This is an optimization exercise on Yosys and OpenROAD, whose aim is small area, a short achievable clock period and few clock cycles per item, not a production implementation.
Where RTL was checked, it was by simulation tests only, not by an equivalence proof against the original.
The series may have gaps, and a smaller design here may also do less where the tests do not look.
For runs 8 to 11, only the layout was checked, not whether the RTL still works.

Run 1, cell sizes after repair:
Scale: 1.5 px per µm.
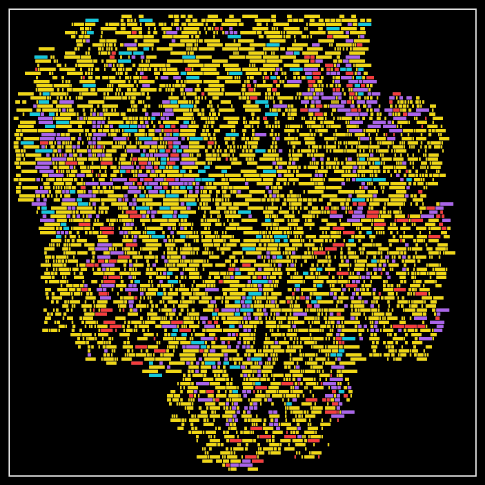
Run 1, M4 wires:
Scale: 2 px per µm.
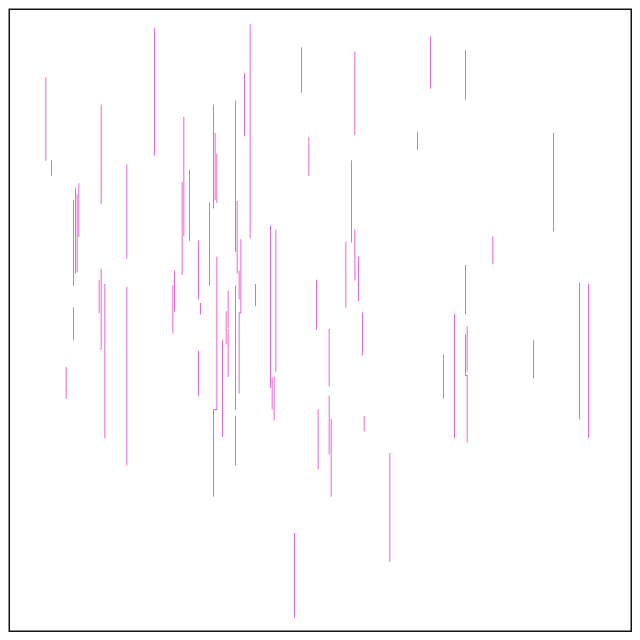
Run 1, routed clock nets over the placement:
Scale: 1 px per µm.
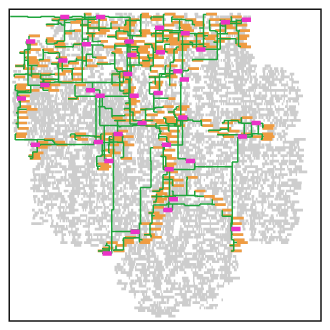
==> flow/design.v, too long to show whole: its modules and the start of the top module <==
// module nr_div: 1557 lines
module nr_div (
    input rstn,
    input clk,
    input [23:0] d,
    input in_valid,
    output reg in_ready,
    output reg [23:0] out,
    output reg out_valid,
    input out_ready
);
  // ...
==> flow/run.sh <==
#!/bin/bash
# synth_recipe.tcl (not shown) runs the flow's synth.tcl, then flattens the netlist and writes it again
# the make line also repeats each setting of config.mk as NAME=value (left out here)
make -C /OpenROAD-flow-scripts/flow DESIGN_CONFIG=/design/flow/config.mk WORK_HOME=/design/flow/orfs CLKGATE_MAP_FILE= SYNTH_SCRIPT=/design/flow/synth_recipe.tcl finish
==> flow/config.mk <==
export PLATFORM = sky130hd
export DESIGN_NAME = nr_div
export DESIGN_NICKNAME = nr_div
export VERILOG_FILES = /design/flow/design.v
export SDC_FILE = /design/flow/constraint.sdc
export NUM_CORES = 4
export LEC_CHECK = 0
export CAP_MARGIN = 20
export CORE_MARGIN = 2
export CORE_UTILIZATION = 40
export SETUP_SLACK_MARGIN = 4.5
export SLEW_MARGIN = 20
==> flow/constraint.sdc <==
create_clock -name core_clock -period 8.0 [get_ports {clk}]
set_input_delay 1.6000 -clock core_clock [delete_from_list [all_inputs] [get_ports {clk}]]
set_output_delay 1.6000 -clock core_clock [all_outputs]
set_load 0.01 [all_outputs]
==> impl_metrics.ini, run 1 <==
[run_status]
status = finished clean

[synthesis]
ys_ff_latch = 322
synth_compound_area_share_pct = 5.751
synthFlopType = edfxtp_1
yosys.area.top_type = fa_1
yosys.area_share.simple_pct = 16.34
ys_warn_count = 1
synth_xor_area_share_pct = 3.526
synthAdderAreaFrac_pct = 39.20
yosys.area.top_type_share_pct = 30.26
synth_top_family_by_area = adder cells
synth-edff-count = 287
synth.avg_cell_area_um2 = 9.933

[timing]
tightest_slew_ns = 0.9966
finClkSkew_ns = 0.02930
setup_tns_ns = 0
fmax_mhz = 167.9
setup_viol = 0
hold_ws_ns = 0.4105
rsz0062_at_grt = yes

[cts]
clk-insertion-delay-late_ns = 0.57
cts_hold_buf = 0
cts_sinks = 322
cts_resized = 257
root_buffer = clkbuf_16
cts_buffer_depth = 3
cts_tree = yes
cts_post_setup_buffers_inserted = 303

[routing]
drc = 0
met3_length_mm = 3.987
vias_per_cell = 4.971
wl_per_cell_um = 17.63
wl_met2_mm = 45.93
vias = 26860
maxUsedRoutingLayer = met4

[setup_path]
ff2ff_setup_slack_ns = 2.04
startpoint_type = register
crit_path_top_delay_cell = fa_1
critPathMostFrequentCell = fa_1
cpLargestDelayFamily = adder cells
worstPathBufferInverterCount = 6
r2r_cells = 22
critPathMaxStageDelay_ns = 0.52
end_kind = register
cp_data_arrival_time_ns = 6.37

[placed_design]
gp_congestion = 0.8537

[die]
start_util_pct = 40.25
io-pin-count = 54
die_h_um = 310.2
die_area_mm2 = 0.09623
core-area_mm2 = 0.09319

[global_route]
grt_max_degree = 63
gr-total-overflow = 0
grt_pass1_vias = 28040
grt_pass1_wl_mm = 152.6

[cells_and_area]
antenna_cells = 0
layout_commonest_cell = inv_1
syn_to_final_growth_pct = 23.10
Testbench counts for the RTL of run 1, summed over its fixed seeds: cycles 2,096, items 2,048.
Back to the opening pictures, 'cell sizes after repair':
- drive 3 to 4: purple (cells 480; most used buf_4)
- drive 2: red (cells 207; most used fa_2)
- drive 6 and up: cyan (cells 145; most used buf_6)
- drive 1 or less: yellow (cells 3,317; most used inv_1)

Back to the opening pictures, 'M4 wires':
- nets with wire on the layer: 56
- main direction: vertical
- wire length on this layer: 2,810 µm

Back to the opening pictures, 'routed clock nets over the placement':
- cells driving clock nets: magenta (count 38)
- clock wires: green (length 4,910 µm)
- flip-flops: orange (count 322)
- routed clock nets: 39

## run 1: metal layers
layer,track usage [%],up-vias
met3,1.662,170
met1,27.91,13690
met5,0,-
met2,34.06,576
met4,5.381,0
li1,-,12430
## run 1: through the flow
step           setup slack [ns]  util, %
2_1_floorplan             2.251        -
3_3_place_gp              1.759    42.78
3_5_place_dp              1.713    42.78
4_1_cts                   2.115    48.15
5_1_grt                   1.878    49.54
6_report                  2.045    49.54
## run 1: synth_stat cells (16+ instances only)
library cell and number:
xor2_1 44, mux2_2 19, and3_1 18, nor2b_1 16
nand2_1 356, edfxtp_1 287, a21o_1 24, inv_1 799
nor2_1 99, ha_1 268, o21ai_0 95, xnor2_1 107
clkbuf_1 126, fa_1 567, and2_1 517, nor3_1 45
o21a_1 17, nor4_1 16, nand3_1 38, mux2i_1 16
a21oi_1 77, dfxtp_1 35
## run 1: area by class of cell
type                            count  area [µm²]
Tap cell                         1254        1569
Fill cell                        8306       47020
Clock buffer                       50        1057
Multi-Input combinational cell   2523       27120
Clock inverter                     18       170.2
Sequential cell                   322        9323
Timing Repair Buffer              436        3906
Inverter                          800        3024
Run 1, the clock network:
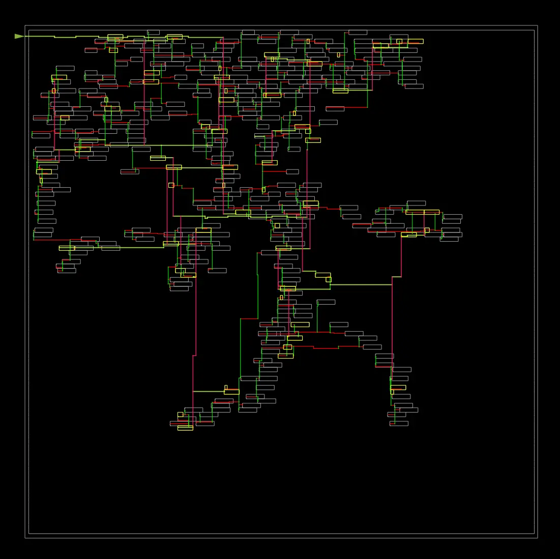

==> run 2: changes to the inputs <==
--- a/flow/config.mk
+++ b/flow/config.mk
@@ -8,5 +8,5 @@
 export CAP_MARGIN = 20
 export CORE_MARGIN = 2
 export CORE_UTILIZATION = 40
-export SETUP_SLACK_MARGIN = 4.5
+export SETUP_SLACK_MARGIN = 3
 export SLEW_MARGIN = 20
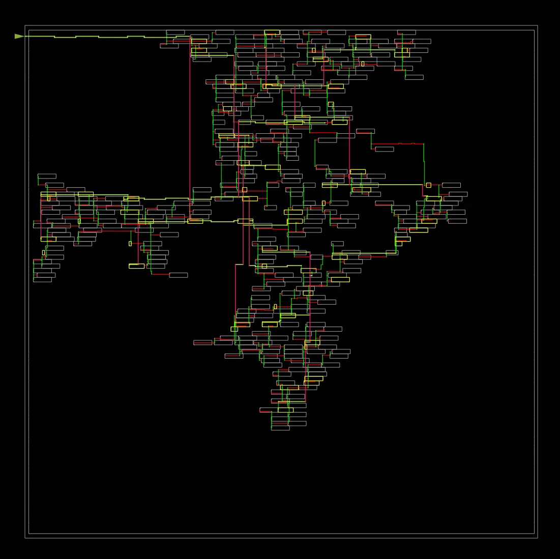
Run 2: the clock network
Clock Sinks: 322

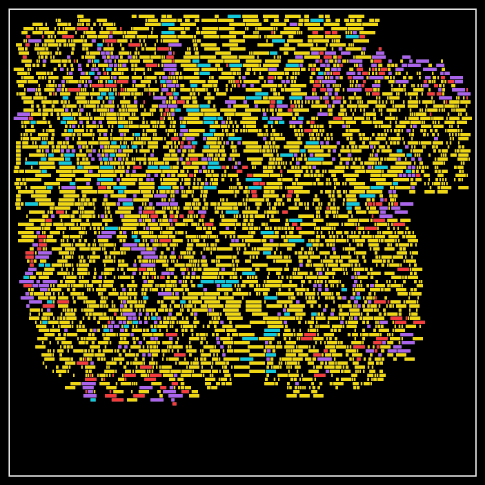
Run 2: cell sizes after repair
Scale: 1.5 px per µm.
- drive 1 or less: yellow (cells 3,373; most used inv_1)
- drive 3 to 4: purple (cells 390; most used buf_4)
- drive 6 and up: cyan (cells 134; most used buf_6)
- drive 2: red (cells 195; most used fa_2)

==> impl_metrics.ini, run 2 <==
[global_route]
grt_use_total_pct = 21.26
gr-total-overflow = 0
grt_pass1_vias = 28230
grt_max_degree = 81
grt_pass1_wl_mm = 158.7

[routing]
drtIter0Drc = 1612
vias_per_cell = 4.989
wl_per_cell_um = 18.60
drc = 0
vias = 26670

[cells_and_area]
syn_to_final_growth_pct = 20.62
final-seq-area_mm2 = 0.009319
layout_commonest_cell = inv_1
antenna_cells = 0
fillerInstances = 8559
final_core_util_pct = 48.55
final_area_mm2 = 0.04524
layoutNonFillerInstCount = 5346
multi_input_area_mm2 = 0.02657

[synthesis]
synthFlopType = edfxtp_1
syn_area_mm2 = 0.03751
synth_top_family_by_area = adder cells
synth.avg_cell_area_um2 = 9.933
synth-edff-count = 287
ys_warn_count = 1
ys_seq_area_share_pct = 24.85
yosysMostFrequentCell = inv_1
synth_compound_area_share_pct = 5.751
synth_xor_area_share_pct = 3.526
yosys.cell_types.count = 77
ys_ff_latch = 322
synth_mux_area_share_pct = 0.9974
synthAdderAreaFrac_pct = 39.20
yosys-top-cells-count = 799 x inv_1, 567 x fa_1, 517 x and2_1
synthArstFlopShare_pct = 0
yosys.area.top_type = fa_1
yosys.area_share.simple_pct = 16.34
yosys.area.top_type_share_pct = 30.26

[setup_path]
cp_data_arrival_time_ns = 6.37
ff2ff_setup_slack_ns = 1.95
r2r_cells = 23
critPathMaxStageDelay_ns = 0.51
startpoint_type = register
crit_path_top_delay_cell = fa_1
worstPathBufferInverterCount = 7
required_ns = 8.32
cpLargestDelayFamily = adder cells
end_kind = register
critPathMostFrequentCell = fa_1
path_class = reg -> reg
path_depth = 23

[timing]
hold_viol = 0
setup_tns_ns = 0
rsz0062_at_grt = yes
fmax_mhz = 165.2
final-max-slew-violation-count = 0
hold_ws_ns = 0.4031
finalCritPeriodShare_pct = 75.67
tightest_slew_ns = 1.031
setup_viol = 0
finClkSkew_ns = 0.03801
setup_ws_ns = 1.946

[run_status]
status = finished clean

[placed_design]
gp_congestion = 0.8578
post-place-ws_ns = 1.517

[die]
io-pin-count = 54
die_h_um = 310.2
core-area_mm2 = 0.09319
die_area_mm2 = 0.09623
rows = 112
start_util_pct = 40.25

[cts]
numCtsBuffers = 37
cts_tree = yes
clk-insertion-delay-late_ns = 0.57
root_buffer = clkbuf_16
cts_hold_buf = 0
cts_buffer_depth = 3

[min_path]
min_path_type = reg -> reg
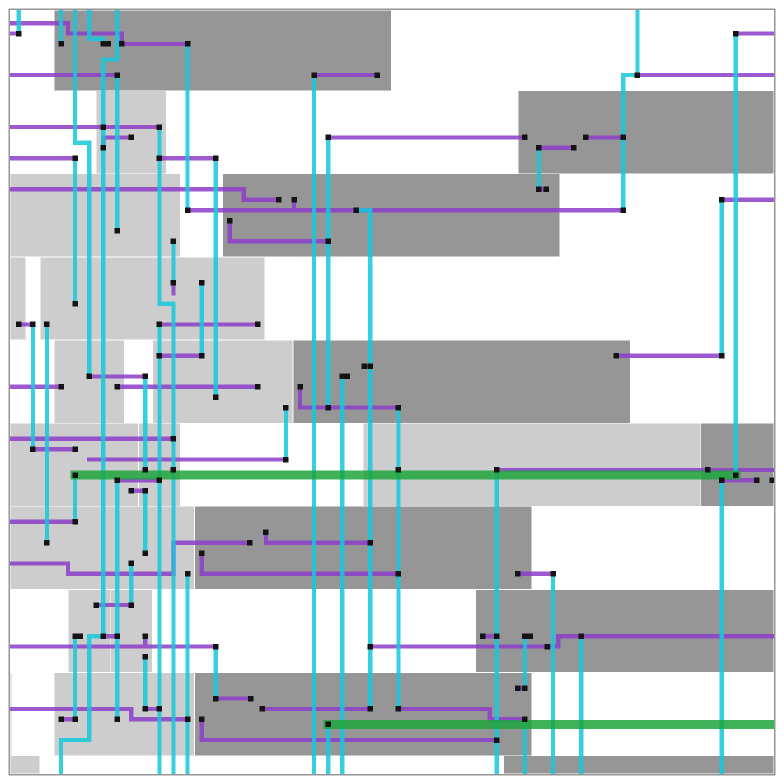
Run 2: close-up of the layout
Region (143, 81) to (168, 106) µm. Cells in grey, sequential cells in the stronger grey; small squares are vias.
- met3: green
- met2: cyan
- met1: purple
- sequential cells in the window: 7
- most frequent: edfxtp_1 (7), fa_1 (4)
- cells with their middle in the window: 19

## run 2: kinds of logic after synthesis
family | after synthesis
compound gates | 331
xor+xnor | 151
fa+ha+maj | 835
buf+inv | 932
flops | 322
mux | 35
simple gates | 1170
## run 2: final cells by class
type	instances	share of cell area [%]
Tap cell	1254	3.468
Timing Repair Buffer	381	7.556
Clock inverter	23	0.8075
Multi-Input combinational cell	2522	58.74
Inverter	800	6.637
Sequential cell	322	20.60
Clock buffer	44	2.196
## run 2: what timing repair did
item | in CTS | in global routing
pin swaps | 116 | 153
endpoints found under the setup margin | 98 | 90
buffers inserted | 225 | 63
gates resized for setup | 200 | 196
cloned | 0 | 1
## run 2: metal layers
| metal | up-vias | wire length (µm) | global-route usage (%) | share of wire (%) |
|---|---|---|---|---|
| met3 | 135 | 5052 | 2.377 | 5.1 |
| met1 | 13600 | 43720 | 29.31 | 44 |
| met4 | 0 | 2871 | 5.572 | 2.9 |
| li1 | 12310 | - | - | - |
| met5 | - | 0 | 0 | 0 |
| met2 | 623 | 47780 | 35.67 | 48 |
Run 2, M4 wires:
Scale: 2 px per µm.
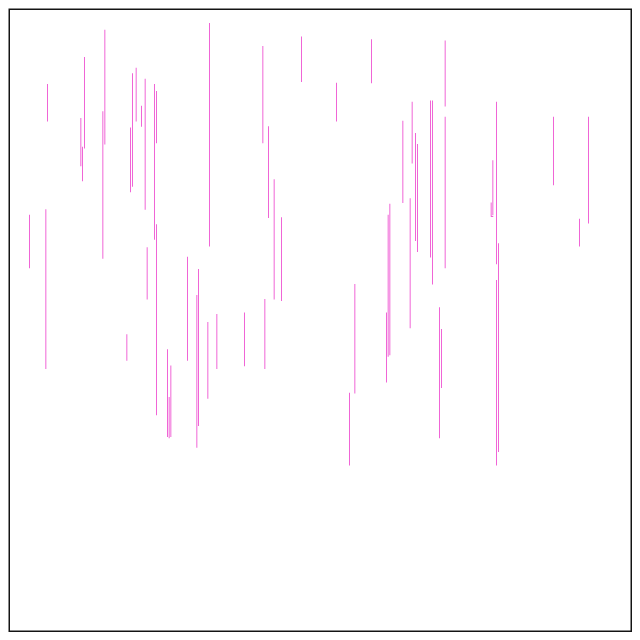

==> run 3: changes to the inputs <==
--- a/flow/config.mk
+++ b/flow/config.mk
@@ -8,5 +8,4 @@
 export CAP_MARGIN = 20
 export CORE_MARGIN = 2
 export CORE_UTILIZATION = 40
-export SETUP_SLACK_MARGIN = 3
 export SLEW_MARGIN = 20
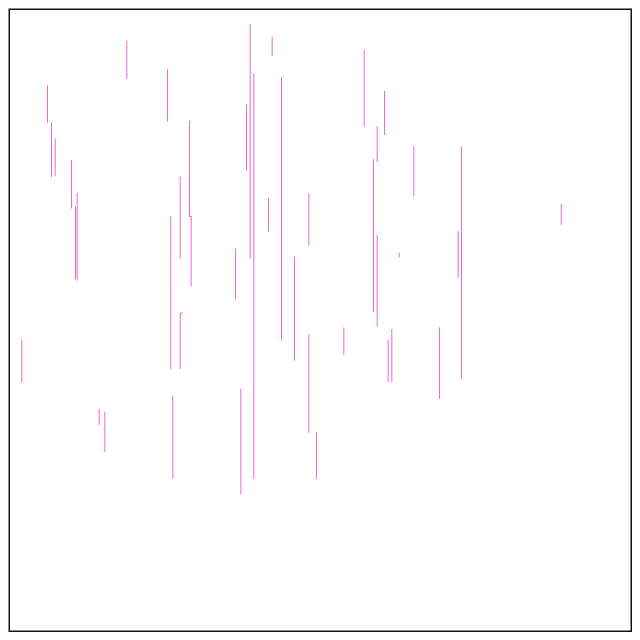
Run 3: M4 wires
Scale: 2 px per µm.
- share of all routed wire: 1.9%
- longest straight run: 203 µm
- main direction: vertical
- wire length on this layer: 1,740 µm

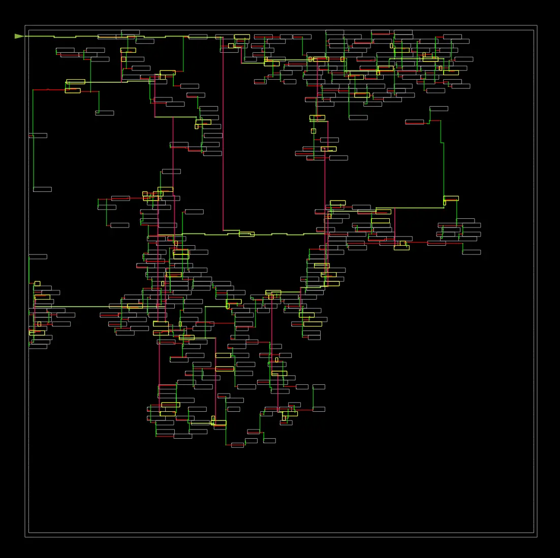
Run 3: the clock network
Seq cells: 322
# clk buffers: 48

==> impl_metrics.ini, run 3 <==
[run_status]
status = finished clean

[min_path]
min_path_type = reg -> reg
whs_path_depth = 0

[synthesis]
syn_inst = 3776
synth-edff-count = 287
synthArstFlopShare_pct = 0
synthTopCellsByArea = fa_1 30%, edfxtp_1 23%, ha_1 8.9%
ys_ff_latch = 322
synth_compound_area_share_pct = 5.751
synth_xor_area_share_pct = 3.526
synth_top_family_by_area = adder cells
yosys.area.top_type_share_pct = 30.26
yosysMostFrequentCell = inv_1
yosys.area.top_type = fa_1
synth.avg_cell_area_um2 = 9.933
synthFlopType = edfxtp_1
ys_warn_count = 1
yosys-top-cells-count = 799 x inv_1, 567 x fa_1, 517 x and2_1
synthAdderAreaFrac_pct = 39.20
yosys.area_share.simple_pct = 16.34
yosys.cell_types.count = 77
ys_seq_area_share_pct = 24.85
synth_mux_area_share_pct = 0.9974
syn_nets = 4639
syn_area_mm2 = 0.03751

[cts]
clk-insertion-delay-late_ns = 0.56
cts_tree = yes
root_buffer = clkbuf_16
cts_sinks = 322
cts_max_level = 2
clkSlewWorstSetupHoldPaths_ns = 0.06
cts_buffer_depth = 3
cts_post_setup_buffers_inserted = 0
cts_hold_buf = 0
cts_resized = 0
numCtsBuffers = 40

[die]
start_util_pct = 40.25
chipWidth_um = 310.2
io-pin-count = 54
die_h_um = 310.2
rows = 112
core-area_mm2 = 0.09319
die_area_mm2 = 0.09623

[setup_path]
cpLargestDelayFamily = adder cells
r2r_cells = 18
path_cells = nand2_1 > fa_1 > fa_1 > inv_1 > fa_1 > fa_1 > fa_1 > fa_1 > ha_1 > a2111oi_0 > o21ai_0 > a211oi_1 > o31ai_1 > a211oi_1 > o311ai_0 > a31oi_1 > o21bai_1 > xnor2_1
ff2ff_setup_slack_ns = 1.13
path_class = reg -> reg
path_depth = 18
critPathMostFrequentCell = fa_1
end_kind = register
path_max_fanout = 16
critPathMaxStageDelay_ns = 0.65
startpoint_type = register
crit_path_top_delay_cell = edfxtp_1
required_ns = 8.28
cp_data_arrival_time_ns = 7.16
worstPathBufferInverterCount = 1

[timing]
hold_viol = 0
period_needed_ns = 6.874
final-max-slew-violation-count = 0
hold_ws_ns = 0.3979
finalCritPeriodShare_pct = 85.93
rsz0062_at_grt = no
finClkSkew_ns = 0.02810
fmax_mhz = 145.5
setup_viol = 0
setup_tns_ns = 0
slew_headroom_pct = 32.10
tightest_slew_ns = 1.017
setup_ws_ns = 1.126

[placed_design]
post-place-ws_ns = 1.011
dp_hpwl_mm = 70.65
io_buffers = 53
gp_congestion = 0.8429
dp_cells = 4988
dpl_cell_area_mm2 = 0.03941

[cells_and_area]
layout.nets = 4639
layoutNonFillerInstCount = 5062
final_area_mm2 = 0.04077
layout_commonest_cell = inv_1
fillerInstances = 8977
mostFrequentLayoutCells = 798 x inv_1, 567 x fa_1, 517 x and2_1
syn_to_final_growth_pct = 8.693
multi_input_area_mm2 = 0.02471
final-seq-area_mm2 = 0.009319
drive_gt1_share_pct = 3.860
final_core_util_pct = 43.75
antenna_cells = 0

[routing]
drc = 0
wl_met1_mm = 41.05
wl_per_cell_um = 17.93
firstDrtPassIters = 8
vias = 25010
finalWirelength_mm = 90.78
maxUsedRoutingLayer = met5
vias_per_cell = 4.941
drtIter0Drc = 1584
met3_length_mm = 3.078
wl_met2_mm = 44.90
drtAntennaViolNets = 0

[global_route]
grt_max_degree = 74
grt_pass1_vias = 26150
antenna_found_initial = 1
gr-total-overflow = 0
grt_pass1_wl_mm = 146.0
grt_use_total_pct = 19.59

[job]
maxCapViolCount = 0
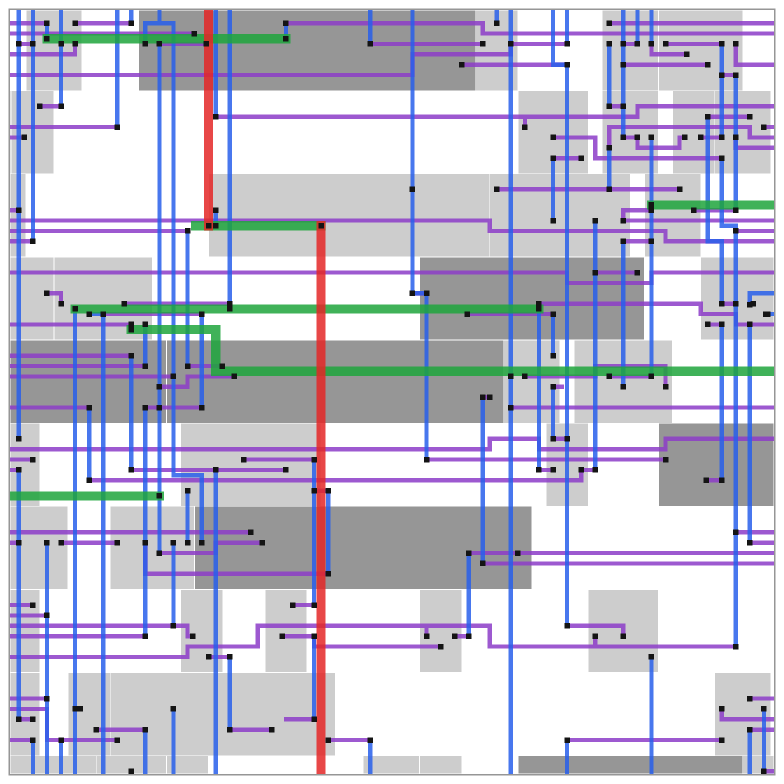
Run 3: close-up of the layout
Region (143, 81) to (168, 106) µm. Cells in grey, sequential cells in the stronger grey; small squares are vias.
- met2: blue
- met1: purple
- met4: red
- met3: green
- sequential cells in the window: 6
- cells with their middle in the window: 34
- most frequent: inv_1 (5)

-- run 3: changes by cell type in the layout (fill, tap and decap cells not counted), moves of 18 or more --
cell / before / now
a21oi_1: 54 / 77
and2_1: 493 / 517
and2_4: 24 / 0
buf_4: 246 / 37
buf_6: 68 / 0
fa_1: 529 / 567
fa_2: 38 / 0
ha_1: 232 / 268
ha_4: 29 / 0
inv_1: 763 / 798
inv_2: 36 / 1
o21ai_0: 64 / 93
xnor2_1: 89 / 107
-- run 3: final cells by class --
cell class | count | area share [%]
well taps | 1254 | 3.849
clock inverters | 26 | 0.7059
repair buffers | 90 | 1.983
inverters | 800 | 7.366
multi-input cells | 2522 | 60.61
flip-flops and latches | 322 | 22.86
clock buffers | 48 | 2.633
-- run 3: per-layer routing --
| layer | vias up | GRT usage, % |
|---|---|---|
| met1 | 12730 | 26.41 |
| met2 | 450 | 34.36 |
| met3 | 98 | 1.689 |
| met4 | 2 | 4.269 |
| met5 | - | 0 |
| li1 | 11730 | - |
Run 3, cell sizes after repair:
Scale: 1.5 px per µm.
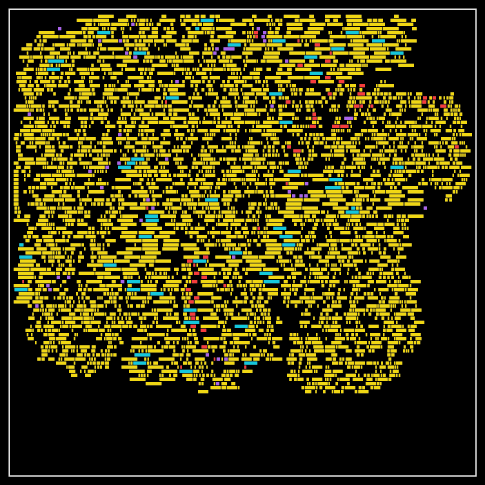

## Run 4: large edit since run 3, in outline
flow/design.v: 1557 -> 1674 lines; modules unchanged: 0
  nr_div: edited, 1557 -> 1674 lines
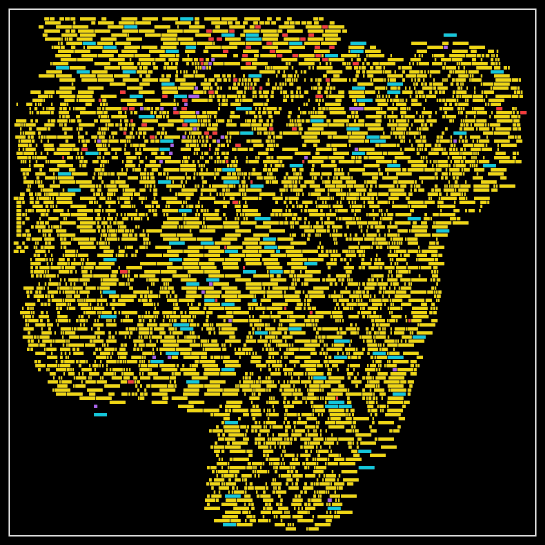
Run 4: cell sizes after repair
Scale: 1.5 px per µm.
- drive 3 to 4: purple (cells 31; most used buf_4)
- drive 1 or less: yellow (cells 4,044; most used inv_1)
- drive 2: red (cells 67; most used mux2_2)
- drive 6 and up: cyan (cells 95; most used clkbuf_16)

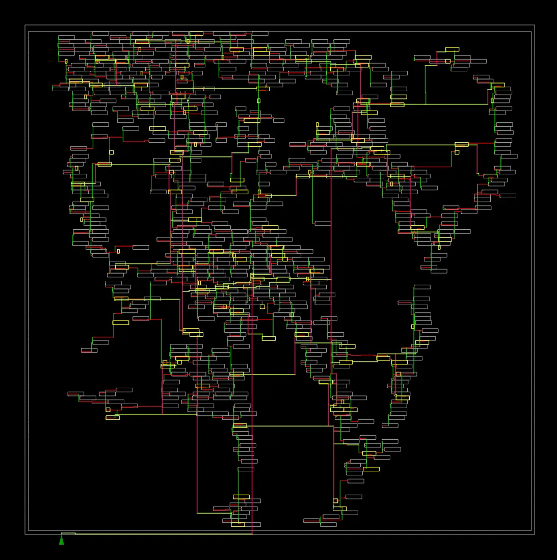
Run 4: the clock network
worst skew pair latency: 0.65 ns
Max Clock Skew: 0.04675 ns
Num CTS Buffers: 73

==> impl_metrics.ini, run 4 <==
[setup_path]
path_cells = clkinv_1 > ha_1 > nand2b_1 > a31oi_4 > buf_4 > buf_12 > buf_4 > buf_4
critPathMostFrequentCell = buf_4
crit_path_top_delay_cell = buf_4
ff2ff_setup_slack_ns = 2.48
critPathMaxStageDelay_ns = 0.88
cp_data_arrival_time_ns = 5.76
cpLargestDelayFamily = buffers and inverters
end_kind = register
path_max_fanout = 181
path_class = reg -> reg
required_ns = 8.24
r2r_cells = 8
startpoint_type = register
path_depth = 8
worstPathBufferInverterCount = 5

[synthesis]
synthArstFlopShare_pct = 0
yosys-top-cells-count = 886 x inv_1, 604 x edfxtp_1, 590 x fa_1
syn_inst = 4155
synthFlopType = edfxtp_1
yosys.area.top_type = edfxtp_1
yosysMostFrequentCell = inv_1
ys_seq_area_share_pct = 39.52
synth-edff-count = 604
synth.avg_cell_area_um2 = 11.52
ys_warn_count = 1
synthTopCellsByArea = edfxtp_1 38%, fa_1 25%, ha_1 7.6%
ys_ff_latch = 643
yosys.area.top_type_share_pct = 37.89
syn_area_mm2 = 0.04787
syn_nets = 5064
yosys.cell_types.count = 65

[placed_design]
io_buffers = 53
dp_hpwl_mm = 72.96
post-place-ws_ns = 2.591
gp_congestion = 0.8352

[cts]
cts_post_setup_buffers_inserted = 0
clkSlewWorstSetupHoldPaths_ns = 0.06
cts_buffer_depth = 3
cts_tree = yes
cts_max_level = 3
cts_resized = 0
cts_hold_buf = 0
cts_sinks = 643
root_buffer = clkbuf_16

[die]
die_h_um = 350.0
core-area_mm2 = 0.1184
die_area_mm2 = 0.1225
taps = 1600
rows = 126
start_util_pct = 40.43
io-pin-count = 54
chipWidth_um = 350.0

[cells_and_area]
multi_input_area_mm2 = 0.02519
largest_class = multi-input combinational cells
sh_seq_area_pct = 35.88
antenna_cells = 1
syn_to_final_growth_pct = 10.14
n_all_buffers = 74
clk_share_pct = 4.907
multi_input_area_share_pct = 47.77
fillerInstances = 10870
layout_commonest_cell = inv_1
seq_cells = 643
final-seq-area_mm2 = 0.01892
mostFrequentLayoutCells = 885 x inv_1, 604 x edfxtp_1, 590 x fa_1
inv_count = 887
nonClkBufAreaFrac_pct = 1.329
layout.nets = 5089
multi_input_cells = 2501
drive_gt1_share_pct = 4.555
clockBufferCount = 83

[global_route]
antenna_found_initial = 1
grt_pass1_vias = 29880
grt_use_total_pct = 16.94
grt_pass1_wl_mm = 163.0
gr-total-overflow = 0

[timing]
finalCritPeriodShare_pct = 69.05
period_needed_ns = 5.524
slew_headroom_pct = 26.27
rsz0062_at_grt = no
tightest_slew_ns = 1.106
setup_ws_ns = 2.476
fmax_mhz = 181.0
setup_tns_ns = 0
setup_viol = 0
final-max-slew-violation-count = 0

[routing]
firstDrtPassIters = 5
vias_per_cell = 4.787
wl_per_cell_um = 17.15
drtIter0Drc = 1462
drc = 0
finalWirelength_mm = 100.1

[min_path]
whs_path_depth = 0
min_path_type = reg -> reg

[run_status]
status = finished clean

[job]
maxCapViolCount = 0
Testbench counts for the RTL of run 4, summed over its fixed seeds: cycles 2,128, items 2,048.
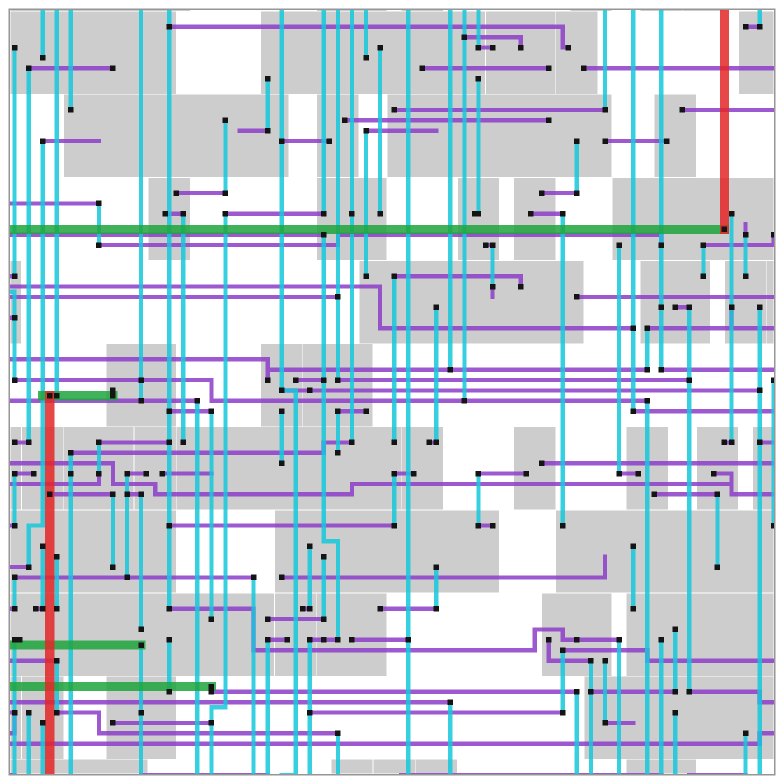
Run 4: close-up of the layout
Region (162, 92) to (187, 117) µm. Cells in grey, sequential cells in the stronger grey; small squares are vias.
- met4: red
- met2: cyan
- met3: green
- met1: purple
- sequential cells in the window: 0
- cells with their middle in the window: 39
- most frequent: inv_1 (14), fa_1 (13), and2_1 (9)

## run 4: cell count changes after synthesis, moves of 25 or more
cell / previous run / this run
xor2_1: 44 / 79
edfxtp_1: 287 / 604
inv_1: 799 / 886
and2_1: 517 / 486
nor2_1: 99 / 74
## run 4: stage by stage
step	std cells	util, %	hold slack [ns]	cell area, µm²
after CTS	5837	44.53	0.4090	52720
after global placement	5705	42.34	0.4003	50130
after floorplan	4155	-	0.4003	47880
after detailed placement	5705	42.34	0.4045	50130
after global routing	5837	44.53	0.4208	52730
final	5838	44.54	0.4158	52730
## run 4: logic make-up after synthesis
kind of cell / after synthesis / share of synthesized area (%)
flip-flops: 643 / 39.52
multiplexers: 52 / 1.174
XOR/XNOR: 181 / 3.311
buffers and inverters: 1011 / 7.938
adder cells (fa/ha/maj): 881 / 32.28
AO/OA/AOI/OAI: 293 / 3.931
AND/OR/NAND/NOR: 1094 / 11.85
## run 4: per-layer routing
layer	vias up	routed length (µm)	track usage, %
li1	13130	-	-
met1	14220	46490	23.38
met2	466	47870	28.27
met3	132	3766	1.930
met4	0	1968	4.750
met5	-	0	0
Run 4, M4 wires:
Scale: 2 px per µm.
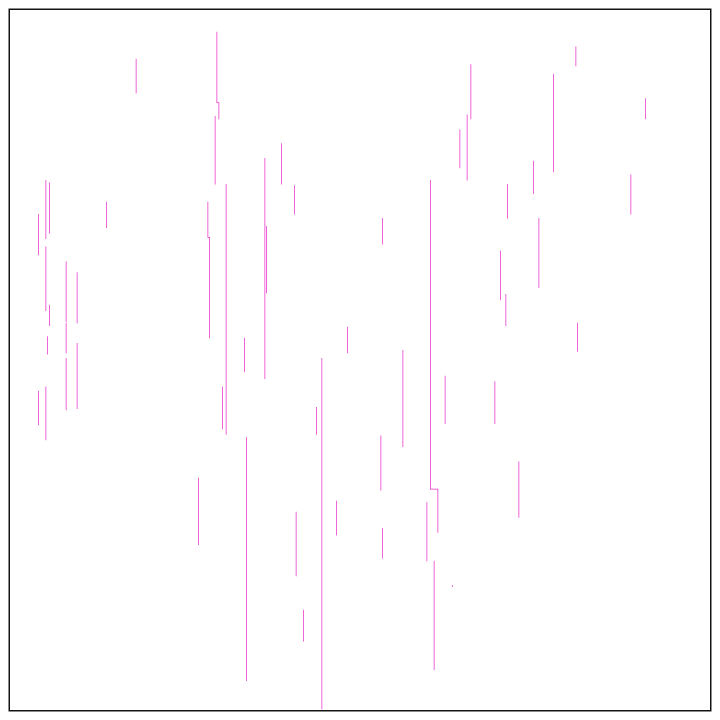

==> run 5: changes to the inputs <==
--- a/flow/config.mk
+++ b/flow/config.mk
@@ -8,4 +8,5 @@
 export CAP_MARGIN = 20
 export CORE_MARGIN = 2
 export CORE_UTILIZATION = 40
+export SETUP_SLACK_MARGIN = 5
 export SLEW_MARGIN = 20
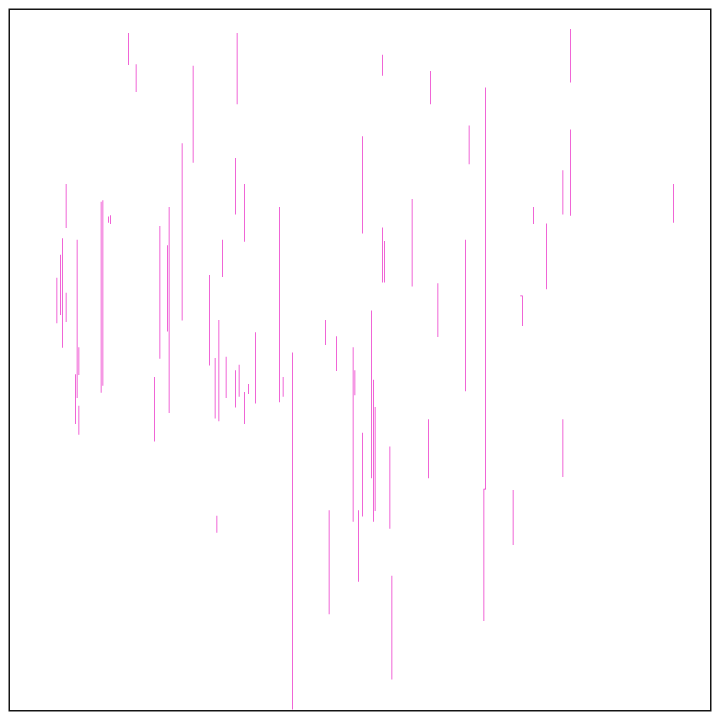
Run 5: M4 wires
Scale: 2 px per µm.
- share of all routed wire: 2.6%
- main direction: vertical
- wire length on this layer: 2,880 µm

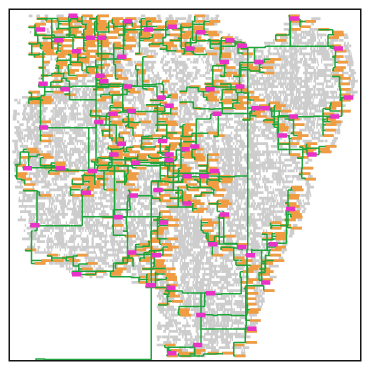
Run 5: routed clock nets over the placement
Scale: 1 px per µm.
- clock wires: green (length 9,270 µm)
- flip-flops: orange (count 643)
- cells driving clock nets: magenta (count 77)
- routed clock nets: 78

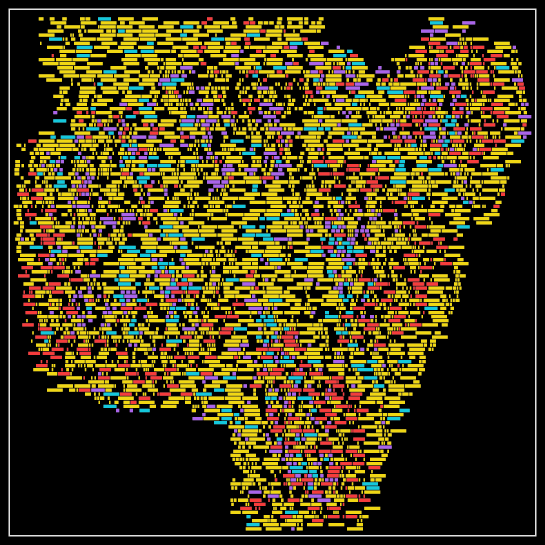
Run 5: cell sizes after repair
Scale: 1.5 px per µm.
- drive 3 to 4: purple (cells 482; most used buf_4)
- drive 6 and up: cyan (cells 260; most used buf_6)
- drive 2: red (cells 613; most used fa_2)
- drive 1 or less: yellow (cells 3,287; most used inv_1)

==> impl_metrics.ini, run 5 <==
[run_status]
status = finished clean

[cts]
cts_buffer_depth = 3
cts_tree = yes
cts_max_level = 3
cts_sinks = 643
root_buffer = clkbuf_16
cts_hold_buf = 0
numCtsBuffers = 77
clkSlewWorstSetupHoldPaths_ns = 0.07

[cells_and_area]
syn_to_final_growth_pct = 23.81
mostFrequentLayoutCells = 674 x inv_1, 604 x edfxtp_1, 392 x and2_1
layout.nets = 5489
fillerInstances = 10260
drive_gt1_share_pct = 29.19
antenna_cells = 0

[synthesis]
yosys.cell_types.count = 65
yosys.area.top_type_share_pct = 37.89
synth_xor_area_share_pct = 3.311
synthTopCellsByArea = edfxtp_1 38%, fa_1 25%, ha_1 7.6%
synthArstFlopShare_pct = 0
ys_warn_count = 1
synth_compound_area_share_pct = 3.931
yosysMostFrequentCell = inv_1
yosys.area.top_type = edfxtp_1
synth.avg_cell_area_um2 = 11.52
yosys-top-cells-count = 886 x inv_1, 604 x edfxtp_1, 590 x fa_1
syn_nets = 5064
yosys.area_share.simple_pct = 11.85
ys_ff_latch = 643
ys_seq_area_share_pct = 39.52
syn_inst = 4155
synth_mux_area_share_pct = 1.174
synthAdderAreaFrac_pct = 32.28

[setup_path]
required_ns = 8.45
crit_path_top_delay_cell = fa_1
path_max_fanout = 5
startpoint_type = register
path_class = reg -> reg
critPathMaxStageDelay_ns = 0.54
path_cells = inv_2 > fa_1 > inv_2 > fa_1 > inv_1 > ha_1 > inv_2 > ha_4 > nand4_1 > or3_1 > a21oi_2 > nor3_2 > o21a_2 > o211ai_1 > buf_4 > a31oi_2 > xnor2_1 > mux2_2
end_kind = register
cpLargestDelayFamily = adder cells
r2r_cells = 18
ff2ff_setup_slack_ns = 3.85
path_depth = 18
cp_data_arrival_time_ns = 4.60

[timing]
finalCritPeriodShare_pct = 51.85
slew_headroom_pct = 37.17
final-max-slew-violation-count = 0
tightest_slew_ns = 0.9425
hold_ws_ns = 0.4089
setup_tns_ns = 0
setup_viol = 0
fmax_mhz = 241.1
finClkSkew_ns = 0.05426
setup_ws_ns = 3.852

[routing]
firstDrtPassIters = 5
drtAntennaViolNets = 0
finalWirelength_mm = 112.5
vias = 30170
wl_per_cell_um = 18.02
drtIter0Drc = 1910
vias_per_cell = 4.834

[die]
die_area_mm2 = 0.1225
core-area_mm2 = 0.1184
die_h_um = 350.0
start_util_pct = 40.43
io-pin-count = 54

[global_route]
grt_max_degree = 84
grt_use_total_pct = 18.67
antenna_found_initial = 3
grt_pass1_vias = 31760
grt_pass1_wl_mm = 177.6
gr-total-overflow = 0

[min_path]
min_path_type = reg -> reg

[placed_design]
gp_congestion = 0.8552
dp_hpwl_mm = 74.40

[job]
maxCapViolCount = 0
## run 5: cell counts after synthesis
Identical to the previous run, type by type.
## run 5: final cells by class
type / count / area, µm² / area share (%)
multi-input combinational: 2501 / 27630 / 46.62
sequential: 643 / 18930 / 31.93
timing repair buffer: 469 / 4773 / 8.053
inverter: 887 / 3348 / 5.649
clock buffer: 96 / 2038 / 3.439
tap: 1600 / 2002 / 3.378
clock inverter: 45 / 545.5 / 0.9204
timing repair inverter: 1 / 7.507 / 0.01267
## run 5: stage by stage
stage               util [%]  cell area [µm²]  cells
finish                 50.06            59270   6242
global route           50.06            59270   6242
global placement       42.67            50520   5698
floorplan                  -            48700   4155
detailed placement     42.67            50520   5698
CTS                    48.74            57700   6174
## run 5: logic make-up after synthesis
group / count (synthesis)
xor+xnor: 181
buf+inv: 1011
fa+ha+maj: 881
flops: 643
mux: 52
compound gates: 293
simple gates: 1094
## run 5: routing by layer
metal	track usage, %	share of wire [%]
met4	5.401	2.6
met3	2.270	4.1
met2	31.22	49
met5	0	0
met1	25.56	45
## run 5: timing repair
item	in CTS	in global routing
setup buffers	327	66
gates cloned	8	2
pin swaps	314	177
resized for setup	575	296
endpoints found under the setup margin	781	394
Run 5, the clock network:
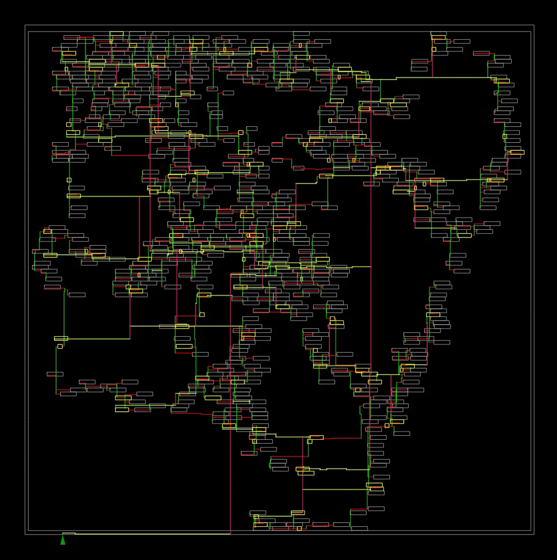

==> run 6: changes to the inputs <==
--- a/flow/config.mk
+++ b/flow/config.mk
@@ -8,5 +8,5 @@
 export CAP_MARGIN = 20
 export CORE_MARGIN = 2
 export CORE_UTILIZATION = 40
-export SETUP_SLACK_MARGIN = 5
+export SETUP_SLACK_MARGIN = 4.3
 export SLEW_MARGIN = 20
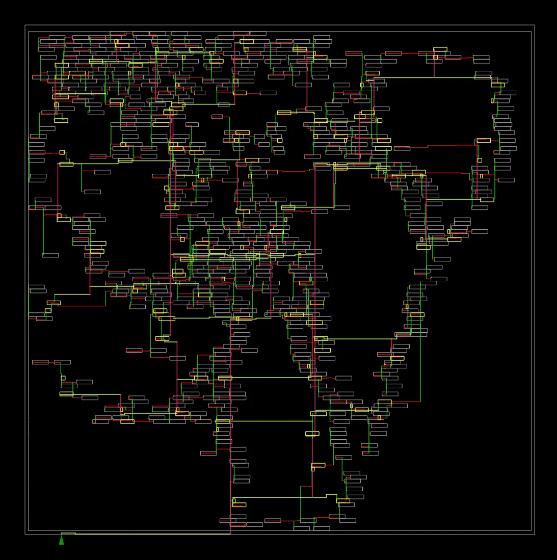
Run 6: the clock network
worst skew pair latency: 0.67 ns
Clock Sinks: 643
Max Clock Skew: 0.04371 ns

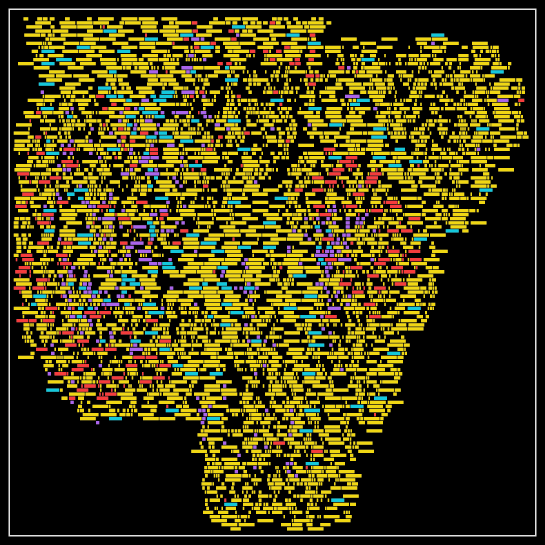
Run 6: cell sizes after repair
Scale: 1.5 px per µm.
- drive 6 and up: cyan (cells 153; most used clkbuf_16)
- drive 1 or less: yellow (cells 3,780; most used inv_1)
- drive 2: red (cells 269; most used fa_2)
- drive 3 to 4: purple (cells 277; most used buf_4)

==> impl_metrics.ini, run 6 <==
[run_status]
status = finished clean

[setup_path]
end_kind = register
path_depth = 18
crit_path_top_delay_cell = fa_2
path_max_fanout = 4
r2r_cells = 18
cp_data_arrival_time_ns = 4.69
worstPathBufferInverterCount = 5
critPathMaxStageDelay_ns = 0.57
startpoint_type = register

[cells_and_area]
final_area_mm2 = 0.05562
final-seq-area_mm2 = 0.01892
layoutNonFillerInstCount = 6079
layout_commonest_cell = inv_1
mostFrequentLayoutCells = 800 x inv_1, 604 x edfxtp_1, 493 x fa_1
antenna_cells = 0

[cts]
cts_hold_buf = 0
cts_max_level = 3
root_buffer = clkbuf_16
numCtsBuffers = 77

[min_path]
whs_path_depth = 0
min_path_type = reg -> reg

[die]
start_util_pct = 40.43
chipWidth_um = 350.0
io-pin-count = 54
die_area_mm2 = 0.1225

[routing]
vias = 29140
finalWirelength_mm = 106.1
met3_length_mm = 4.227
wl_met2_mm = 51.95
drtIter0Drc = 1639
wl_met1_mm = 47.54
firstDrtPassIters = 5
drc = 0

[synthesis]
yosys.cell_types.count = 65
synth.avg_cell_area_um2 = 11.52
synthFlopType = edfxtp_1
ys_seq_area_share_pct = 39.52
synthArstFlopShare_pct = 0
yosys.area.top_type_share_pct = 37.89
ys_ff_latch = 643

[placed_design]
io_buffers = 53
dp_hpwl_mm = 74.67
dp_cells = 5699
dpl_cell_area_mm2 = 0.05033

[timing]
rsz0062_at_grt = yes
tightest_slew_ns = 1.031
period_needed_ns = 4.273
hold_viol = 0
finalCritPeriodShare_pct = 53.41
slew_headroom_pct = 31.24

[job]
maxCapViolCount = 0

[global_route]
busiest_layer = met2
grt_use_total_pct = 17.88
met2_usage_pct = 30.30
gr-total-overflow = 0
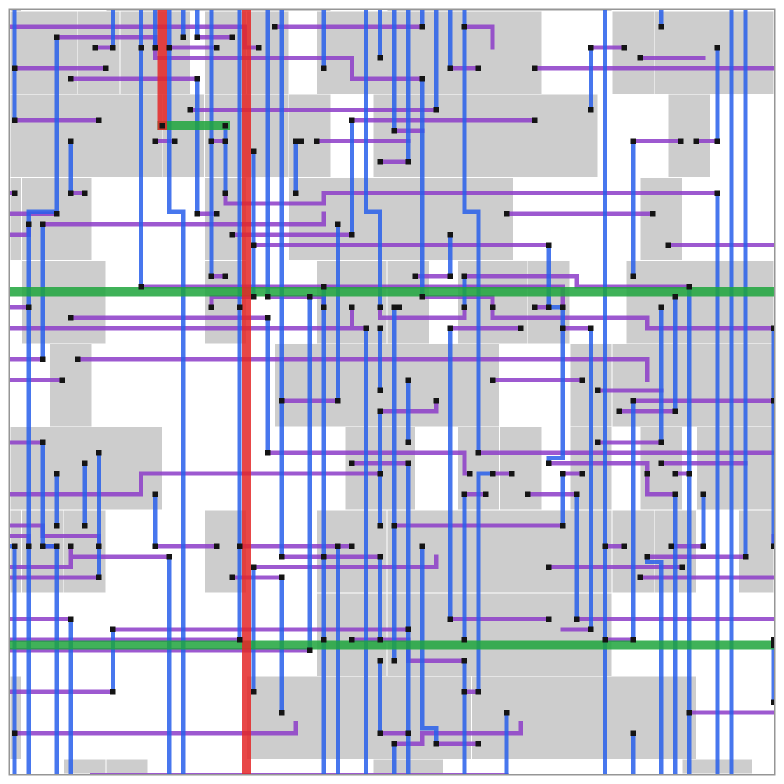
Run 6: close-up of the layout
Region (162, 92) to (187, 117) µm. Cells in grey, sequential cells in the stronger grey; small squares are vias.
- met3: green
- met1: purple
- met2: blue
- met4: red
- sequential cells in the window: 0
- most frequent: inv_1 (18), fa_1 (13), and2_1 (8)
- cells with their middle in the window: 46

[run 6: timing repair]
| item | 4_1_cts | 5_1_grt |
|---|---|---|
| setup endpoints to repair | 399 | 260 |
| resized for setup | 139 | 108 |
| buffers inserted | 192 | 42 |
| gates cloned | 2 | 1 |
| pin swaps | 74 | 77 |
[run 6: cell type report]
class	count	share of cell area [%]
Multi-Input combinational cell	2501	46.66
Tap cell	1600	3.599
Clock inverter	54	1.093
Timing Repair Buffer	304	5.061
Sequential cell	643	34.02
Timing Repair inverter	1	0.01350
Inverter	887	6.015
Clock buffer	89	3.545
[run 6: per-stage QoR]
step / util, % / setup slack, ns / hold WS [ns]
after floorplan: - / 3.989 / 0.4003
after global placement: 42.51 / 3.638 / 0.4005
after global routing: 46.98 / 3.545 / 0.4056
after detailed placement: 42.51 / 3.604 / 0.4045
final: 46.98 / 3.727 / 0.4050
after CTS: 46.45 / 3.743 / 0.4024
[run 6: cells by family after synthesis]
kind of cell	share of synthesized area (%)
flops	39.52
simple gates	11.85
fa+ha+maj	32.28
mux	1.174
compound gates	3.931
xor+xnor	3.311
buf+inv	7.938
Run 6, routed clock nets over the placement:
Scale: 1 px per µm.
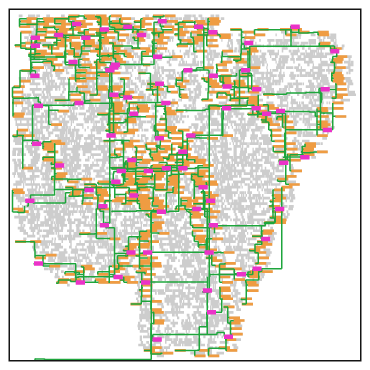

==> run 7: changes to the inputs <==
--- a/flow/config.mk
+++ b/flow/config.mk
@@ -8,5 +8,5 @@
 export CAP_MARGIN = 20
 export CORE_MARGIN = 2
 export CORE_UTILIZATION = 40
-export SETUP_SLACK_MARGIN = 4.3
+export SETUP_SLACK_MARGIN = 3.7
 export SLEW_MARGIN = 20
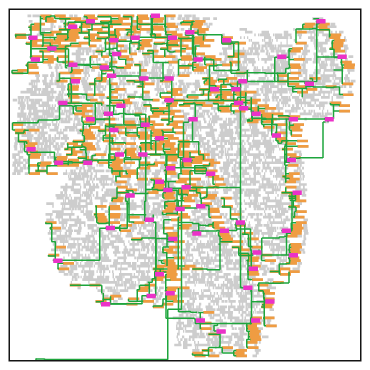
Run 7: routed clock nets over the placement
Scale: 1 px per µm.
- clock wires: green (length 8,990 µm)
- cells driving clock nets: magenta (count 77)
- flip-flops: orange (count 643)
- flops lie: widely spread

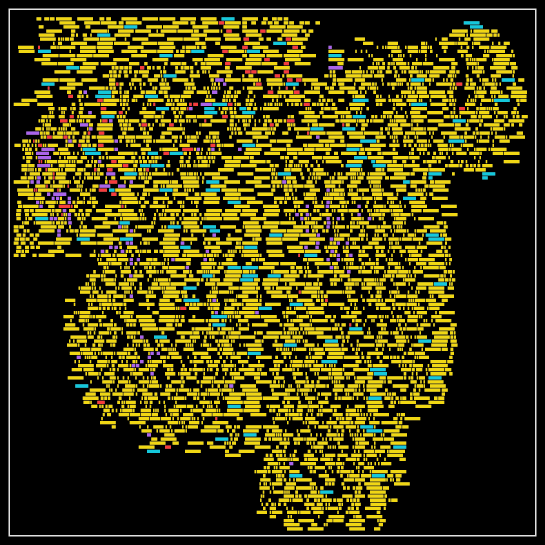
Run 7: cell sizes after repair
Scale: 1.5 px per µm.
- drive 2: red (cells 89; most used mux2_2)
- drive 6 and up: cyan (cells 109; most used clkbuf_16)
- drive 1 or less: yellow (cells 4,016; most used inv_1)
- drive 3 to 4: purple (cells 112; most used buf_4)

==> impl_metrics.ini, run 7 <==
[setup_path]
cpLargestDelayFamily = adder cells
startpoint_type = register
path_depth = 19
crit_path_top_delay_cell = fa_2
path_cells = inv_2 > fa_2 > inv_2 > fa_1 > inv_1 > ha_4 > inv_2 > ha_4 > nand4_1 > or3_1 > a21oi_2 > nor3_2 > o21a_2 > o211ai_1 > buf_4 > buf_6 > nand3_4 > xnor2_2 > mux2_4
required_ns = 8.41
cp_data_arrival_time_ns = 4.66
path_class = reg -> reg

[global_route]
grt_max_degree = 200
gr-total-overflow = 0
grt_pass1_vias = 29710
grt_pass1_wl_mm = 161.5
antenna_found_initial = 3

[synthesis]
ys_ff_latch = 643
synthFlopType = edfxtp_1
synthAdderAreaFrac_pct = 32.28
synth_compound_area_share_pct = 3.931
yosys.cell_types.count = 65
ys_seq_area_share_pct = 39.52
ys_warn_count = 1
synth_mux_area_share_pct = 1.174
syn_inst = 4155
synth_top_family_by_area = adder cells
yosysMostFrequentCell = inv_1
synth_xor_area_share_pct = 3.311
syn_nets = 5064

[routing]
drtAntennaViolNets = 0
finalWirelength_mm = 98.67
drc = 0

[die]
io-pin-count = 54
core-area_mm2 = 0.1184
start_util_pct = 40.43
die_h_um = 350.0

[timing]
hold_viol = 0
finClkSkew_ns = 0.06723
fmax_mhz = 235.5
final-max-slew-violation-count = 0
slew_headroom_pct = 33.97
hold_ws_ns = 0.4078
finalCritPeriodShare_pct = 53.09
rsz0062_at_grt = yes

[placed_design]
dp_cells = 5696
dp_hpwl_mm = 71.72
gp_congestion = 0.8194

[cells_and_area]
layout.nets = 5173
layoutNonFillerInstCount = 5926
drive_gt1_share_pct = 7.166
antenna_cells = 0

[cts]
cts_sinks = 643
cts_max_level = 3
cts_tree = yes
cts_buffer_depth = 3
clk-insertion-delay-late_ns = 0.66
numCtsBuffers = 77

[min_path]
min_path_type = reg -> reg

[run_status]
status = finished clean
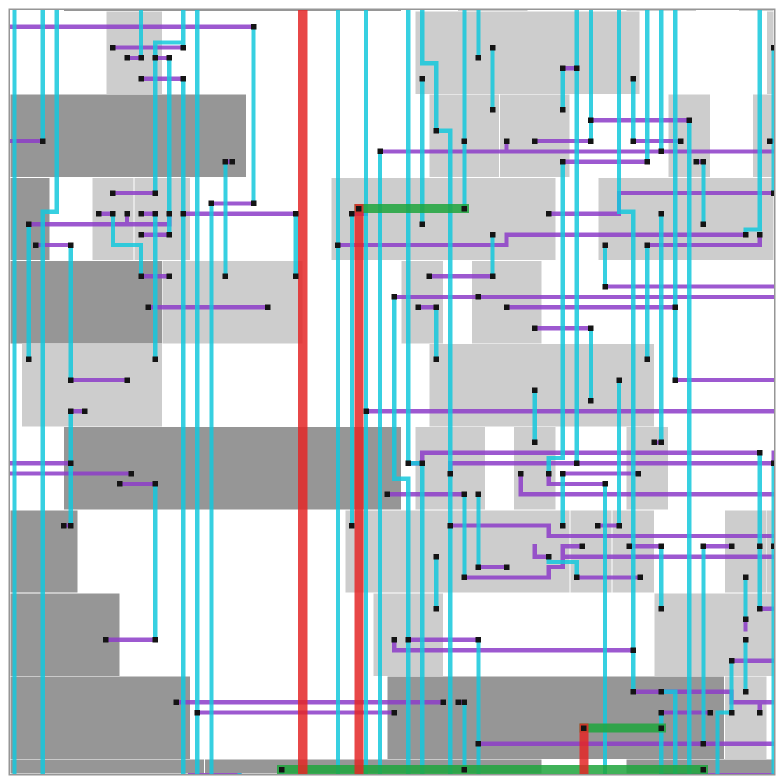
Run 7: close-up of the layout
Region (162, 92) to (187, 117) µm. Cells in grey, sequential cells in the stronger grey; small squares are vias.
- met2: cyan
- met3: green
- met1: purple
- met4: red
- cells with their middle in the window: 29
- most frequent: inv_1 (6), fa_1 (6), and2_1 (5)
- sequential cells in the window: 4

[run 7: cell counts after synthesis]
No cell type changed its count.
[run 7: per-stage QoR]
stage,instance area [µm²],utilization (%)
CTS,53080,44.83
floorplan,47920,-
global placement,50090,42.31
finish,53730,45.38
detailed placement,50090,42.31
global route,53730,45.38
[run 7: layout make-up]
type | count | area [µm²] | area share [%]
inverter | 887 | 3332 | 6.202
timing repair buffer | 154 | 1405 | 2.615
sequential | 643 | 18920 | 35.22
clock inverter | 45 | 691.9 | 1.288
clock buffer | 96 | 2018 | 3.756
multi-input combinational | 2501 | 25360 | 47.20
tap | 1600 | 2002 | 3.726
[run 7: per-layer routing]
layer  GRT usage [%]  share of wire [%]
met1           22.93                 45
met2           28.00                 49
met3           2.009                4.1
met4           4.152                1.8
met5               0                  0
[run 7: timing repair]
| item | CTS | global route |
|---|---|---|
| pin swaps | 1 | 14 |
| gates resized for setup | 7 | 34 |
| buffers inserted | 33 | 54 |
| gates cloned | 0 | 0 |
| hold buffers | 0 | 0 |
| endpoints found under the setup margin | 42 | 29 |
Run 7, M4 wires:
Scale: 2 px per µm.
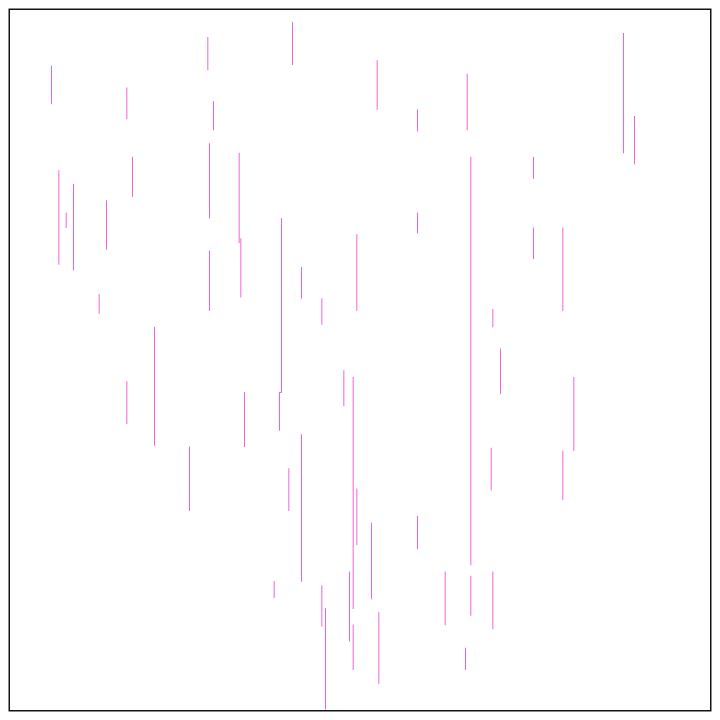

==> run 8: changes to the inputs <==
--- a/flow/design.v
+++ b/flow/design.v
@@ -3,7 +3,7 @@
     input clk,
     input [23:0] d,
     input in_valid,
-    output reg in_ready,
+    output in_ready,
     output reg [23:0] out,
     output reg out_valid,
     input out_ready
@@ -18,6 +18,8 @@
     reg [7:0]  dl1;
     reg [7:0]  ex2, ex3, ex4, ex5, ex6, ex7, ex8, ex9;
     reg [15:0] z2, z3, z4, z6, z7, zz8;
+    reg        z2h;                      
+    reg [1:0]  m2h;
     reg [13:0] mp2, mp3, mp4, mp5, mp6;
     reg [26:0] pa3_a, pa3_b;
     reg [11:0] ea4;
@@ -25,15 +27,14 @@
     reg [21:0] pb7_a, pb7_b;
     reg [6:0]  eb8;
     reg [31:0] zc9_a, zc9_b;
-    reg        skv;                      
-    reg [23:0] sk;
     reg        sbusy;                    
     reg [2:0]  ph;                       
     reg [4:0]  cnt;
     reg [15:0] sM;
     reg [16:0] sZ, sB, sA;
     wire sdone = (ph == 3'd0);
-    wire en = !skv & !(v9 & f9 & !sdone);
+    wire en = (!out_valid | out_ready) & !(v9 & f9 & !sdone);
+    assign in_ready = (!out_valid | out_ready) & !sbusy;
     wire [15:0] m1 = x1 + {15'd0, s1};
     wire za_s1 = x1[0] ^ s1 ^ ~x1[4];
     wire za_c2 = (x1[0] & s1) | (x1[0] & ~x1[4]) | (s1 & ~x1[4]);
@@ -1595,7 +1596,7 @@
     always @(posedge clk) begin
         if (en) begin
             s1 <= d[23]; x1 <= d[23:8] ^ {16{d[23]}}; dl1 <= d[7:0];
-            s2 <= s1; ex2 <= 8'd1 - dl1; z2 <= z1[15:0]; mp2 <= m1[13:0];
+            s2 <= s1; ex2 <= 8'd1 - dl1; z2 <= z1[15:0]; mp2 <= m1[13:0]; z2h <= z1[16]; m2h <= m1[15:14];
             s3 <= s2; ex3 <= ex2; z3 <= z2; mp3 <= mp2; pa3_a <= pa_a; pa3_b <= pa_b;
             s4 <= s3; ex4 <= ex3; z4 <= z3; mp4 <= mp3; ea4 <= e1n;
             s5 <= s4; ex5 <= ex4; mp5 <= mp4; qb5_a <= qb_a; qb5_b <= qb_b;
@@ -1607,38 +1608,29 @@
     end
     wire push = en & v9;
     wire pop  = out_valid & out_ready;
-    wire skv_n = pop ? 1'b0 : (push & out_valid) | skv;
-    wire sbusy_n = (acc & !in_norm) | (sbusy & !(push & f9));
     always @(posedge clk) begin
         if (!rstn) begin
             v1 <= 0; v2 <= 0; v3 <= 0; v4 <= 0; v5 <= 0; v6 <= 0; v7 <= 0; v8 <= 0; v9 <= 0;
             out_valid <= 0;
-            skv <= 0;
             sbusy <= 0;
-            in_ready <= 1;
         end else begin
             if (en) begin
                 v1 <= acc; v2 <= v1; v3 <= v2; v4 <= v3; v5 <= v4; v6 <= v5; v7 <= v6; v8 <= v7; v9 <= v8;
             end
-            if (pop) out_valid <= skv | push;
-            else if (push) out_valid <= 1;
-            skv <= skv_n;
-            sbusy <= sbusy_n;
-            in_ready <= !skv_n & !sbusy_n;
+            if (push) out_valid <= 1;
+            else if (pop) out_valid <= 0;
+            if (acc & !in_norm) sbusy <= 1;
+            else if (push & f9) sbusy <= 0;
         end
     end
     always @(posedge clk) begin
         if (en) begin
             f1 <= !in_norm; f2 <= f1; f3 <= f2; f4 <= f3; f5 <= f4; f6 <= f5; f7 <= f6; f8 <= f7; f9 <= f8;
         end
-        if (pop) begin
-            out <= skv ? sk : r9;
-        end else if (push & !out_valid) begin
-            out <= r9;
-        end
-        if (push & out_valid & !pop) sk <= r9;
+        if (push) out <= r9;
     end
-    wire        sstart = en & v1 & f1;
+    wire        sstart = en & v2 & f2;
+    wire [15:0] m2 = {m2h, mp2};
     wire [17:0] ssum = {1'b0, sA} + (sB[0] ? {1'b0, sZ} : 18'd0);
     wire [16:0] sH = {sA[14:0], sB[16:15]};
     wire [16:0] sT = (~sH + {16'd0, ~|sB[14:0]}) ^ 17'h10000;
@@ -1653,7 +1645,7 @@
     end
     always @(posedge clk) begin
         if (sstart) begin
-            sM <= m1; sZ <= z1; sB <= {1'b0, m1}; sA <= 0; cnt <= 0;
+            sM <= m2; sZ <= {z2h, z2}; sB <= {1'b0, m2}; sA <= 0; cnt <= 0;
         end else if (ph != 0) begin
             if (cnt == 5'd17) begin
                 cnt <= 0;
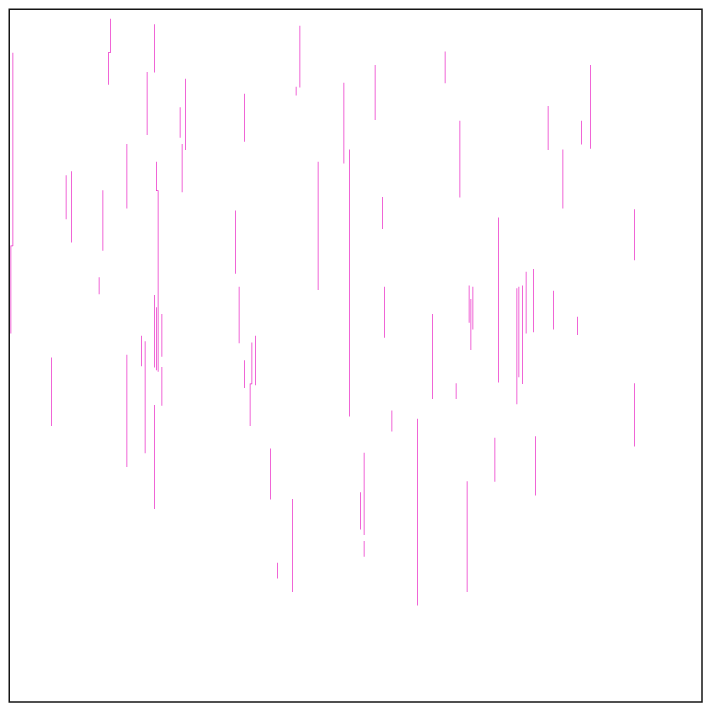
Run 8: M4 wires
Scale: 2 px per µm.
- main direction: vertical
- share of all routed wire: 2.5%
- longest straight run: 133 µm
- nets with wire on the layer: 39
- wire length on this layer: 2,370 µm

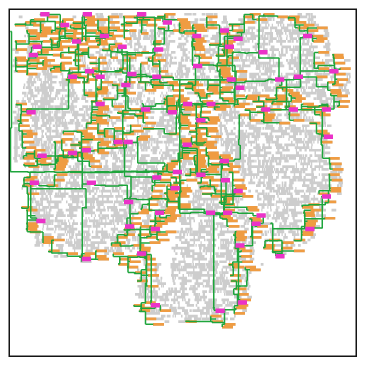
Run 8: routed clock nets over the placement
Scale: 1 px per µm.
- clock wires: green (length 8,960 µm)
- cells driving clock nets: magenta (count 73)
- flip-flops: orange (count 620)
- flops lie: widely spread

==> impl_metrics.ini, run 8 <==
[synthesis]
synthFlopType = edfxtp_1
syn_inst = 4088
yosysMostFrequentCell = inv_1
yosys-top-cells-count = 828 x inv_1, 590 x fa_1, 583 x edfxtp_1
yosys.area.top_type = edfxtp_1
ys_seq_area_share_pct = 39.10
syn_area_mm2 = 0.04667
synth-edff-count = 583
synth.avg_cell_area_um2 = 11.42
synthTopCellsByArea = edfxtp_1 38%, fa_1 25%, ha_1 7.8%
ys_ff_latch = 620
yosys.cell_types.count = 71
synthArstFlopShare_pct = 0
ys_warn_count = 1

[cells_and_area]
layoutNonFillerInstCount = 5805
antenna_cells = 0
layout_commonest_cell = inv_1
fillerInstances = 10660
largest_reg_flops = 32
layout.nets = 5133
mostFrequentLayoutCells = 818 x inv_1, 589 x fa_1, 583 x edfxtp_1
drive_gt1_share_pct = 6.681
multi_input_area_mm2 = 0.02497
final-seq-area_mm2 = 0.01825

[setup_path]
cpLargestDelayFamily = adder cells
ff2ff_setup_slack_ns = 3.78
critPathMaxStageDelay_ns = 0.55
startpoint_type = register
cp_data_arrival_time_ns = 4.61
worstPathBufferInverterCount = 2
r2r_cells = 14
critPathMostFrequentCell = fa_1
end_kind = register
path_class = reg -> reg
crit_path_top_delay_cell = fa_1
required_ns = 8.39
path_max_fanout = 3

[cts]
cts_hold_buf = 0
cts_resized = 12
cts_max_level = 3
numCtsBuffers = 73
cts_post_setup_buffers_inserted = 60
clkSlewWorstSetupHoldPaths_ns = 0.06
cts_buffer_depth = 3
cts_tree = yes
cts_sinks = 620
root_buffer = clkbuf_16
clk-insertion-delay-late_ns = 0.64

[timing]
finalCritPeriodShare_pct = 52.76
rsz0062_at_grt = yes
finClkSkew_ns = 0.02483
hold_viol = 0
slew_headroom_pct = 29.73
tightest_slew_ns = 1.054
fmax_mhz = 236.9
setup_tns_ns = 0
setup_viol = 0

[die]
start_util_pct = 40.27
chipWidth_um = 345.6
die_area_mm2 = 0.1194
io-pin-count = 54
die_h_um = 345.6
core-area_mm2 = 0.1159

[global_route]
grt_pass1_vias = 29040
busiest_layer = met2
met1_usage_pct = 21.69
grt_max_degree = 107
grt_pass1_wl_mm = 155.5
gr-total-overflow = 0
met2_usage_pct = 27.23
grt_use_total_pct = 16.22
antenna_found_initial = 1

[routing]
drc = 0
drtAntennaViolNets = 0
met3_length_mm = 4.210
vias_per_cell = 4.785
drtIter0Drc = 1439
wl_per_cell_um = 16.28
vias = 27780
wl_met1_mm = 42.49
firstDrtPassIters = 5
wl_met2_mm = 45.45

[placed_design]
dp_hpwl_mm = 67.34
dp_cells = 5566
gp_congestion = 0.8191
io_buffers = 53

[job]
maxCapViolCount = 0

[run_status]
status = finished clean

[min_path]
min_path_type = reg -> reg
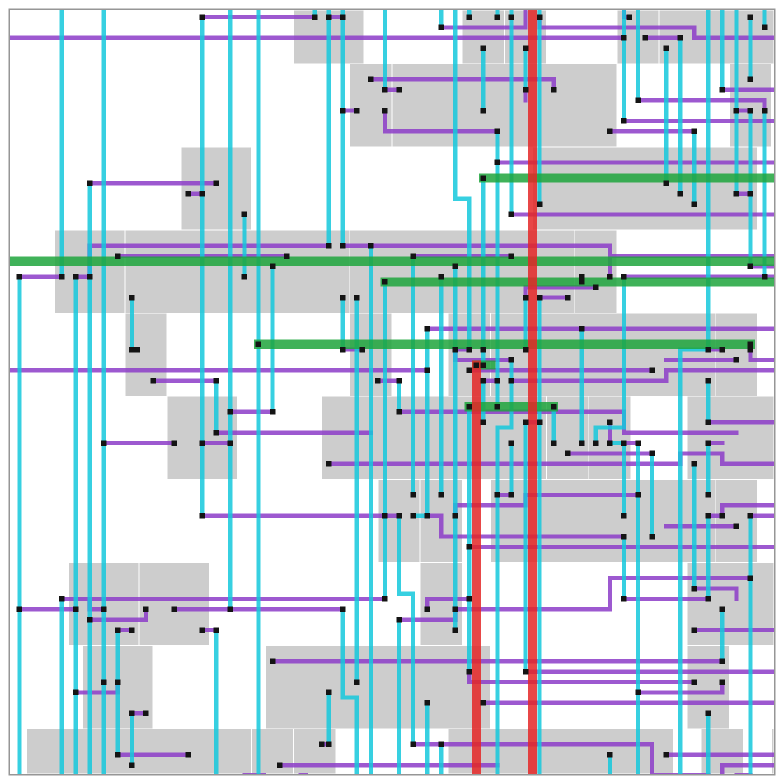
Run 8: close-up of the layout
Region (160, 91) to (185, 116) µm. Cells in grey, sequential cells in the stronger grey; small squares are vias.
- met1: purple
- met3: green
- met2: cyan
- met4: red
- most frequent: nand2_1 (15), fa_1 (11), and2_1 (7)
- sequential cells in the window: 0
- cells with their middle in the window: 38

run 8: per-stage QoR:
step                      util [%]  setup WS (ns)  hold slack (ns)  cell area (µm²)
after detailed placement     42.13          2.473           0.4045            48830
final                        45.09          3.779           0.4096            52250
after CTS                    44.73          3.700           0.4098            51840
after floorplan                  -          3.763           0.4003            46720
after global placement       42.13          2.566           0.4003            48830
after global routing         45.09          3.619           0.4190            52250
run 8: kinds of logic (layout without fill, tap and decap cells):
logic type / Yosys count / count (layout) / share of synthesized area [%]
AO/OA/AOI/OAI: 320 / 320 / 4.238
AND/OR/NAND/NOR: 1129 / 1129 / 12.29
XOR/XNOR: 176 / 176 / 3.303
multiplexers: 14 / 14 / 0.3002
buffers and inverters: 947 / 1140 / 7.637
adder cells (fa/ha/maj): 882 / 882 / 33.13
flip-flops: 620 / 620 / 39.10
run 8: area by class of cell:
class                   count  area share [%]
clock buffers              84           3.690
clock inverters            49           1.123
inverters                 829           5.979
multi-input cells        2521           47.78
flip-flops and latches    620           34.92
well taps                1524           3.649
repair buffers            178           2.854
Run 8, the clock network:
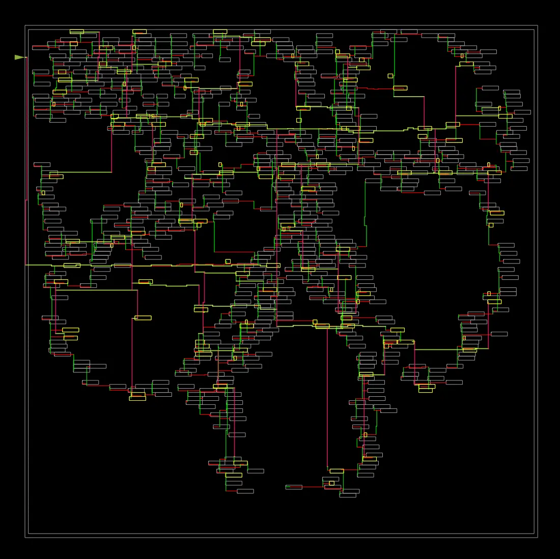

==> run 9: changes to the inputs <==
==> flow/flow/run.sh (new file) <==
#!/bin/bash
# Standard layout, with one extra step between synthesis and floorplan:
# invopt.py re-polarises full adders (a full adder is self-dual) so that the
# netlist needs fewer inverters around them.  Registers are untouched.
set -euo pipefail
R=orfs/results/${FLOW_PLATFORM}/nr_div/base
bash standard.sh synth > synth.log 2>&1
cp "$R/1_2_yosys.v" "$R/1_2_yosys.std.v"
python3 flow/invopt.py "$R/1_2_yosys.std.v" "$R/1_2_yosys.v" > invopt.log 2>&1
rm -f "$R/1_synth.odb" "$R/1_synth.sdc"
bash standard.sh > layout.log 2>&1
==> flow/flow/invopt.py (new file) <==
#!/usr/bin/env python3
"""Remove inverters around full adders in a Yosys gate netlist.
A full adder is self-dual: complementing its three inputs complements both
outputs.  Each fa cell may therefore be 'flipped' (fed complemented inputs,
its outputs read as complemented); this pass picks flips that need the
fewest inverters and rewrites the netlist.  Usage: invopt.py in.v out.v"""
import re, sys, random
from collections import defaultdict

src = open(sys.argv[1]).read()
INV = re.compile(r'sky130_fd_sc_hd__(inv|clkinv)_\d+$')
cell_re = re.compile(r'^(\s*)(sky130_fd_sc_hd__\w+)\s+(\S+)\s*\((.*?)\);', re.S | re.M)
pin_re = re.compile(r'\.(\w+)\(\s*(.*?)\s*\)\s*(?:,|$)', re.S)
OUTPINS = {'X', 'Y', 'Q', 'Q_N', 'SUM', 'COUT', 'HI', 'LO'}

cells = []
for m in cell_re.finditer(src):
    pins = [(p, n.strip()) for p, n in pin_re.findall(m.group(4))]
    cells.append(dict(span=m.span(), indent=m.group(1), type=m.group(2), name=m.group(3), pins=pins))

driver = {}
loads = defaultdict(list)           # net -> [(cell idx, pin)]
for i, c in enumerate(cells):
    for p, n in c['pins']:
        if p in OUTPINS:
            driver[n] = (i, p)
        else:
            loads[n].append((i, p))

def is_inv(i):
    return bool(INV.match(cells[i]['type']))
def is_fa(i):
    return re.match(r'sky130_fd_sc_hd__fa_\d+$', cells[i]['type']) is not None

# base signal of each net: follow inverter chains back to a non-inverter driver
def base(n):
    par = 0
    seen = 0
    while n in driver and is_inv(driver[n][0]) and seen < 50:
        i = driver[n][0]
        n = dict(cells[i]['pins'])['A']
        par ^= 1
        seen += 1
    return n, par

# groups: base net -> list of consumer pins with their polarity relative to base
groups = defaultdict(list)
inv_cells = set()
for i, c in enumerate(cells):
    if is_inv(i):
        inv_cells.add(i)
        continue
    for p, n in c['pins']:
        if p in OUTPINS:
            continue
        b, par = base(n)
        groups[b].append((i, p, par))
# nets used by module ports / assigns outside cells: keep their polarity fixed
other = src
for c in reversed(cells):
    s, e = c['span']
    other = other[:s] + other[e:]
extern = defaultdict(int)
for line in other.split(";"):
    l = line.strip()
    if l.startswith("assign") or l.startswith("output") or l.startswith("input"):
        for tok in re.findall(r'\\\S+|[A-Za-z_][\w$]*(?:\[\d+\])?', l):
            extern[tok] += 1
# inverter output nets referenced outside cells (e.g. output ports)
ext_need = defaultdict(set)
for n in list(driver):
    if n in extern and driver[n][0] in inv_cells:
        b, par = base(n)
        ext_need[b].add(par)
for n in extern:
    if n in driver and driver[n][0] not in inv_cells:
        ext_need[n].add(0)

fixed = set(driver[n][0] for n in extern if n in driver)
fa_idx = [i for i in range(len(cells)) if is_fa(i) and i not in fixed]
flip = defaultdict(int)
def drv_pol(b):
    if b in driver and is_fa(driver[b][0]):
        return flip[driver[b][0]]
    return 0
def group_cost(b):
    need = set(ext_need.get(b, ()))
    for i, p, par in groups[b]:
        need.add(par ^ (flip[i] if is_fa(i) else 0))
    dp = drv_pol(b)
    return 1 if any(x != dp for x in need) else 0

# groups touched by each fa
touch = defaultdict(set)
for b, lst in groups.items():
    for i, p, par in lst:
        if is_fa(i):
            touch[i].add(b)
    if b in driver and is_fa(driver[b][0]):
        touch[driver[b][0]].add(b)
for b in ext_need:
    if b in driver and is_fa(driver[b][0]):
        touch[driver[b][0]].add(b)

allg = set(groups) | set(ext_need)
before = sum(1 for b in allg if any(True for _ in [0]) and group_cost(b))
import math
random.seed(1)
cur = sum(group_cost(b) for b in allg)
best = cur; bestflip = dict(flip)
T = 2.0
steps = 400 * max(1, len(fa_idx))
for k in range(steps):
    i = random.choice(fa_idx)
    gs = touch[i]
    c0 = sum(group_cost(b) for b in gs)
    flip[i] ^= 1
    c1 = sum(group_cost(b) for b in gs)
    d = c1 - c0
    if d <= 0 or random.random() < math.exp(-d / T):
        cur += d
        if cur < best:
            best = cur; bestflip = dict(flip)
    else:
        flip[i] ^= 1
    T = max(0.05, 2.0 * (1 - k / steps))
flip.clear(); flip.update(bestflip)
after = sum(group_cost(b) for b in allg)
nflip = sum(flip[i] for i in fa_idx)
sys.stderr.write(f"inverters: {len(inv_cells)} cells; groups needing one before {before}, after {after}; flipped {nflip} of {len(fa_idx)} fa\n")

if len(sys.argv) < 3:
    sys.exit(0)

# rewrite: one inverter per group that needs the other polarity
newnets = []
edits = {}                          # cell idx -> new pin list
repl_inv = []
cnt = 0
def pin_set(i, p, n):
    pl = edits.get(i, list(cells[i]['pins']))
    pl = [(pp, n if pp == p else nn) for pp, nn in pl]
    edits[i] = pl
for b in allg:
    dp = drv_pol(b)
    consumers = groups.get(b, [])
    need_inv = any((par ^ (flip[i] if is_fa(i) else 0)) != dp for i, p, par in consumers) or any(x != dp for x in ext_need.get(b, ()))
    invnet = None
    if need_inv:
        cnt += 1
        invnet = f"_invopt_{cnt}_"
        newnets.append(invnet)
        repl_inv.append((b, invnet))
    for i, p, par in consumers:
        want = par ^ (flip[i] if is_fa(i) else 0)
        pin_set(i, p, b if want == dp else invnet)
    # external references to inverted copies: keep via assigns

# external nets that were inverter outputs: drive them from the new structure
assigns = []
for n in list(driver):
    if n in extern and driver[n][0] in inv_cells:
        b, par = base(n)
        dp = drv_pol(b)
        src_net = b if par == dp else [x for bb, x in repl_inv if bb == b][0]
        assigns.append((n, src_net))
for n in extern:
    if n in driver and driver[n][0] not in inv_cells and drv_pol(n) == 1:
        # a flipped fa output drives a port/assign directly: not handled
        raise SystemExit("flipped fa output referenced outside cells: " + n)

out = []
pos = 0
for i, c in enumerate(cells):
    s, e = c['span']
    out.append(src[pos:s])
    pos = e
    if i in inv_cells:
        continue
    pl = edits.get(i, c['pins'])
    body = ",\n".join(f"    .{p}({n}{' ' if n.startswith(chr(92)) else ''})" for p, n in pl)
    out.append(f"{c['indent']}{c['type']} {c['name']} (\n{body}\n  );")
out.append(src[pos:])
txt = "".join(out)
decl = "".join(f"  wire {n};\n" for n in newnets)
sp = lambda n: n + (' ' if n.startswith(chr(92)) else '')
insts = "".join(f"  sky130_fd_sc_hd__inv_1 _invopt_cell_{k}_ (\n    .A({sp(b)}),\n    .Y({x})\n  );\n" for k, (b, x) in enumerate(repl_inv))
asg = "".join(f"  assign {sp(n)} = {sp(s)};\n" for n, s in assigns)
# wires of removed inverter outputs stay declared (unused) - harmless
txt = txt.replace("endmodule", decl + insts + asg + "endmodule", 1)
open(sys.argv[2], "w").write(txt)
sys.stderr.write(f"wrote {sys.argv[2]}: {len(repl_inv)} inverters\n")
==> flow/standard.sh (new file) <==
#!/bin/bash
# synth_recipe.tcl (not shown) runs the flow's synth.tcl, then flattens the netlist and writes it again
# the make line also repeats each setting of config.mk as NAME=value (left out here)
make -C /OpenROAD-flow-scripts/flow DESIGN_CONFIG=/design/flow/config.mk WORK_HOME=/design/flow/orfs CLKGATE_MAP_FILE= SYNTH_SCRIPT=/design/flow/synth_recipe.tcl "${@:-finish}"
removed: flow/run.sh
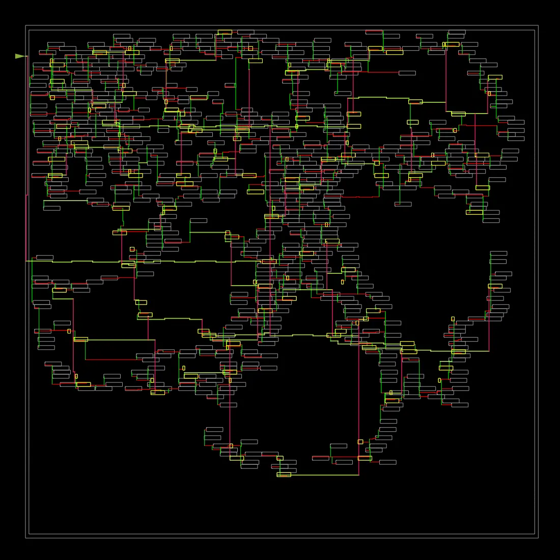
Run 9: the clock network
Clock Sinks: 620
# clk buffers: 85
Num CTS Buffers: 72
Seq cells: 620
worst skew pair latency: 0.64 ns

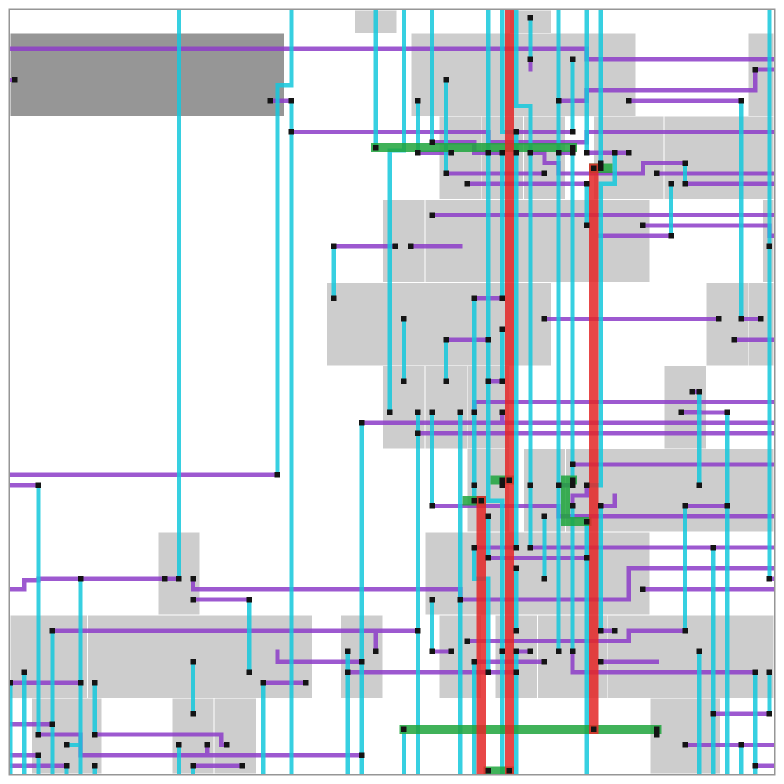
Run 9: close-up of the layout
Region (158, 90) to (183, 115) µm. Cells in grey, sequential cells in the stronger grey; small squares are vias.
- met4: red
- met2: cyan
- met1: purple
- met3: green
- most frequent: nand2_1 (11), fa_1 (7), inv_1 (7)
- sequential cells in the window: 1
- cells with their middle in the window: 30

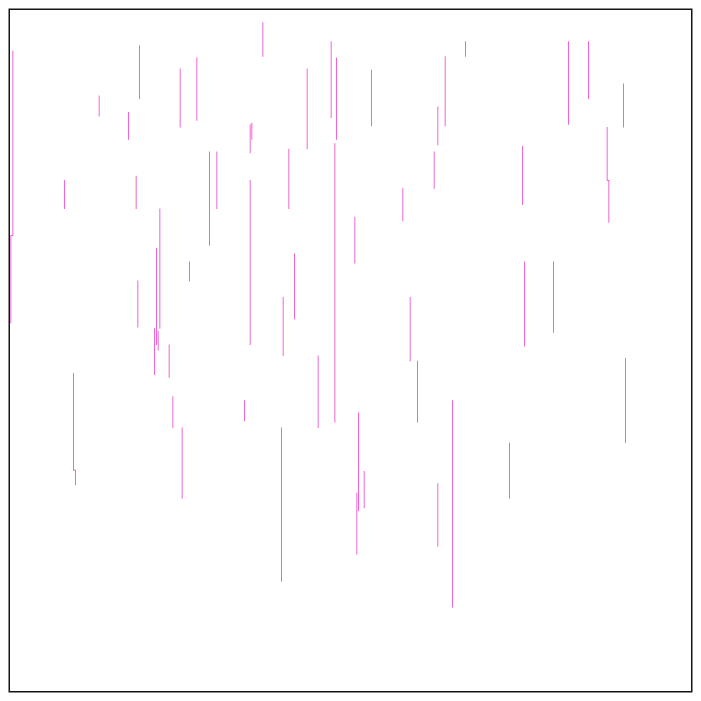
Run 9: M4 wires
Scale: 2 px per µm.
- nets with wire on the layer: 27
- wire length on this layer: 2,010 µm
- share of all routed wire: 2.2%
- longest straight run: 139 µm

==> impl_metrics.ini, run 9 <==
[run_status]
status = finished clean

[die]
rows = 123
die_area_mm2 = 0.1159
core-area_mm2 = 0.1123
io-pin-count = 54
start_util_pct = 40.31
die_h_um = 340.5
chipWidth_um = 340.5

[cts]
cts_buffer_depth = 3
clkSlewWorstSetupHoldPaths_ns = 0.06
cts_max_level = 3
cts_hold_buf = 0
root_buffer = clkbuf_16
cts_tree = yes

[global_route]
use_met3_pct = 2.530
met1_usage_pct = 22.71
antenna_found_initial = 0
grt_use_total_pct = 16.50
grt_pass1_vias = 28080
grt_max_degree = 178
grt_pass1_wl_mm = 152.2
gr-total-overflow = 0
busiest_layer = met2
met2_usage_pct = 27.42

[routing]
wl_per_cell_um = 17.26
drc = 0
met3_length_mm = 3.475
vias = 26490
drtIter0Drc = 1601
wl_met1_mm = 42.50
drtAntennaViolNets = 0
maxUsedRoutingLayer = met4
firstDrtPassIters = 5
wl_met2_mm = 44.99
vias_per_cell = 4.919
finalWirelength_mm = 92.97

[job]
maxCapViolCount = 0

[setup_path]
cp_data_arrival_time_ns = 4.62
r2r_cells = 13
ff2ff_setup_slack_ns = 3.77
path_class = reg -> reg
startpoint_type = register
end_kind = register
required_ns = 8.39
path_max_fanout = 3

[synthesis]
syn_inst = 3717
syn_nets = 4627
syn_area_mm2 = 0.04528
synth.avg_cell_area_um2 = 12.18
ys_warn_count = 1

[timing]
hold_viol = 0
setup_tns_ns = 0
tightest_slew_ns = 0.9742
fmax_mhz = 236.1
final-max-slew-violation-count = 0
period_needed_ns = 4.235
finClkSkew_ns = 0.04040
slew_headroom_pct = 35.05
hold_ws_ns = 0.4028
rsz0062_at_grt = yes
finalCritPeriodShare_pct = 52.94
setup_viol = 0

[cells_and_area]
final_core_util_pct = 45.01
mostFrequentLayoutCells = 588 x fa_1, 583 x edfxtp_1, 465 x and2_1
syn_to_final_growth_pct = 11.68
drive_gt1_share_pct = 6.536
layout_commonest_cell = fa_1
layout.nets = 4737
antenna_cells = 0
layoutNonFillerInstCount = 5386
largest_reg_flops = 32
fillerInstances = 10290

[placed_design]
dp_hpwl_mm = 65.93
dp_cells = 5171
io_buffers = 53
gp_congestion = 0.8311

[min_path]
min_path_type = reg -> reg
whs_path_depth = 0
## run 9: critical path: stages (launching register included)
cell      delay (ns)
edfxtp_1        0.41
inv_2           0.09
fa_1            0.58
fa_1            0.43
fa_1            0.47
ha_2            0.21
or4_4           0.54
a21oi_4         0.16
o21ai_2         0.08
o211ai_1        0.31
a31oi_2         0.18
o21a_1          0.26
o21ai_2         0.17
o21ai_1         0.10
## run 9: timing repair
item | 4_1_cts | 5_1_grt
setup buffers | 32 | 50
gates resized for setup | 17 | 14
endpoints found under the hold margin | 0 | 0
endpoints found under the setup margin | 330 | 77
pin swaps | 3 | 16
## run 9: final cells by class
| cell class | count | area, µm² | area share (%) |
|---|---|---|---|
| Inverter | 458 | 1732 | 3.424 |
| Multi-Input combinational cell | 2521 | 24970 | 49.37 |
| Sequential cell | 620 | 18250 | 36.09 |
| Clock buffer | 85 | 1882 | 3.721 |
| Clock inverter | 48 | 538.0 | 1.064 |
| Tap cell | 1500 | 1877 | 3.711 |
| Timing Repair Buffer | 154 | 1328 | 2.625 |
## run 9: stage by stage
step,area (µm²),setup slack [ns]
after floorplan,45320,3.763
after global placement,47420,2.576
after detailed placement,47420,2.487
after CTS,50140,3.700
after global routing,50570,3.658
final,50570,3.765
Run 9, cell sizes after repair:
Scale: 1.5 px per µm.
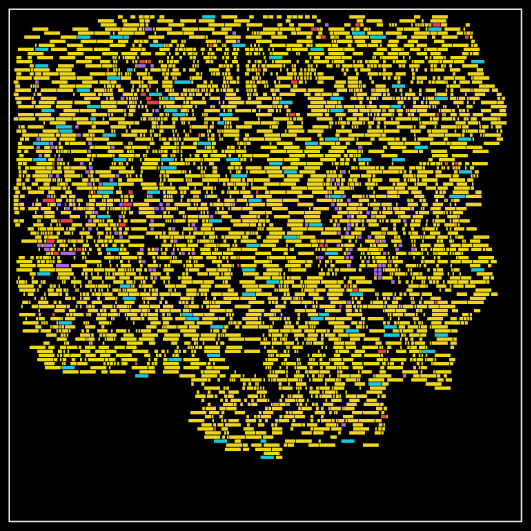

==> run 10: changes to the inputs <==
--- a/flow/design.v
+++ b/flow/design.v
@@ -30,7 +30,6 @@
     reg        sbusy;                    
     reg [2:0]  ph;                       
     reg [4:0]  cnt;
-    reg [15:0] sM;
     reg [16:0] sZ, sB, sA;
     wire sdone = (ph == 3'd0);
     wire en = (!out_valid | out_ready) & !(v9 & f9 & !sdone);
@@ -1594,8 +1593,12 @@
     wire [15:0] om  = f9 ? sm : zc9[31:16];
     wire [23:0] r9  = {om, ex9};
     always @(posedge clk) begin
-        if (en) begin
+        if (acc) begin
             s1 <= d[23]; x1 <= d[23:8] ^ {16{d[23]}}; dl1 <= d[7:0];
+        end
+    end
+    always @(posedge clk) begin
+        if (en) begin
             s2 <= s1; ex2 <= 8'd1 - dl1; z2 <= z1[15:0]; mp2 <= m1[13:0]; z2h <= z1[16]; m2h <= m1[15:14];
             s3 <= s2; ex3 <= ex2; z3 <= z2; mp3 <= mp2; pa3_a <= pa_a; pa3_b <= pa_b;
             s4 <= s3; ex4 <= ex3; z4 <= z3; mp4 <= mp3; ea4 <= e1n;
@@ -1645,7 +1648,7 @@
     end
     always @(posedge clk) begin
         if (sstart) begin
-            sM <= m2; sZ <= {z2h, z2}; sB <= {1'b0, m2}; sA <= 0; cnt <= 0;
+            sZ <= {z2h, z2}; sB <= {1'b0, m2}; sA <= 0; cnt <= 0;
         end else if (ph != 0) begin
             if (cnt == 5'd17) begin
                 cnt <= 0;
@@ -1654,7 +1657,7 @@
                     sB <= sT;
                 end else begin
                     sZ <= sH;
-                    sB <= {1'b0, sM};
+                    sB <= {1'b0, m2};
                 end
             end else begin
                 cnt <= cnt + 5'd1;
--- a/flow/config.mk
+++ b/flow/config.mk
@@ -8,5 +8,5 @@
 export CAP_MARGIN = 20
 export CORE_MARGIN = 2
 export CORE_UTILIZATION = 40
-export SETUP_SLACK_MARGIN = 3.7
+export SETUP_SLACK_MARGIN = 4.0
 export SLEW_MARGIN = 20
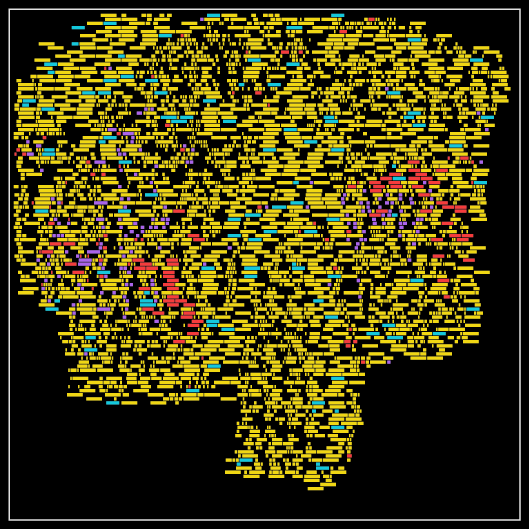
Run 10: cell sizes after repair
Scale: 1.5 px per µm.
- drive 1 or less: yellow (cells 3,519; most used edfxtp_1)
- drive 6 and up: cyan (cells 101; most used clkbuf_16)
- drive 2: red (cells 129; most used fa_2)
- drive 3 to 4: purple (cells 164; most used buf_4)

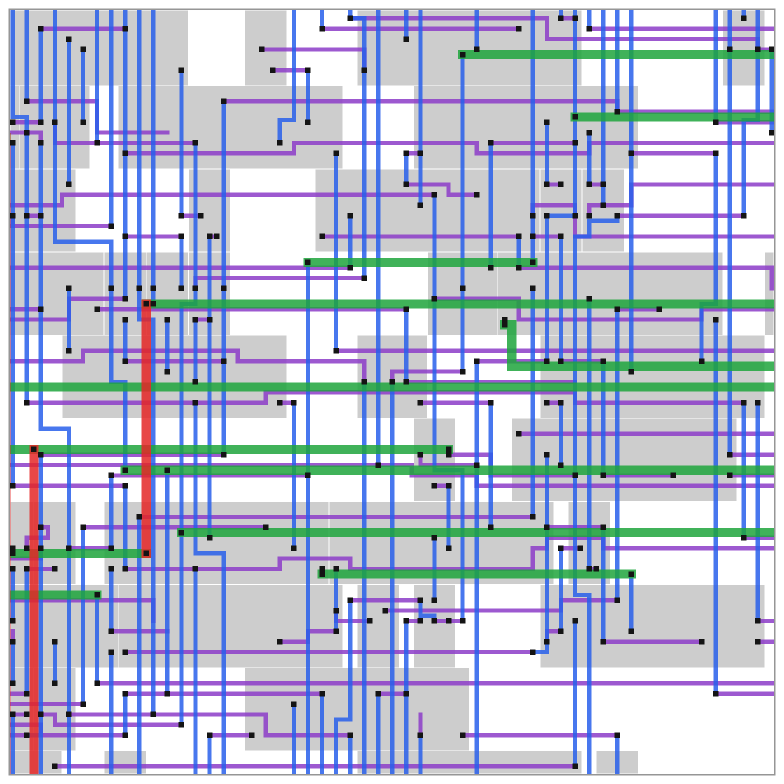
Run 10: close-up of the layout
Region (157, 89) to (182, 114) µm. Cells in grey, sequential cells in the stronger grey; small squares are vias.
- met2: blue
- met3: green
- met1: purple
- met4: red
- most frequent: fa_1 (14), nand2_1 (12)
- cells with their middle in the window: 34
- sequential cells in the window: 0

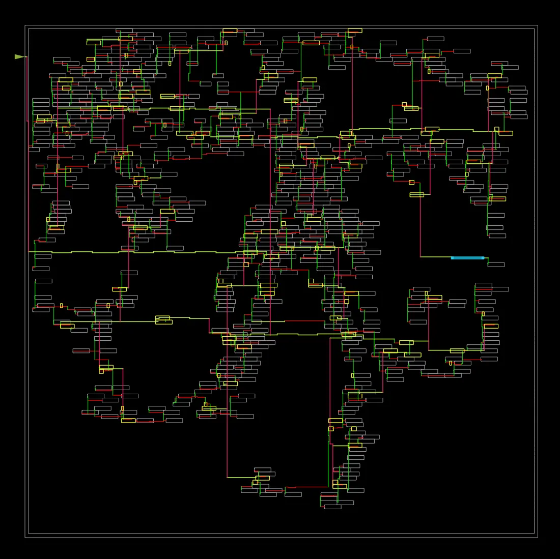
Run 10: the clock network
Max Clock Skew: 0.04464 ns
Clock Sinks: 604
# clk buffers: 87

==> impl_metrics.ini, run 10 <==
[run_status]
status = finished clean

[cts]
clkSlewWorstSetupHoldPaths_ns = 0.06
cts_hold_buf = 0
clk-insertion-delay-late_ns = 0.65
numCtsBuffers = 71
cts_buffer_depth = 3
root_buffer = clkbuf_16
cts_max_level = 3
cts_tree = yes

[setup_path]
cp_data_arrival_time_ns = 4.35
worstPathBufferInverterCount = 1
crit_path_top_delay_cell = fa_1
r2r_cells = 10
required_ns = 8.39
path_max_fanout = 4
startpoint_type = register
critPathMaxStageDelay_ns = 0.57
ff2ff_setup_slack_ns = 4.04
path_cells = buf_4 > fa_1 > fa_1 > fa_1 > ha_1 > o211a_1 > a221o_1 > o2111ai_4 > a31oi_4 > o31a_1
path_depth = 10
critPathMostFrequentCell = fa_1
end_kind = register
cpLargestDelayFamily = adder cells
path_class = reg -> reg

[timing]
final-max-slew-violation-count = 0
setup_tns_ns = 0
period_needed_ns = 3.957
tightest_slew_ns = 0.9517
fmax_mhz = 252.7
hold_viol = 0
setup_ws_ns = 4.043
hold_ws_ns = 0.4050
rsz0062_at_grt = yes
slew_headroom_pct = 36.55
setup_viol = 0
finalCritPeriodShare_pct = 49.46

[cells_and_area]
final_core_util_pct = 45.33
layout.nets = 4763
final_area_mm2 = 0.05078
syn_to_final_growth_pct = 12.82
antenna_cells = 0
mostFrequentLayoutCells = 567 x edfxtp_1, 526 x fa_1, 450 x and2_1
layoutNonFillerInstCount = 5413
layout_commonest_cell = edfxtp_1
largest_reg_flops = 32
drive_gt1_share_pct = 10.07
fillerInstances = 10300

[routing]
finalWirelength_mm = 95.38
drtAntennaViolNets = 0
vias = 26910
vias_per_cell = 4.971
firstDrtPassIters = 5
wl_per_cell_um = 17.62
drtIter0Drc = 1688
drc = 0

[die]
die_h_um = 339.5
rows = 123
chipWidth_um = 339.5
die_area_mm2 = 0.1152
start_util_pct = 40.18
io-pin-count = 54
core-area_mm2 = 0.1120

[global_route]
grt_use_total_pct = 16.94
grt_max_degree = 166
antenna_found_initial = 1
grt_pass1_wl_mm = 155.6
gr-total-overflow = 0
grt_pass1_vias = 28700

[synthesis]
syn_inst = 3712
syn_area_mm2 = 0.04501
syn_nets = 4621
ys_warn_count = 1
synth.avg_cell_area_um2 = 12.13

[placed_design]
dp_hpwl_mm = 67.42
dp_cells = 5157
gp_congestion = 0.8380
io_buffers = 53
post-place-ws_ns = 3.126
dpl_cell_area_mm2 = 0.04711

[min_path]
whs_path_depth = 0
min_path_type = reg -> reg

[job]
maxCapViolCount = 0
==> run 10: cell type report <==
class | instances | area [µm²] | share of cell area (%)
Clock buffer | 87 | 1887 | 3.715
Clock inverter | 45 | 489.2 | 0.9634
Multi-Input combinational cell | 2538 | 25450 | 50.12
Timing Repair Buffer | 189 | 1603 | 3.156
Sequential cell | 604 | 17770 | 34.99
Tap cell | 1500 | 1877 | 3.696
Inverter | 450 | 1709 | 3.366
==> run 10: metal layers <==
metal	vias up	GRT usage, %	share of wire [%]
li1	12470	-	-
met1	13750	22.31	44
met2	515	28.91	49
met3	181	2.559	4.0
met4	2	5.135	3.0
met5	-	0	0.021
==> run 10: timing repair <==
action                                 4_1_cts  5_1_grt
endpoints found under the hold margin        0        0
pin swaps                                   11       65
setup endpoints to repair                  232      102
resized for setup                           36       90
setup buffers                               90       34
Run 10, M4 wires:
Scale: 2 px per µm.
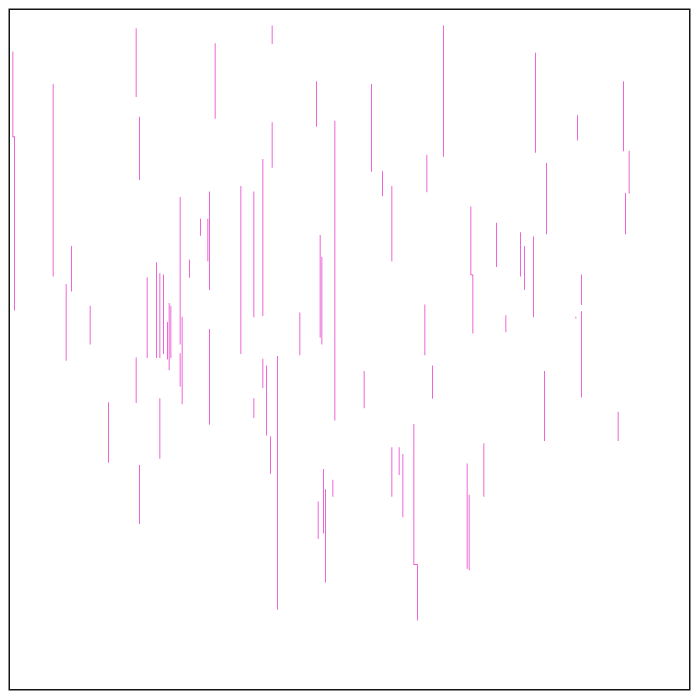

==> run 11: changes to the inputs <==
--- a/flow/config.mk
+++ b/flow/config.mk
@@ -8,5 +8,5 @@
 export CAP_MARGIN = 20
 export CORE_MARGIN = 2
 export CORE_UTILIZATION = 40
-export SETUP_SLACK_MARGIN = 4.0
+export SETUP_SLACK_MARGIN = 3.7
 export SLEW_MARGIN = 20
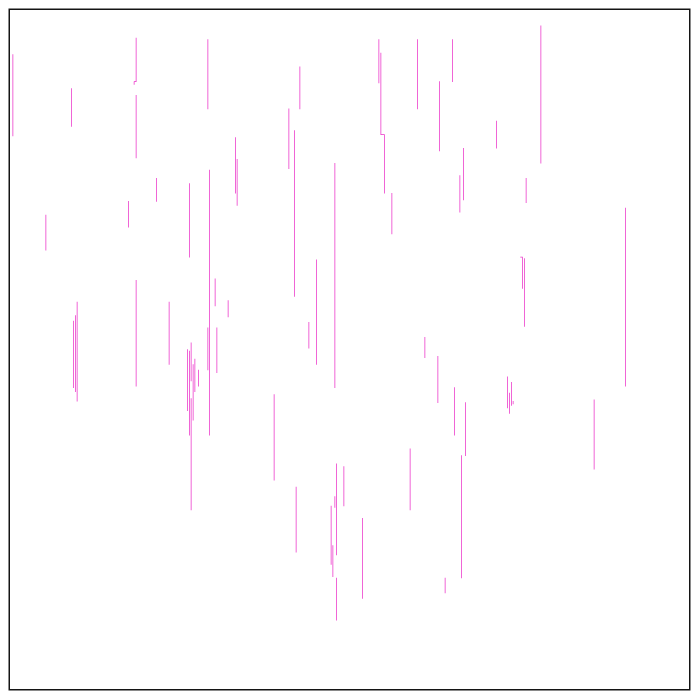
Run 11: M4 wires
Scale: 2 px per µm.
- share of all routed wire: 2.3%
- nets with wire on the layer: 41
- wire length on this layer: 2,190 µm

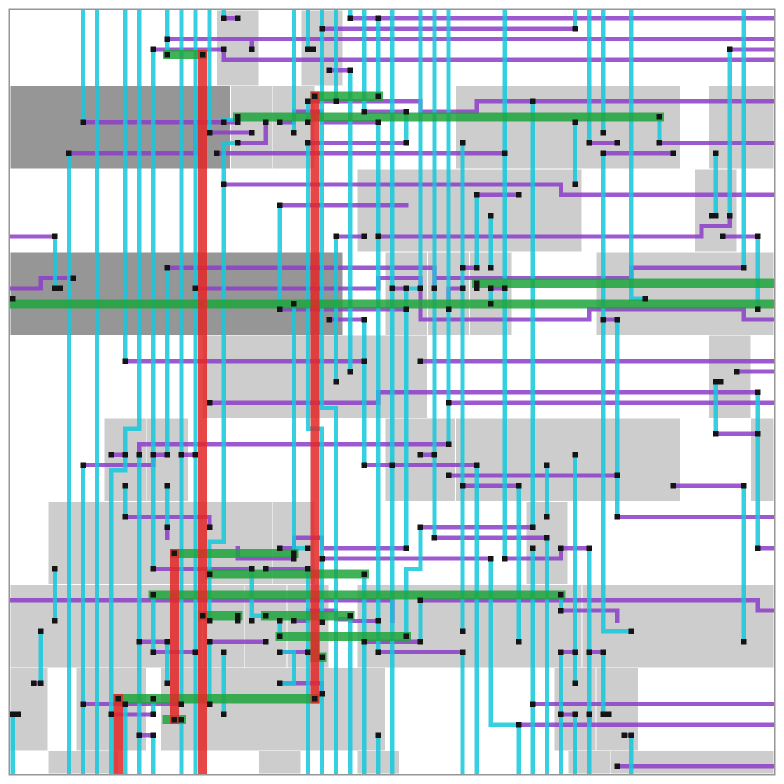
Run 11: close-up of the layout
Region (157, 89) to (182, 114) µm. Cells in grey, sequential cells in the stronger grey; small squares are vias.
- met1: purple
- met2: cyan
- met4: red
- met3: green
- most frequent: nand2_1 (14), fa_1 (10), inv_1 (5)
- sequential cells in the window: 2
- cells with their middle in the window: 33

==> impl_metrics.ini, run 11 <==
[cells_and_area]
nonClkBufAreaFrac_pct = 2.297
multi_input_cells = 2538
largest_reg_flops = 32
layout_commonest_cell = fa_1
final_area_mm2 = 0.05022
clockBufferCount = 88
multi_input_area_share_pct = 50.13
inv_count = 450
largest_class = multi-input combinational cells
fillerInstances = 10290
sh_seq_area_pct = 35.38
layoutNonFillerInstCount = 5357
final_core_util_pct = 44.82
mostFrequentLayoutCells = 588 x fa_1, 567 x edfxtp_1, 466 x and2_1
drive_gt1_share_pct = 6.300
antenna_cells = 0
clk_share_pct = 5.060
syn_to_final_growth_pct = 11.57
n_all_buffers = 134
final-seq-area_mm2 = 0.01777
multi_input_area_mm2 = 0.02518
layout.nets = 4708

[job]
maxCapViolCount = 0

[die]
chipWidth_um = 339.5
core-area_mm2 = 0.1120
die_h_um = 339.5
io-pin-count = 54
die_area_mm2 = 0.1152
rows = 123
start_util_pct = 40.18
taps = 1500

[min_path]
whs_path_depth = 0
min_path_type = reg -> reg

[synthesis]
syn_area_mm2 = 0.04501
syn_inst = 3712
ys_warn_count = 1
syn_nets = 4621
synth.avg_cell_area_um2 = 12.13

[cts]
cts_sinks = 604
cts_buffer_depth = 3
cts_max_level = 3
cts_hold_buf = 0
numCtsBuffers = 71
clkSlewWorstSetupHoldPaths_ns = 0.06
root_buffer = clkbuf_16
cts_tree = yes

[routing]
maxUsedRoutingLayer = met4
finalWirelength_mm = 94.34
drtIter0Drc = 1705
firstDrtPassIters = 7
wl_per_cell_um = 17.61
drc = 0
vias = 26850
drtAntennaViolNets = 0
met3_length_mm = 4.126
wl_met1_mm = 42.17
vias_per_cell = 5.012
wl_met2_mm = 45.85

[placed_design]
dp_cells = 5153
gp_congestion = 0.8052
post-place-ws_ns = 2.780
dpl_cell_area_mm2 = 0.04705
dp_hpwl_mm = 67.53
io_buffers = 53

[timing]
fmax_mhz = 238.5
tightest_slew_ns = 0.9950
rsz0062_at_grt = yes
setup_viol = 0
hold_ws_ns = 0.4136
period_needed_ns = 4.193
slew_headroom_pct = 33.66
final-max-slew-violation-count = 0
setup_tns_ns = 0
finalCritPeriodShare_pct = 52.42
setup_ws_ns = 3.807
hold_viol = 0

[setup_path]
required_ns = 8.38
startpoint_type = register
path_max_fanout = 4
ff2ff_setup_slack_ns = 3.81
path_class = reg -> reg
r2r_cells = 14
cp_data_arrival_time_ns = 4.57
end_kind = register

[global_route]
grt_max_degree = 117
grt_pass1_wl_mm = 155.2
gr-total-overflow = 0
grt_pass1_vias = 28640
antenna_found_initial = 0
grt_use_total_pct = 16.84

[run_status]
status = finished clean
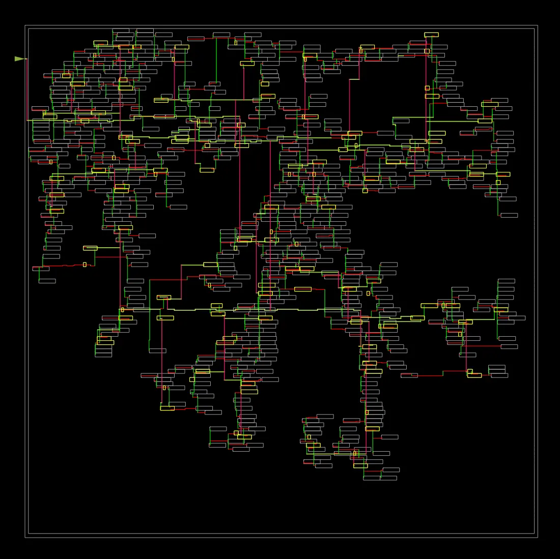
Run 11: the clock network
Max Clock Skew: 0.05695 ns
worst skew pair latency: 0.65 ns
Seq cells: 604

[run 11: critical path, cell delays in order (launching register included)]
cell	delay, ns
edfxtp_1	0.44
inv_2	0.15
fa_2	0.48
fa_1	0.42
fa_1	0.49
inv_1	0.04
ha_1	0.20
a21o_1	0.20
a21o_1	0.18
a21oi_1	0.15
o21ai_0	0.11
a221o_1	0.41
o2111ai_4	0.27
a31oi_4	0.14
o31a_1	0.25
[run 11: timing repair]
| item | in CTS | in global routing |
|---|---|---|
| buffers inserted | 27 | 46 |
| pin swaps | 0 | 2 |
| gates resized for setup | 9 | 9 |
| setup endpoints to repair | 91 | 45 |
[run 11: per-layer routing]
layer  vias up  global-route usage, %
met1     13730                  22.76
met5         -                      0
met3       163                  2.375
met4         0                  4.111
met2       603                  28.68
li1      12350                      -
Run 11, cell sizes after repair:
Scale: 1.5 px per µm.
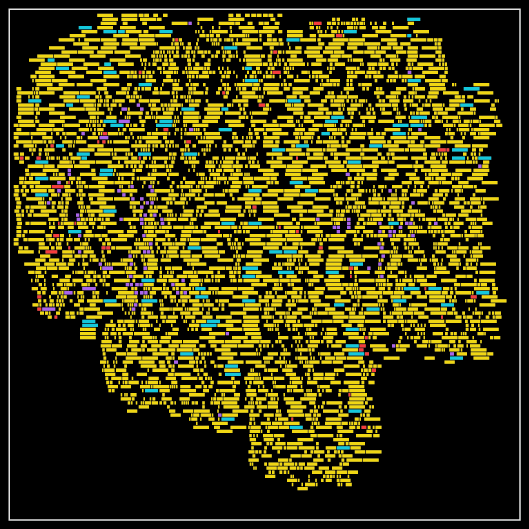

==> run 12: changes to the inputs <==
--- a/flow/design.v
+++ b/flow/design.v
@@ -1640,18 +1640,24 @@
     always @(posedge clk) begin
         if (!rstn) begin
             ph <= 0;
+            cnt <= 0;
         end else if (sstart) begin
             ph <= 1;
         end else if (ph != 0 && cnt == 5'd17) begin
             ph <= (ph == 3'd4) ? 3'd0 : ph + 3'd1;
         end
+        if (rstn) begin
+            if (sstart) cnt <= 0;
+            else if (ph != 0) cnt <= (cnt == 5'd17) ? 5'd0 : cnt + 5'd1;
+        end
     end
     always @(posedge clk) begin
-        if (sstart) begin
-            sZ <= {z2h, z2}; sB <= {1'b0, m2}; sA <= 0; cnt <= 0;
+        if (!rstn) begin
+            sA <= 0;                     
+        end else if (sstart) begin
+            sZ <= {z2h, z2}; sB <= {1'b0, m2}; sA <= 0;
         end else if (ph != 0) begin
             if (cnt == 5'd17) begin
-                cnt <= 0;
                 sA <= 0;
                 if (ph[0]) begin
                     sB <= sT;
@@ -1660,7 +1666,6 @@
                     sB <= {1'b0, m2};
                 end
             end else begin
-                cnt <= cnt + 5'd1;
                 sA <= ssum[17:1];
                 sB <= {ssum[0], sB[16:1]};
             end
--- a/flow/flow/invopt.py
+++ b/flow/flow/invopt.py
@@ -31,6 +31,8 @@
     return bool(INV.match(cells[i]['type']))
 def is_fa(i):
     return re.match(r'sky130_fd_sc_hd__fa_\d+$', cells[i]['type']) is not None
+def is_ha(i):
+    return re.match(r'sky130_fd_sc_hd__ha_\d+$', cells[i]['type']) is not None
 
 # base signal of each net: follow inverter chains back to a non-inverter driver
 def base(n):
@@ -79,14 +81,38 @@
 fixed = set(driver[n][0] for n in extern if n in driver)
 fa_idx = [i for i in range(len(cells)) if is_fa(i) and i not in fixed]
 flip = defaultdict(int)
+def drv_free(b):
+    return b in driver and is_ha(driver[b][0])
 def drv_pol(b):
     if b in driver and is_fa(driver[b][0]):
         return flip[driver[b][0]]
     return 0
-def group_cost(b):
+def needs(b):
     need = set(ext_need.get(b, ()))
     for i, p, par in groups[b]:
+        if is_ha(i):
+            continue
         need.add(par ^ (flip[i] if is_fa(i) else 0))
+    return need
+def out_pol(b):
+    """physical polarity of the driver's net after the rewrite"""
+    if drv_free(b):
+        need = needs(b)
+        if len(need) == 1:
+            return next(iter(need))
+        if not need:
+            return 0
+        # mixed: majority
+        cnt = [0, 0]
+        for i, p, par in groups[b]:
+            if not is_ha(i):
+                cnt[par ^ (flip[i] if is_fa(i) else 0)] += 1
+        return 0 if cnt[0] >= cnt[1] else 1
+    return drv_pol(b)
+def group_cost(b):
+    need = needs(b)
+    if drv_free(b):
+        return 1 if len(need) > 1 else 0
     dp = drv_pol(b)
     return 1 if any(x != dp for x in need) else 0
 
@@ -141,10 +167,11 @@
     pl = edits.get(i, list(cells[i]['pins']))
     pl = [(pp, n if pp == p else nn) for pp, nn in pl]
     edits[i] = pl
+hapol = {}                          # (ha idx, pin) -> physical polarity of the net it reads
 for b in allg:
-    dp = drv_pol(b)
+    dp = out_pol(b)
     consumers = groups.get(b, [])
-    need_inv = any((par ^ (flip[i] if is_fa(i) else 0)) != dp for i, p, par in consumers) or any(x != dp for x in ext_need.get(b, ()))
+    need_inv = any((par ^ (flip[i] if is_fa(i) else 0)) != dp for i, p, par in consumers if not is_ha(i)) or any(x != dp for x in ext_need.get(b, ()))
     invnet = None
     if need_inv:
         cnt += 1
@@ -152,9 +179,19 @@
         newnets.append(invnet)
         repl_inv.append((b, invnet))
     for i, p, par in consumers:
+        if is_ha(i):
+            # reads the driver's net as it is; the HA is rebuilt for that polarity
+            hapol[(i, p)] = dp ^ par
+            pin_set(i, p, b)
+            continue
         want = par ^ (flip[i] if is_fa(i) else 0)
         pin_set(i, p, b if want == dp else invnet)
-    # external references to inverted copies: keep via assigns
+# output polarity of each HA output net
+for i in range(len(cells)):
+    if is_ha(i):
+        for p, n in cells[i]['pins']:
+            if p in OUTPINS:
+                hapol[(i, p)] = out_pol(n) if n in allg else 0
 
 # external nets that were inverter outputs: drive them from the new structure
 assigns = []
@@ -162,10 +199,11 @@
     if n in extern and driver[n][0] in inv_cells:
         b, par = base(n)
         dp = drv_pol(b)
+        dp = out_pol(b)
         src_net = b if par == dp else [x for bb, x in repl_inv if bb == b][0]
         assigns.append((n, src_net))
 for n in extern:
-    if n in driver and driver[n][0] not in inv_cells and drv_pol(n) == 1:
+    if n in driver and driver[n][0] not in inv_cells and out_pol(n) == 1:
         # a flipped fa output drives a port/assign directly: not handled
         raise SystemExit("flipped fa output referenced outside cells: " + n)
 
@@ -178,6 +216,27 @@
     if i in inv_cells:
         continue
     pl = edits.get(i, c['pins'])
+    sp1 = lambda n: n + (' ' if n.startswith(chr(92)) else '')
+    if is_ha(i):
+        d = dict(pl)
+        pa, pb = hapol[(i, 'A')], hapol[(i, 'B')]
+        ps, pc = hapol[(i, 'SUM')], hapol[(i, 'COUT')]
+        a, bb = d['A'], d['B']
+        if 'SUM' in d:
+            t = 'xor2_1' if (pa ^ pb ^ ps) == 0 else 'xnor2_1'
+            o = 'X' if t == 'xor2_1' else 'Y'
+            out.append(f"{c['indent']}sky130_fd_sc_hd__{t} {c['name']}_s (\n    .A({sp1(a)}),\n    .B({sp1(bb)}),\n    .{o}({sp1(d['SUM'])})\n  );")
+        if 'COUT' in d:
+            if pa == 0 and pb == 0:
+                t, pins = ('and2_1', 'X') if pc == 0 else ('nand2_1', 'Y'), (('A', a), ('B', bb))
+            elif pa == 1 and pb == 1:
+                t, pins = ('nor2_1', 'Y') if pc == 0 else ('or2_1', 'X'), (('A', a), ('B', bb))
+            else:
+                an, bp = (a, bb) if pa == 1 else (bb, a)
+                t, pins = ('and2b_1', 'X') if pc == 0 else ('nand2b_1', 'Y'), (('A_N', an), ('B', bp))
+            body = "".join(f"    .{p}({sp1(n)}),\n" for p, n in pins)
+            out.append(f"\n{c['indent']}sky130_fd_sc_hd__{t[0]} {c['name']}_c (\n{body}    .{t[1]}({sp1(d['COUT'])})\n  );")
+        continue
     body = ",\n".join(f"    .{p}({n}{' ' if n.startswith(chr(92)) else ''})" for p, n in pl)
     out.append(f"{c['indent']}{c['type']} {c['name']} (\n{body}\n  );")
 out.append(src[pos:])
--- a/flow/config.mk
+++ b/flow/config.mk
@@ -8,5 +8,5 @@
 export CAP_MARGIN = 20
 export CORE_MARGIN = 2
 export CORE_UTILIZATION = 40
-export SETUP_SLACK_MARGIN = 3.7
+export SETUP_SLACK_MARGIN = 4.0
 export SLEW_MARGIN = 20
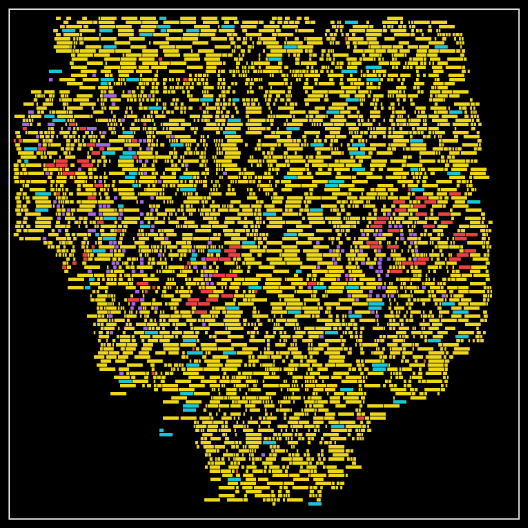
Run 12: cell sizes after repair
Scale: 1.5 px per µm.
- drive 1 or less: yellow (cells 3,653; most used and2_1)
- drive 6 and up: cyan (cells 105; most used clkbuf_16)
- drive 2: red (cells 90; most used fa_2)
- drive 3 to 4: purple (cells 143; most used buf_4)

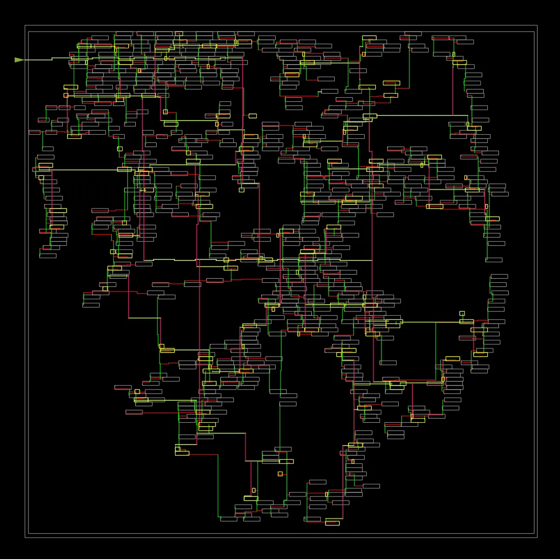
Run 12: the clock network
# clk buffers: 89
Num CTS Buffers: 74

==> impl_metrics.ini, run 12 <==
[setup_path]
path_max_fanout = 4
startpoint_type = register
ff2ff_setup_slack_ns = 4.02
end_kind = register
cpLargestDelayFamily = adder cells
required_ns = 8.39
path_class = reg -> reg
critPathMaxStageDelay_ns = 0.56
r2r_cells = 10
path_cells = buf_4 > buf_4 > nand2_1 > fa_1 > inv_1 > fa_1 > fa_2 > fa_2 > fa_2 > fa_1
worstPathBufferInverterCount = 3

[cells_and_area]
layout_commonest_cell = and2_1
final-seq-area_mm2 = 0.01778
antenna_cells = 0
mostFrequentLayoutCells = 630 x and2_1, 568 x edfxtp_1, 541 x fa_1
fillerInstances = 10120
layout.nets = 4550
syn_to_final_growth_pct = 12.74
largest_reg_flops = 32
final_core_util_pct = 45.54
final_area_mm2 = 0.05054
layoutNonFillerInstCount = 5479
multi_input_area_mm2 = 0.02599

[run_status]
status = finished clean

[timing]
fmax_mhz = 251.2
setup_tns_ns = 0
finalCritPeriodShare_pct = 49.76
hold_viol = 0
tightest_slew_ns = 1.046
rsz0062_at_grt = yes
setup_viol = 0
slew_headroom_pct = 30.24
finClkSkew_ns = 0.06422
final-max-slew-violation-count = 0
period_needed_ns = 3.981

[global_route]
grt_pass1_vias = 28570
grt_max_degree = 160
gr-total-overflow = 0

[placed_design]
dp_hpwl_mm = 66.81
gp_congestion = 0.8006
dpl_cell_area_mm2 = 0.04698
post-place-ws_ns = 2.779

[min_path]
min_path_type = reg -> reg
whs_path_depth = 0

[cts]
cts_buffer_depth = 3
clk-insertion-delay-late_ns = 0.67
cts_sinks = 604
cts_hold_buf = 0
cts_tree = yes
root_buffer = clkbuf_16
cts_max_level = 3

[routing]
wl_per_cell_um = 17.63
vias = 27260
drc = 0
finalWirelength_mm = 96.58
firstDrtPassIters = 6
drtIter0Drc = 1556
drtAntennaViolNets = 0

[die]
io-pin-count = 54
chipWidth_um = 338.8
die_area_mm2 = 0.1148
die_h_um = 338.8
core-area_mm2 = 0.1110
start_util_pct = 40.40
rows = 122

[job]
maxCapViolCount = 0

[synthesis]
synth.avg_cell_area_um2 = 11.79
syn_nets = 4419
ys_warn_count = 1
syn_inst = 3801
syn_area_mm2 = 0.04483
Testbench counts for the RTL of run 12, summed over its fixed seeds: cycles 2,128, items 2,048.
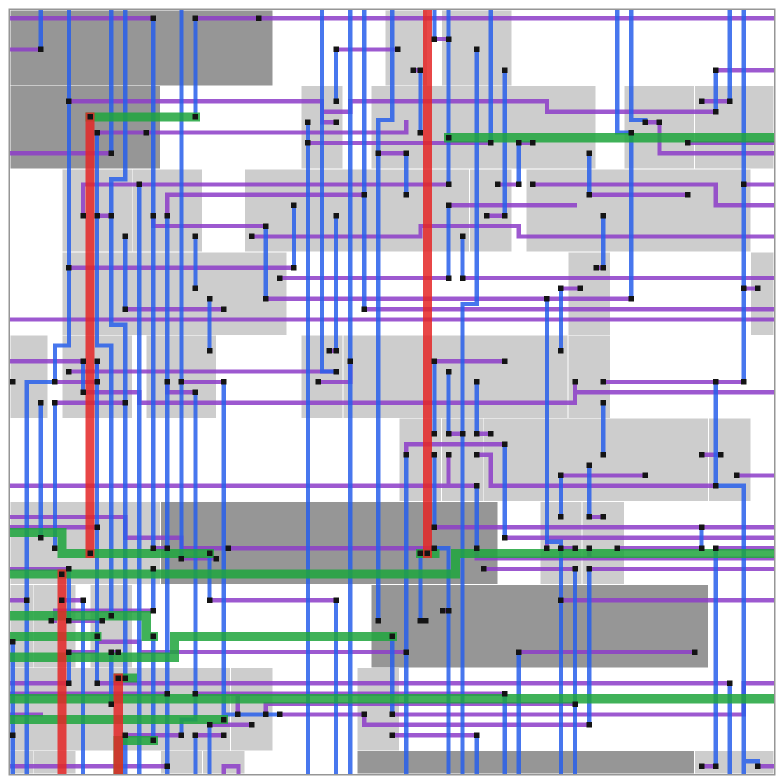
Run 12: close-up of the layout
Region (157, 89) to (182, 114) µm. Cells in grey, sequential cells in the stronger grey; small squares are vias.
- met1: purple
- met4: red
- met2: blue
- met3: green
- most frequent: nand2_1 (8), fa_1 (8)
- sequential cells in the window: 3
- cells with their middle in the window: 33

-- run 12: final cells by class --
| class | count | share of cell area [%] |
|---|---|---|
| inverters | 234 | 1.775 |
| clock inverters | 46 | 1.112 |
| flip-flops and latches | 604 | 35.18 |
| well taps | 1488 | 3.684 |
| repair buffers | 175 | 2.998 |
| multi-input cells | 2843 | 51.42 |
| clock buffers | 89 | 3.835 |
-- run 12: repair_timing --
action,CTS,global route
cloned,0,0
gates resized for setup,30,71
setup endpoints to repair,212,36
pin swaps,6,36
setup buffers,75,25
-- run 12: routing by layer --
layer | GRT usage (%) | vias up | wire [µm]
li1 | - | 12710 | -
met1 | 23.80 | 13850 | 43490
met2 | 28.56 | 558 | 46630
met3 | 2.288 | 147 | 4180
met4 | 5.056 | 2 | 2264
met5 | 0 | - | 13

## what the ideal ports hide
In the flow no input, the clock included, has a driving cell. The finished layouts below were timed again as built, in two steps. Step 1: set_driving_cell puts a clkbuf_16 on clk and a buf_2 on each other input, an assumption about the parent block. Step 2 also shifts input and output timing later by t, the mid clock arrival at the registers, as if the neighbouring blocks saw the same clock. Three values: ideal ports, drivers, drivers and shift; two values: the first two.
run	t (ns)	setup WS [ns]	latest minus earliest clock arrival (ns)	worst data-port slew with drivers (ns)	pins driven straight from the clock port
run 1	0.615	2.045 / 2.045 / 2.045	0.030 / 0.030	0.05	1
run 2	0.619	1.946 / 1.946 / 1.946	0.042 / 0.041	0.05	1
run 3	0.614	1.126 / 1.126 / 1.126	0.028 / 0.028	0.05	1
run 4	0.707	2.476 / 2.476 / 2.476	0.059 / 0.059	0.07	1
run 5	0.735	3.852 / 3.852 / 3.852	0.060 / 0.060	0.06	1
run 6	0.718	3.727 / 3.727 / 3.727	0.048 / 0.047	0.08	1
run 7	0.695	3.753 / 3.753 / 3.753	0.076 / 0.076	0.07	1
run 8	0.694	3.779 / 3.779 / 3.355	0.027 / 0.027	0.04	1
run 9	0.693	3.765 / 3.765 / 3.312	0.042 / 0.042	0.04	1
run 10	0.692	4.043 / 4.043 / 3.851	0.051 / 0.051	0.04	1
run 11	0.686	3.807 / 3.807 / 3.265	0.057 / 0.057	0.04	1
run 12	0.711	4.019 / 4.019 / 3.657	0.066 / 0.066	0.05	1
After both steps every run listed still meets setup and hold. The setup slack of run 11, which loses most, moves by 0.000 ns with the drivers and by -0.542 ns with both steps.
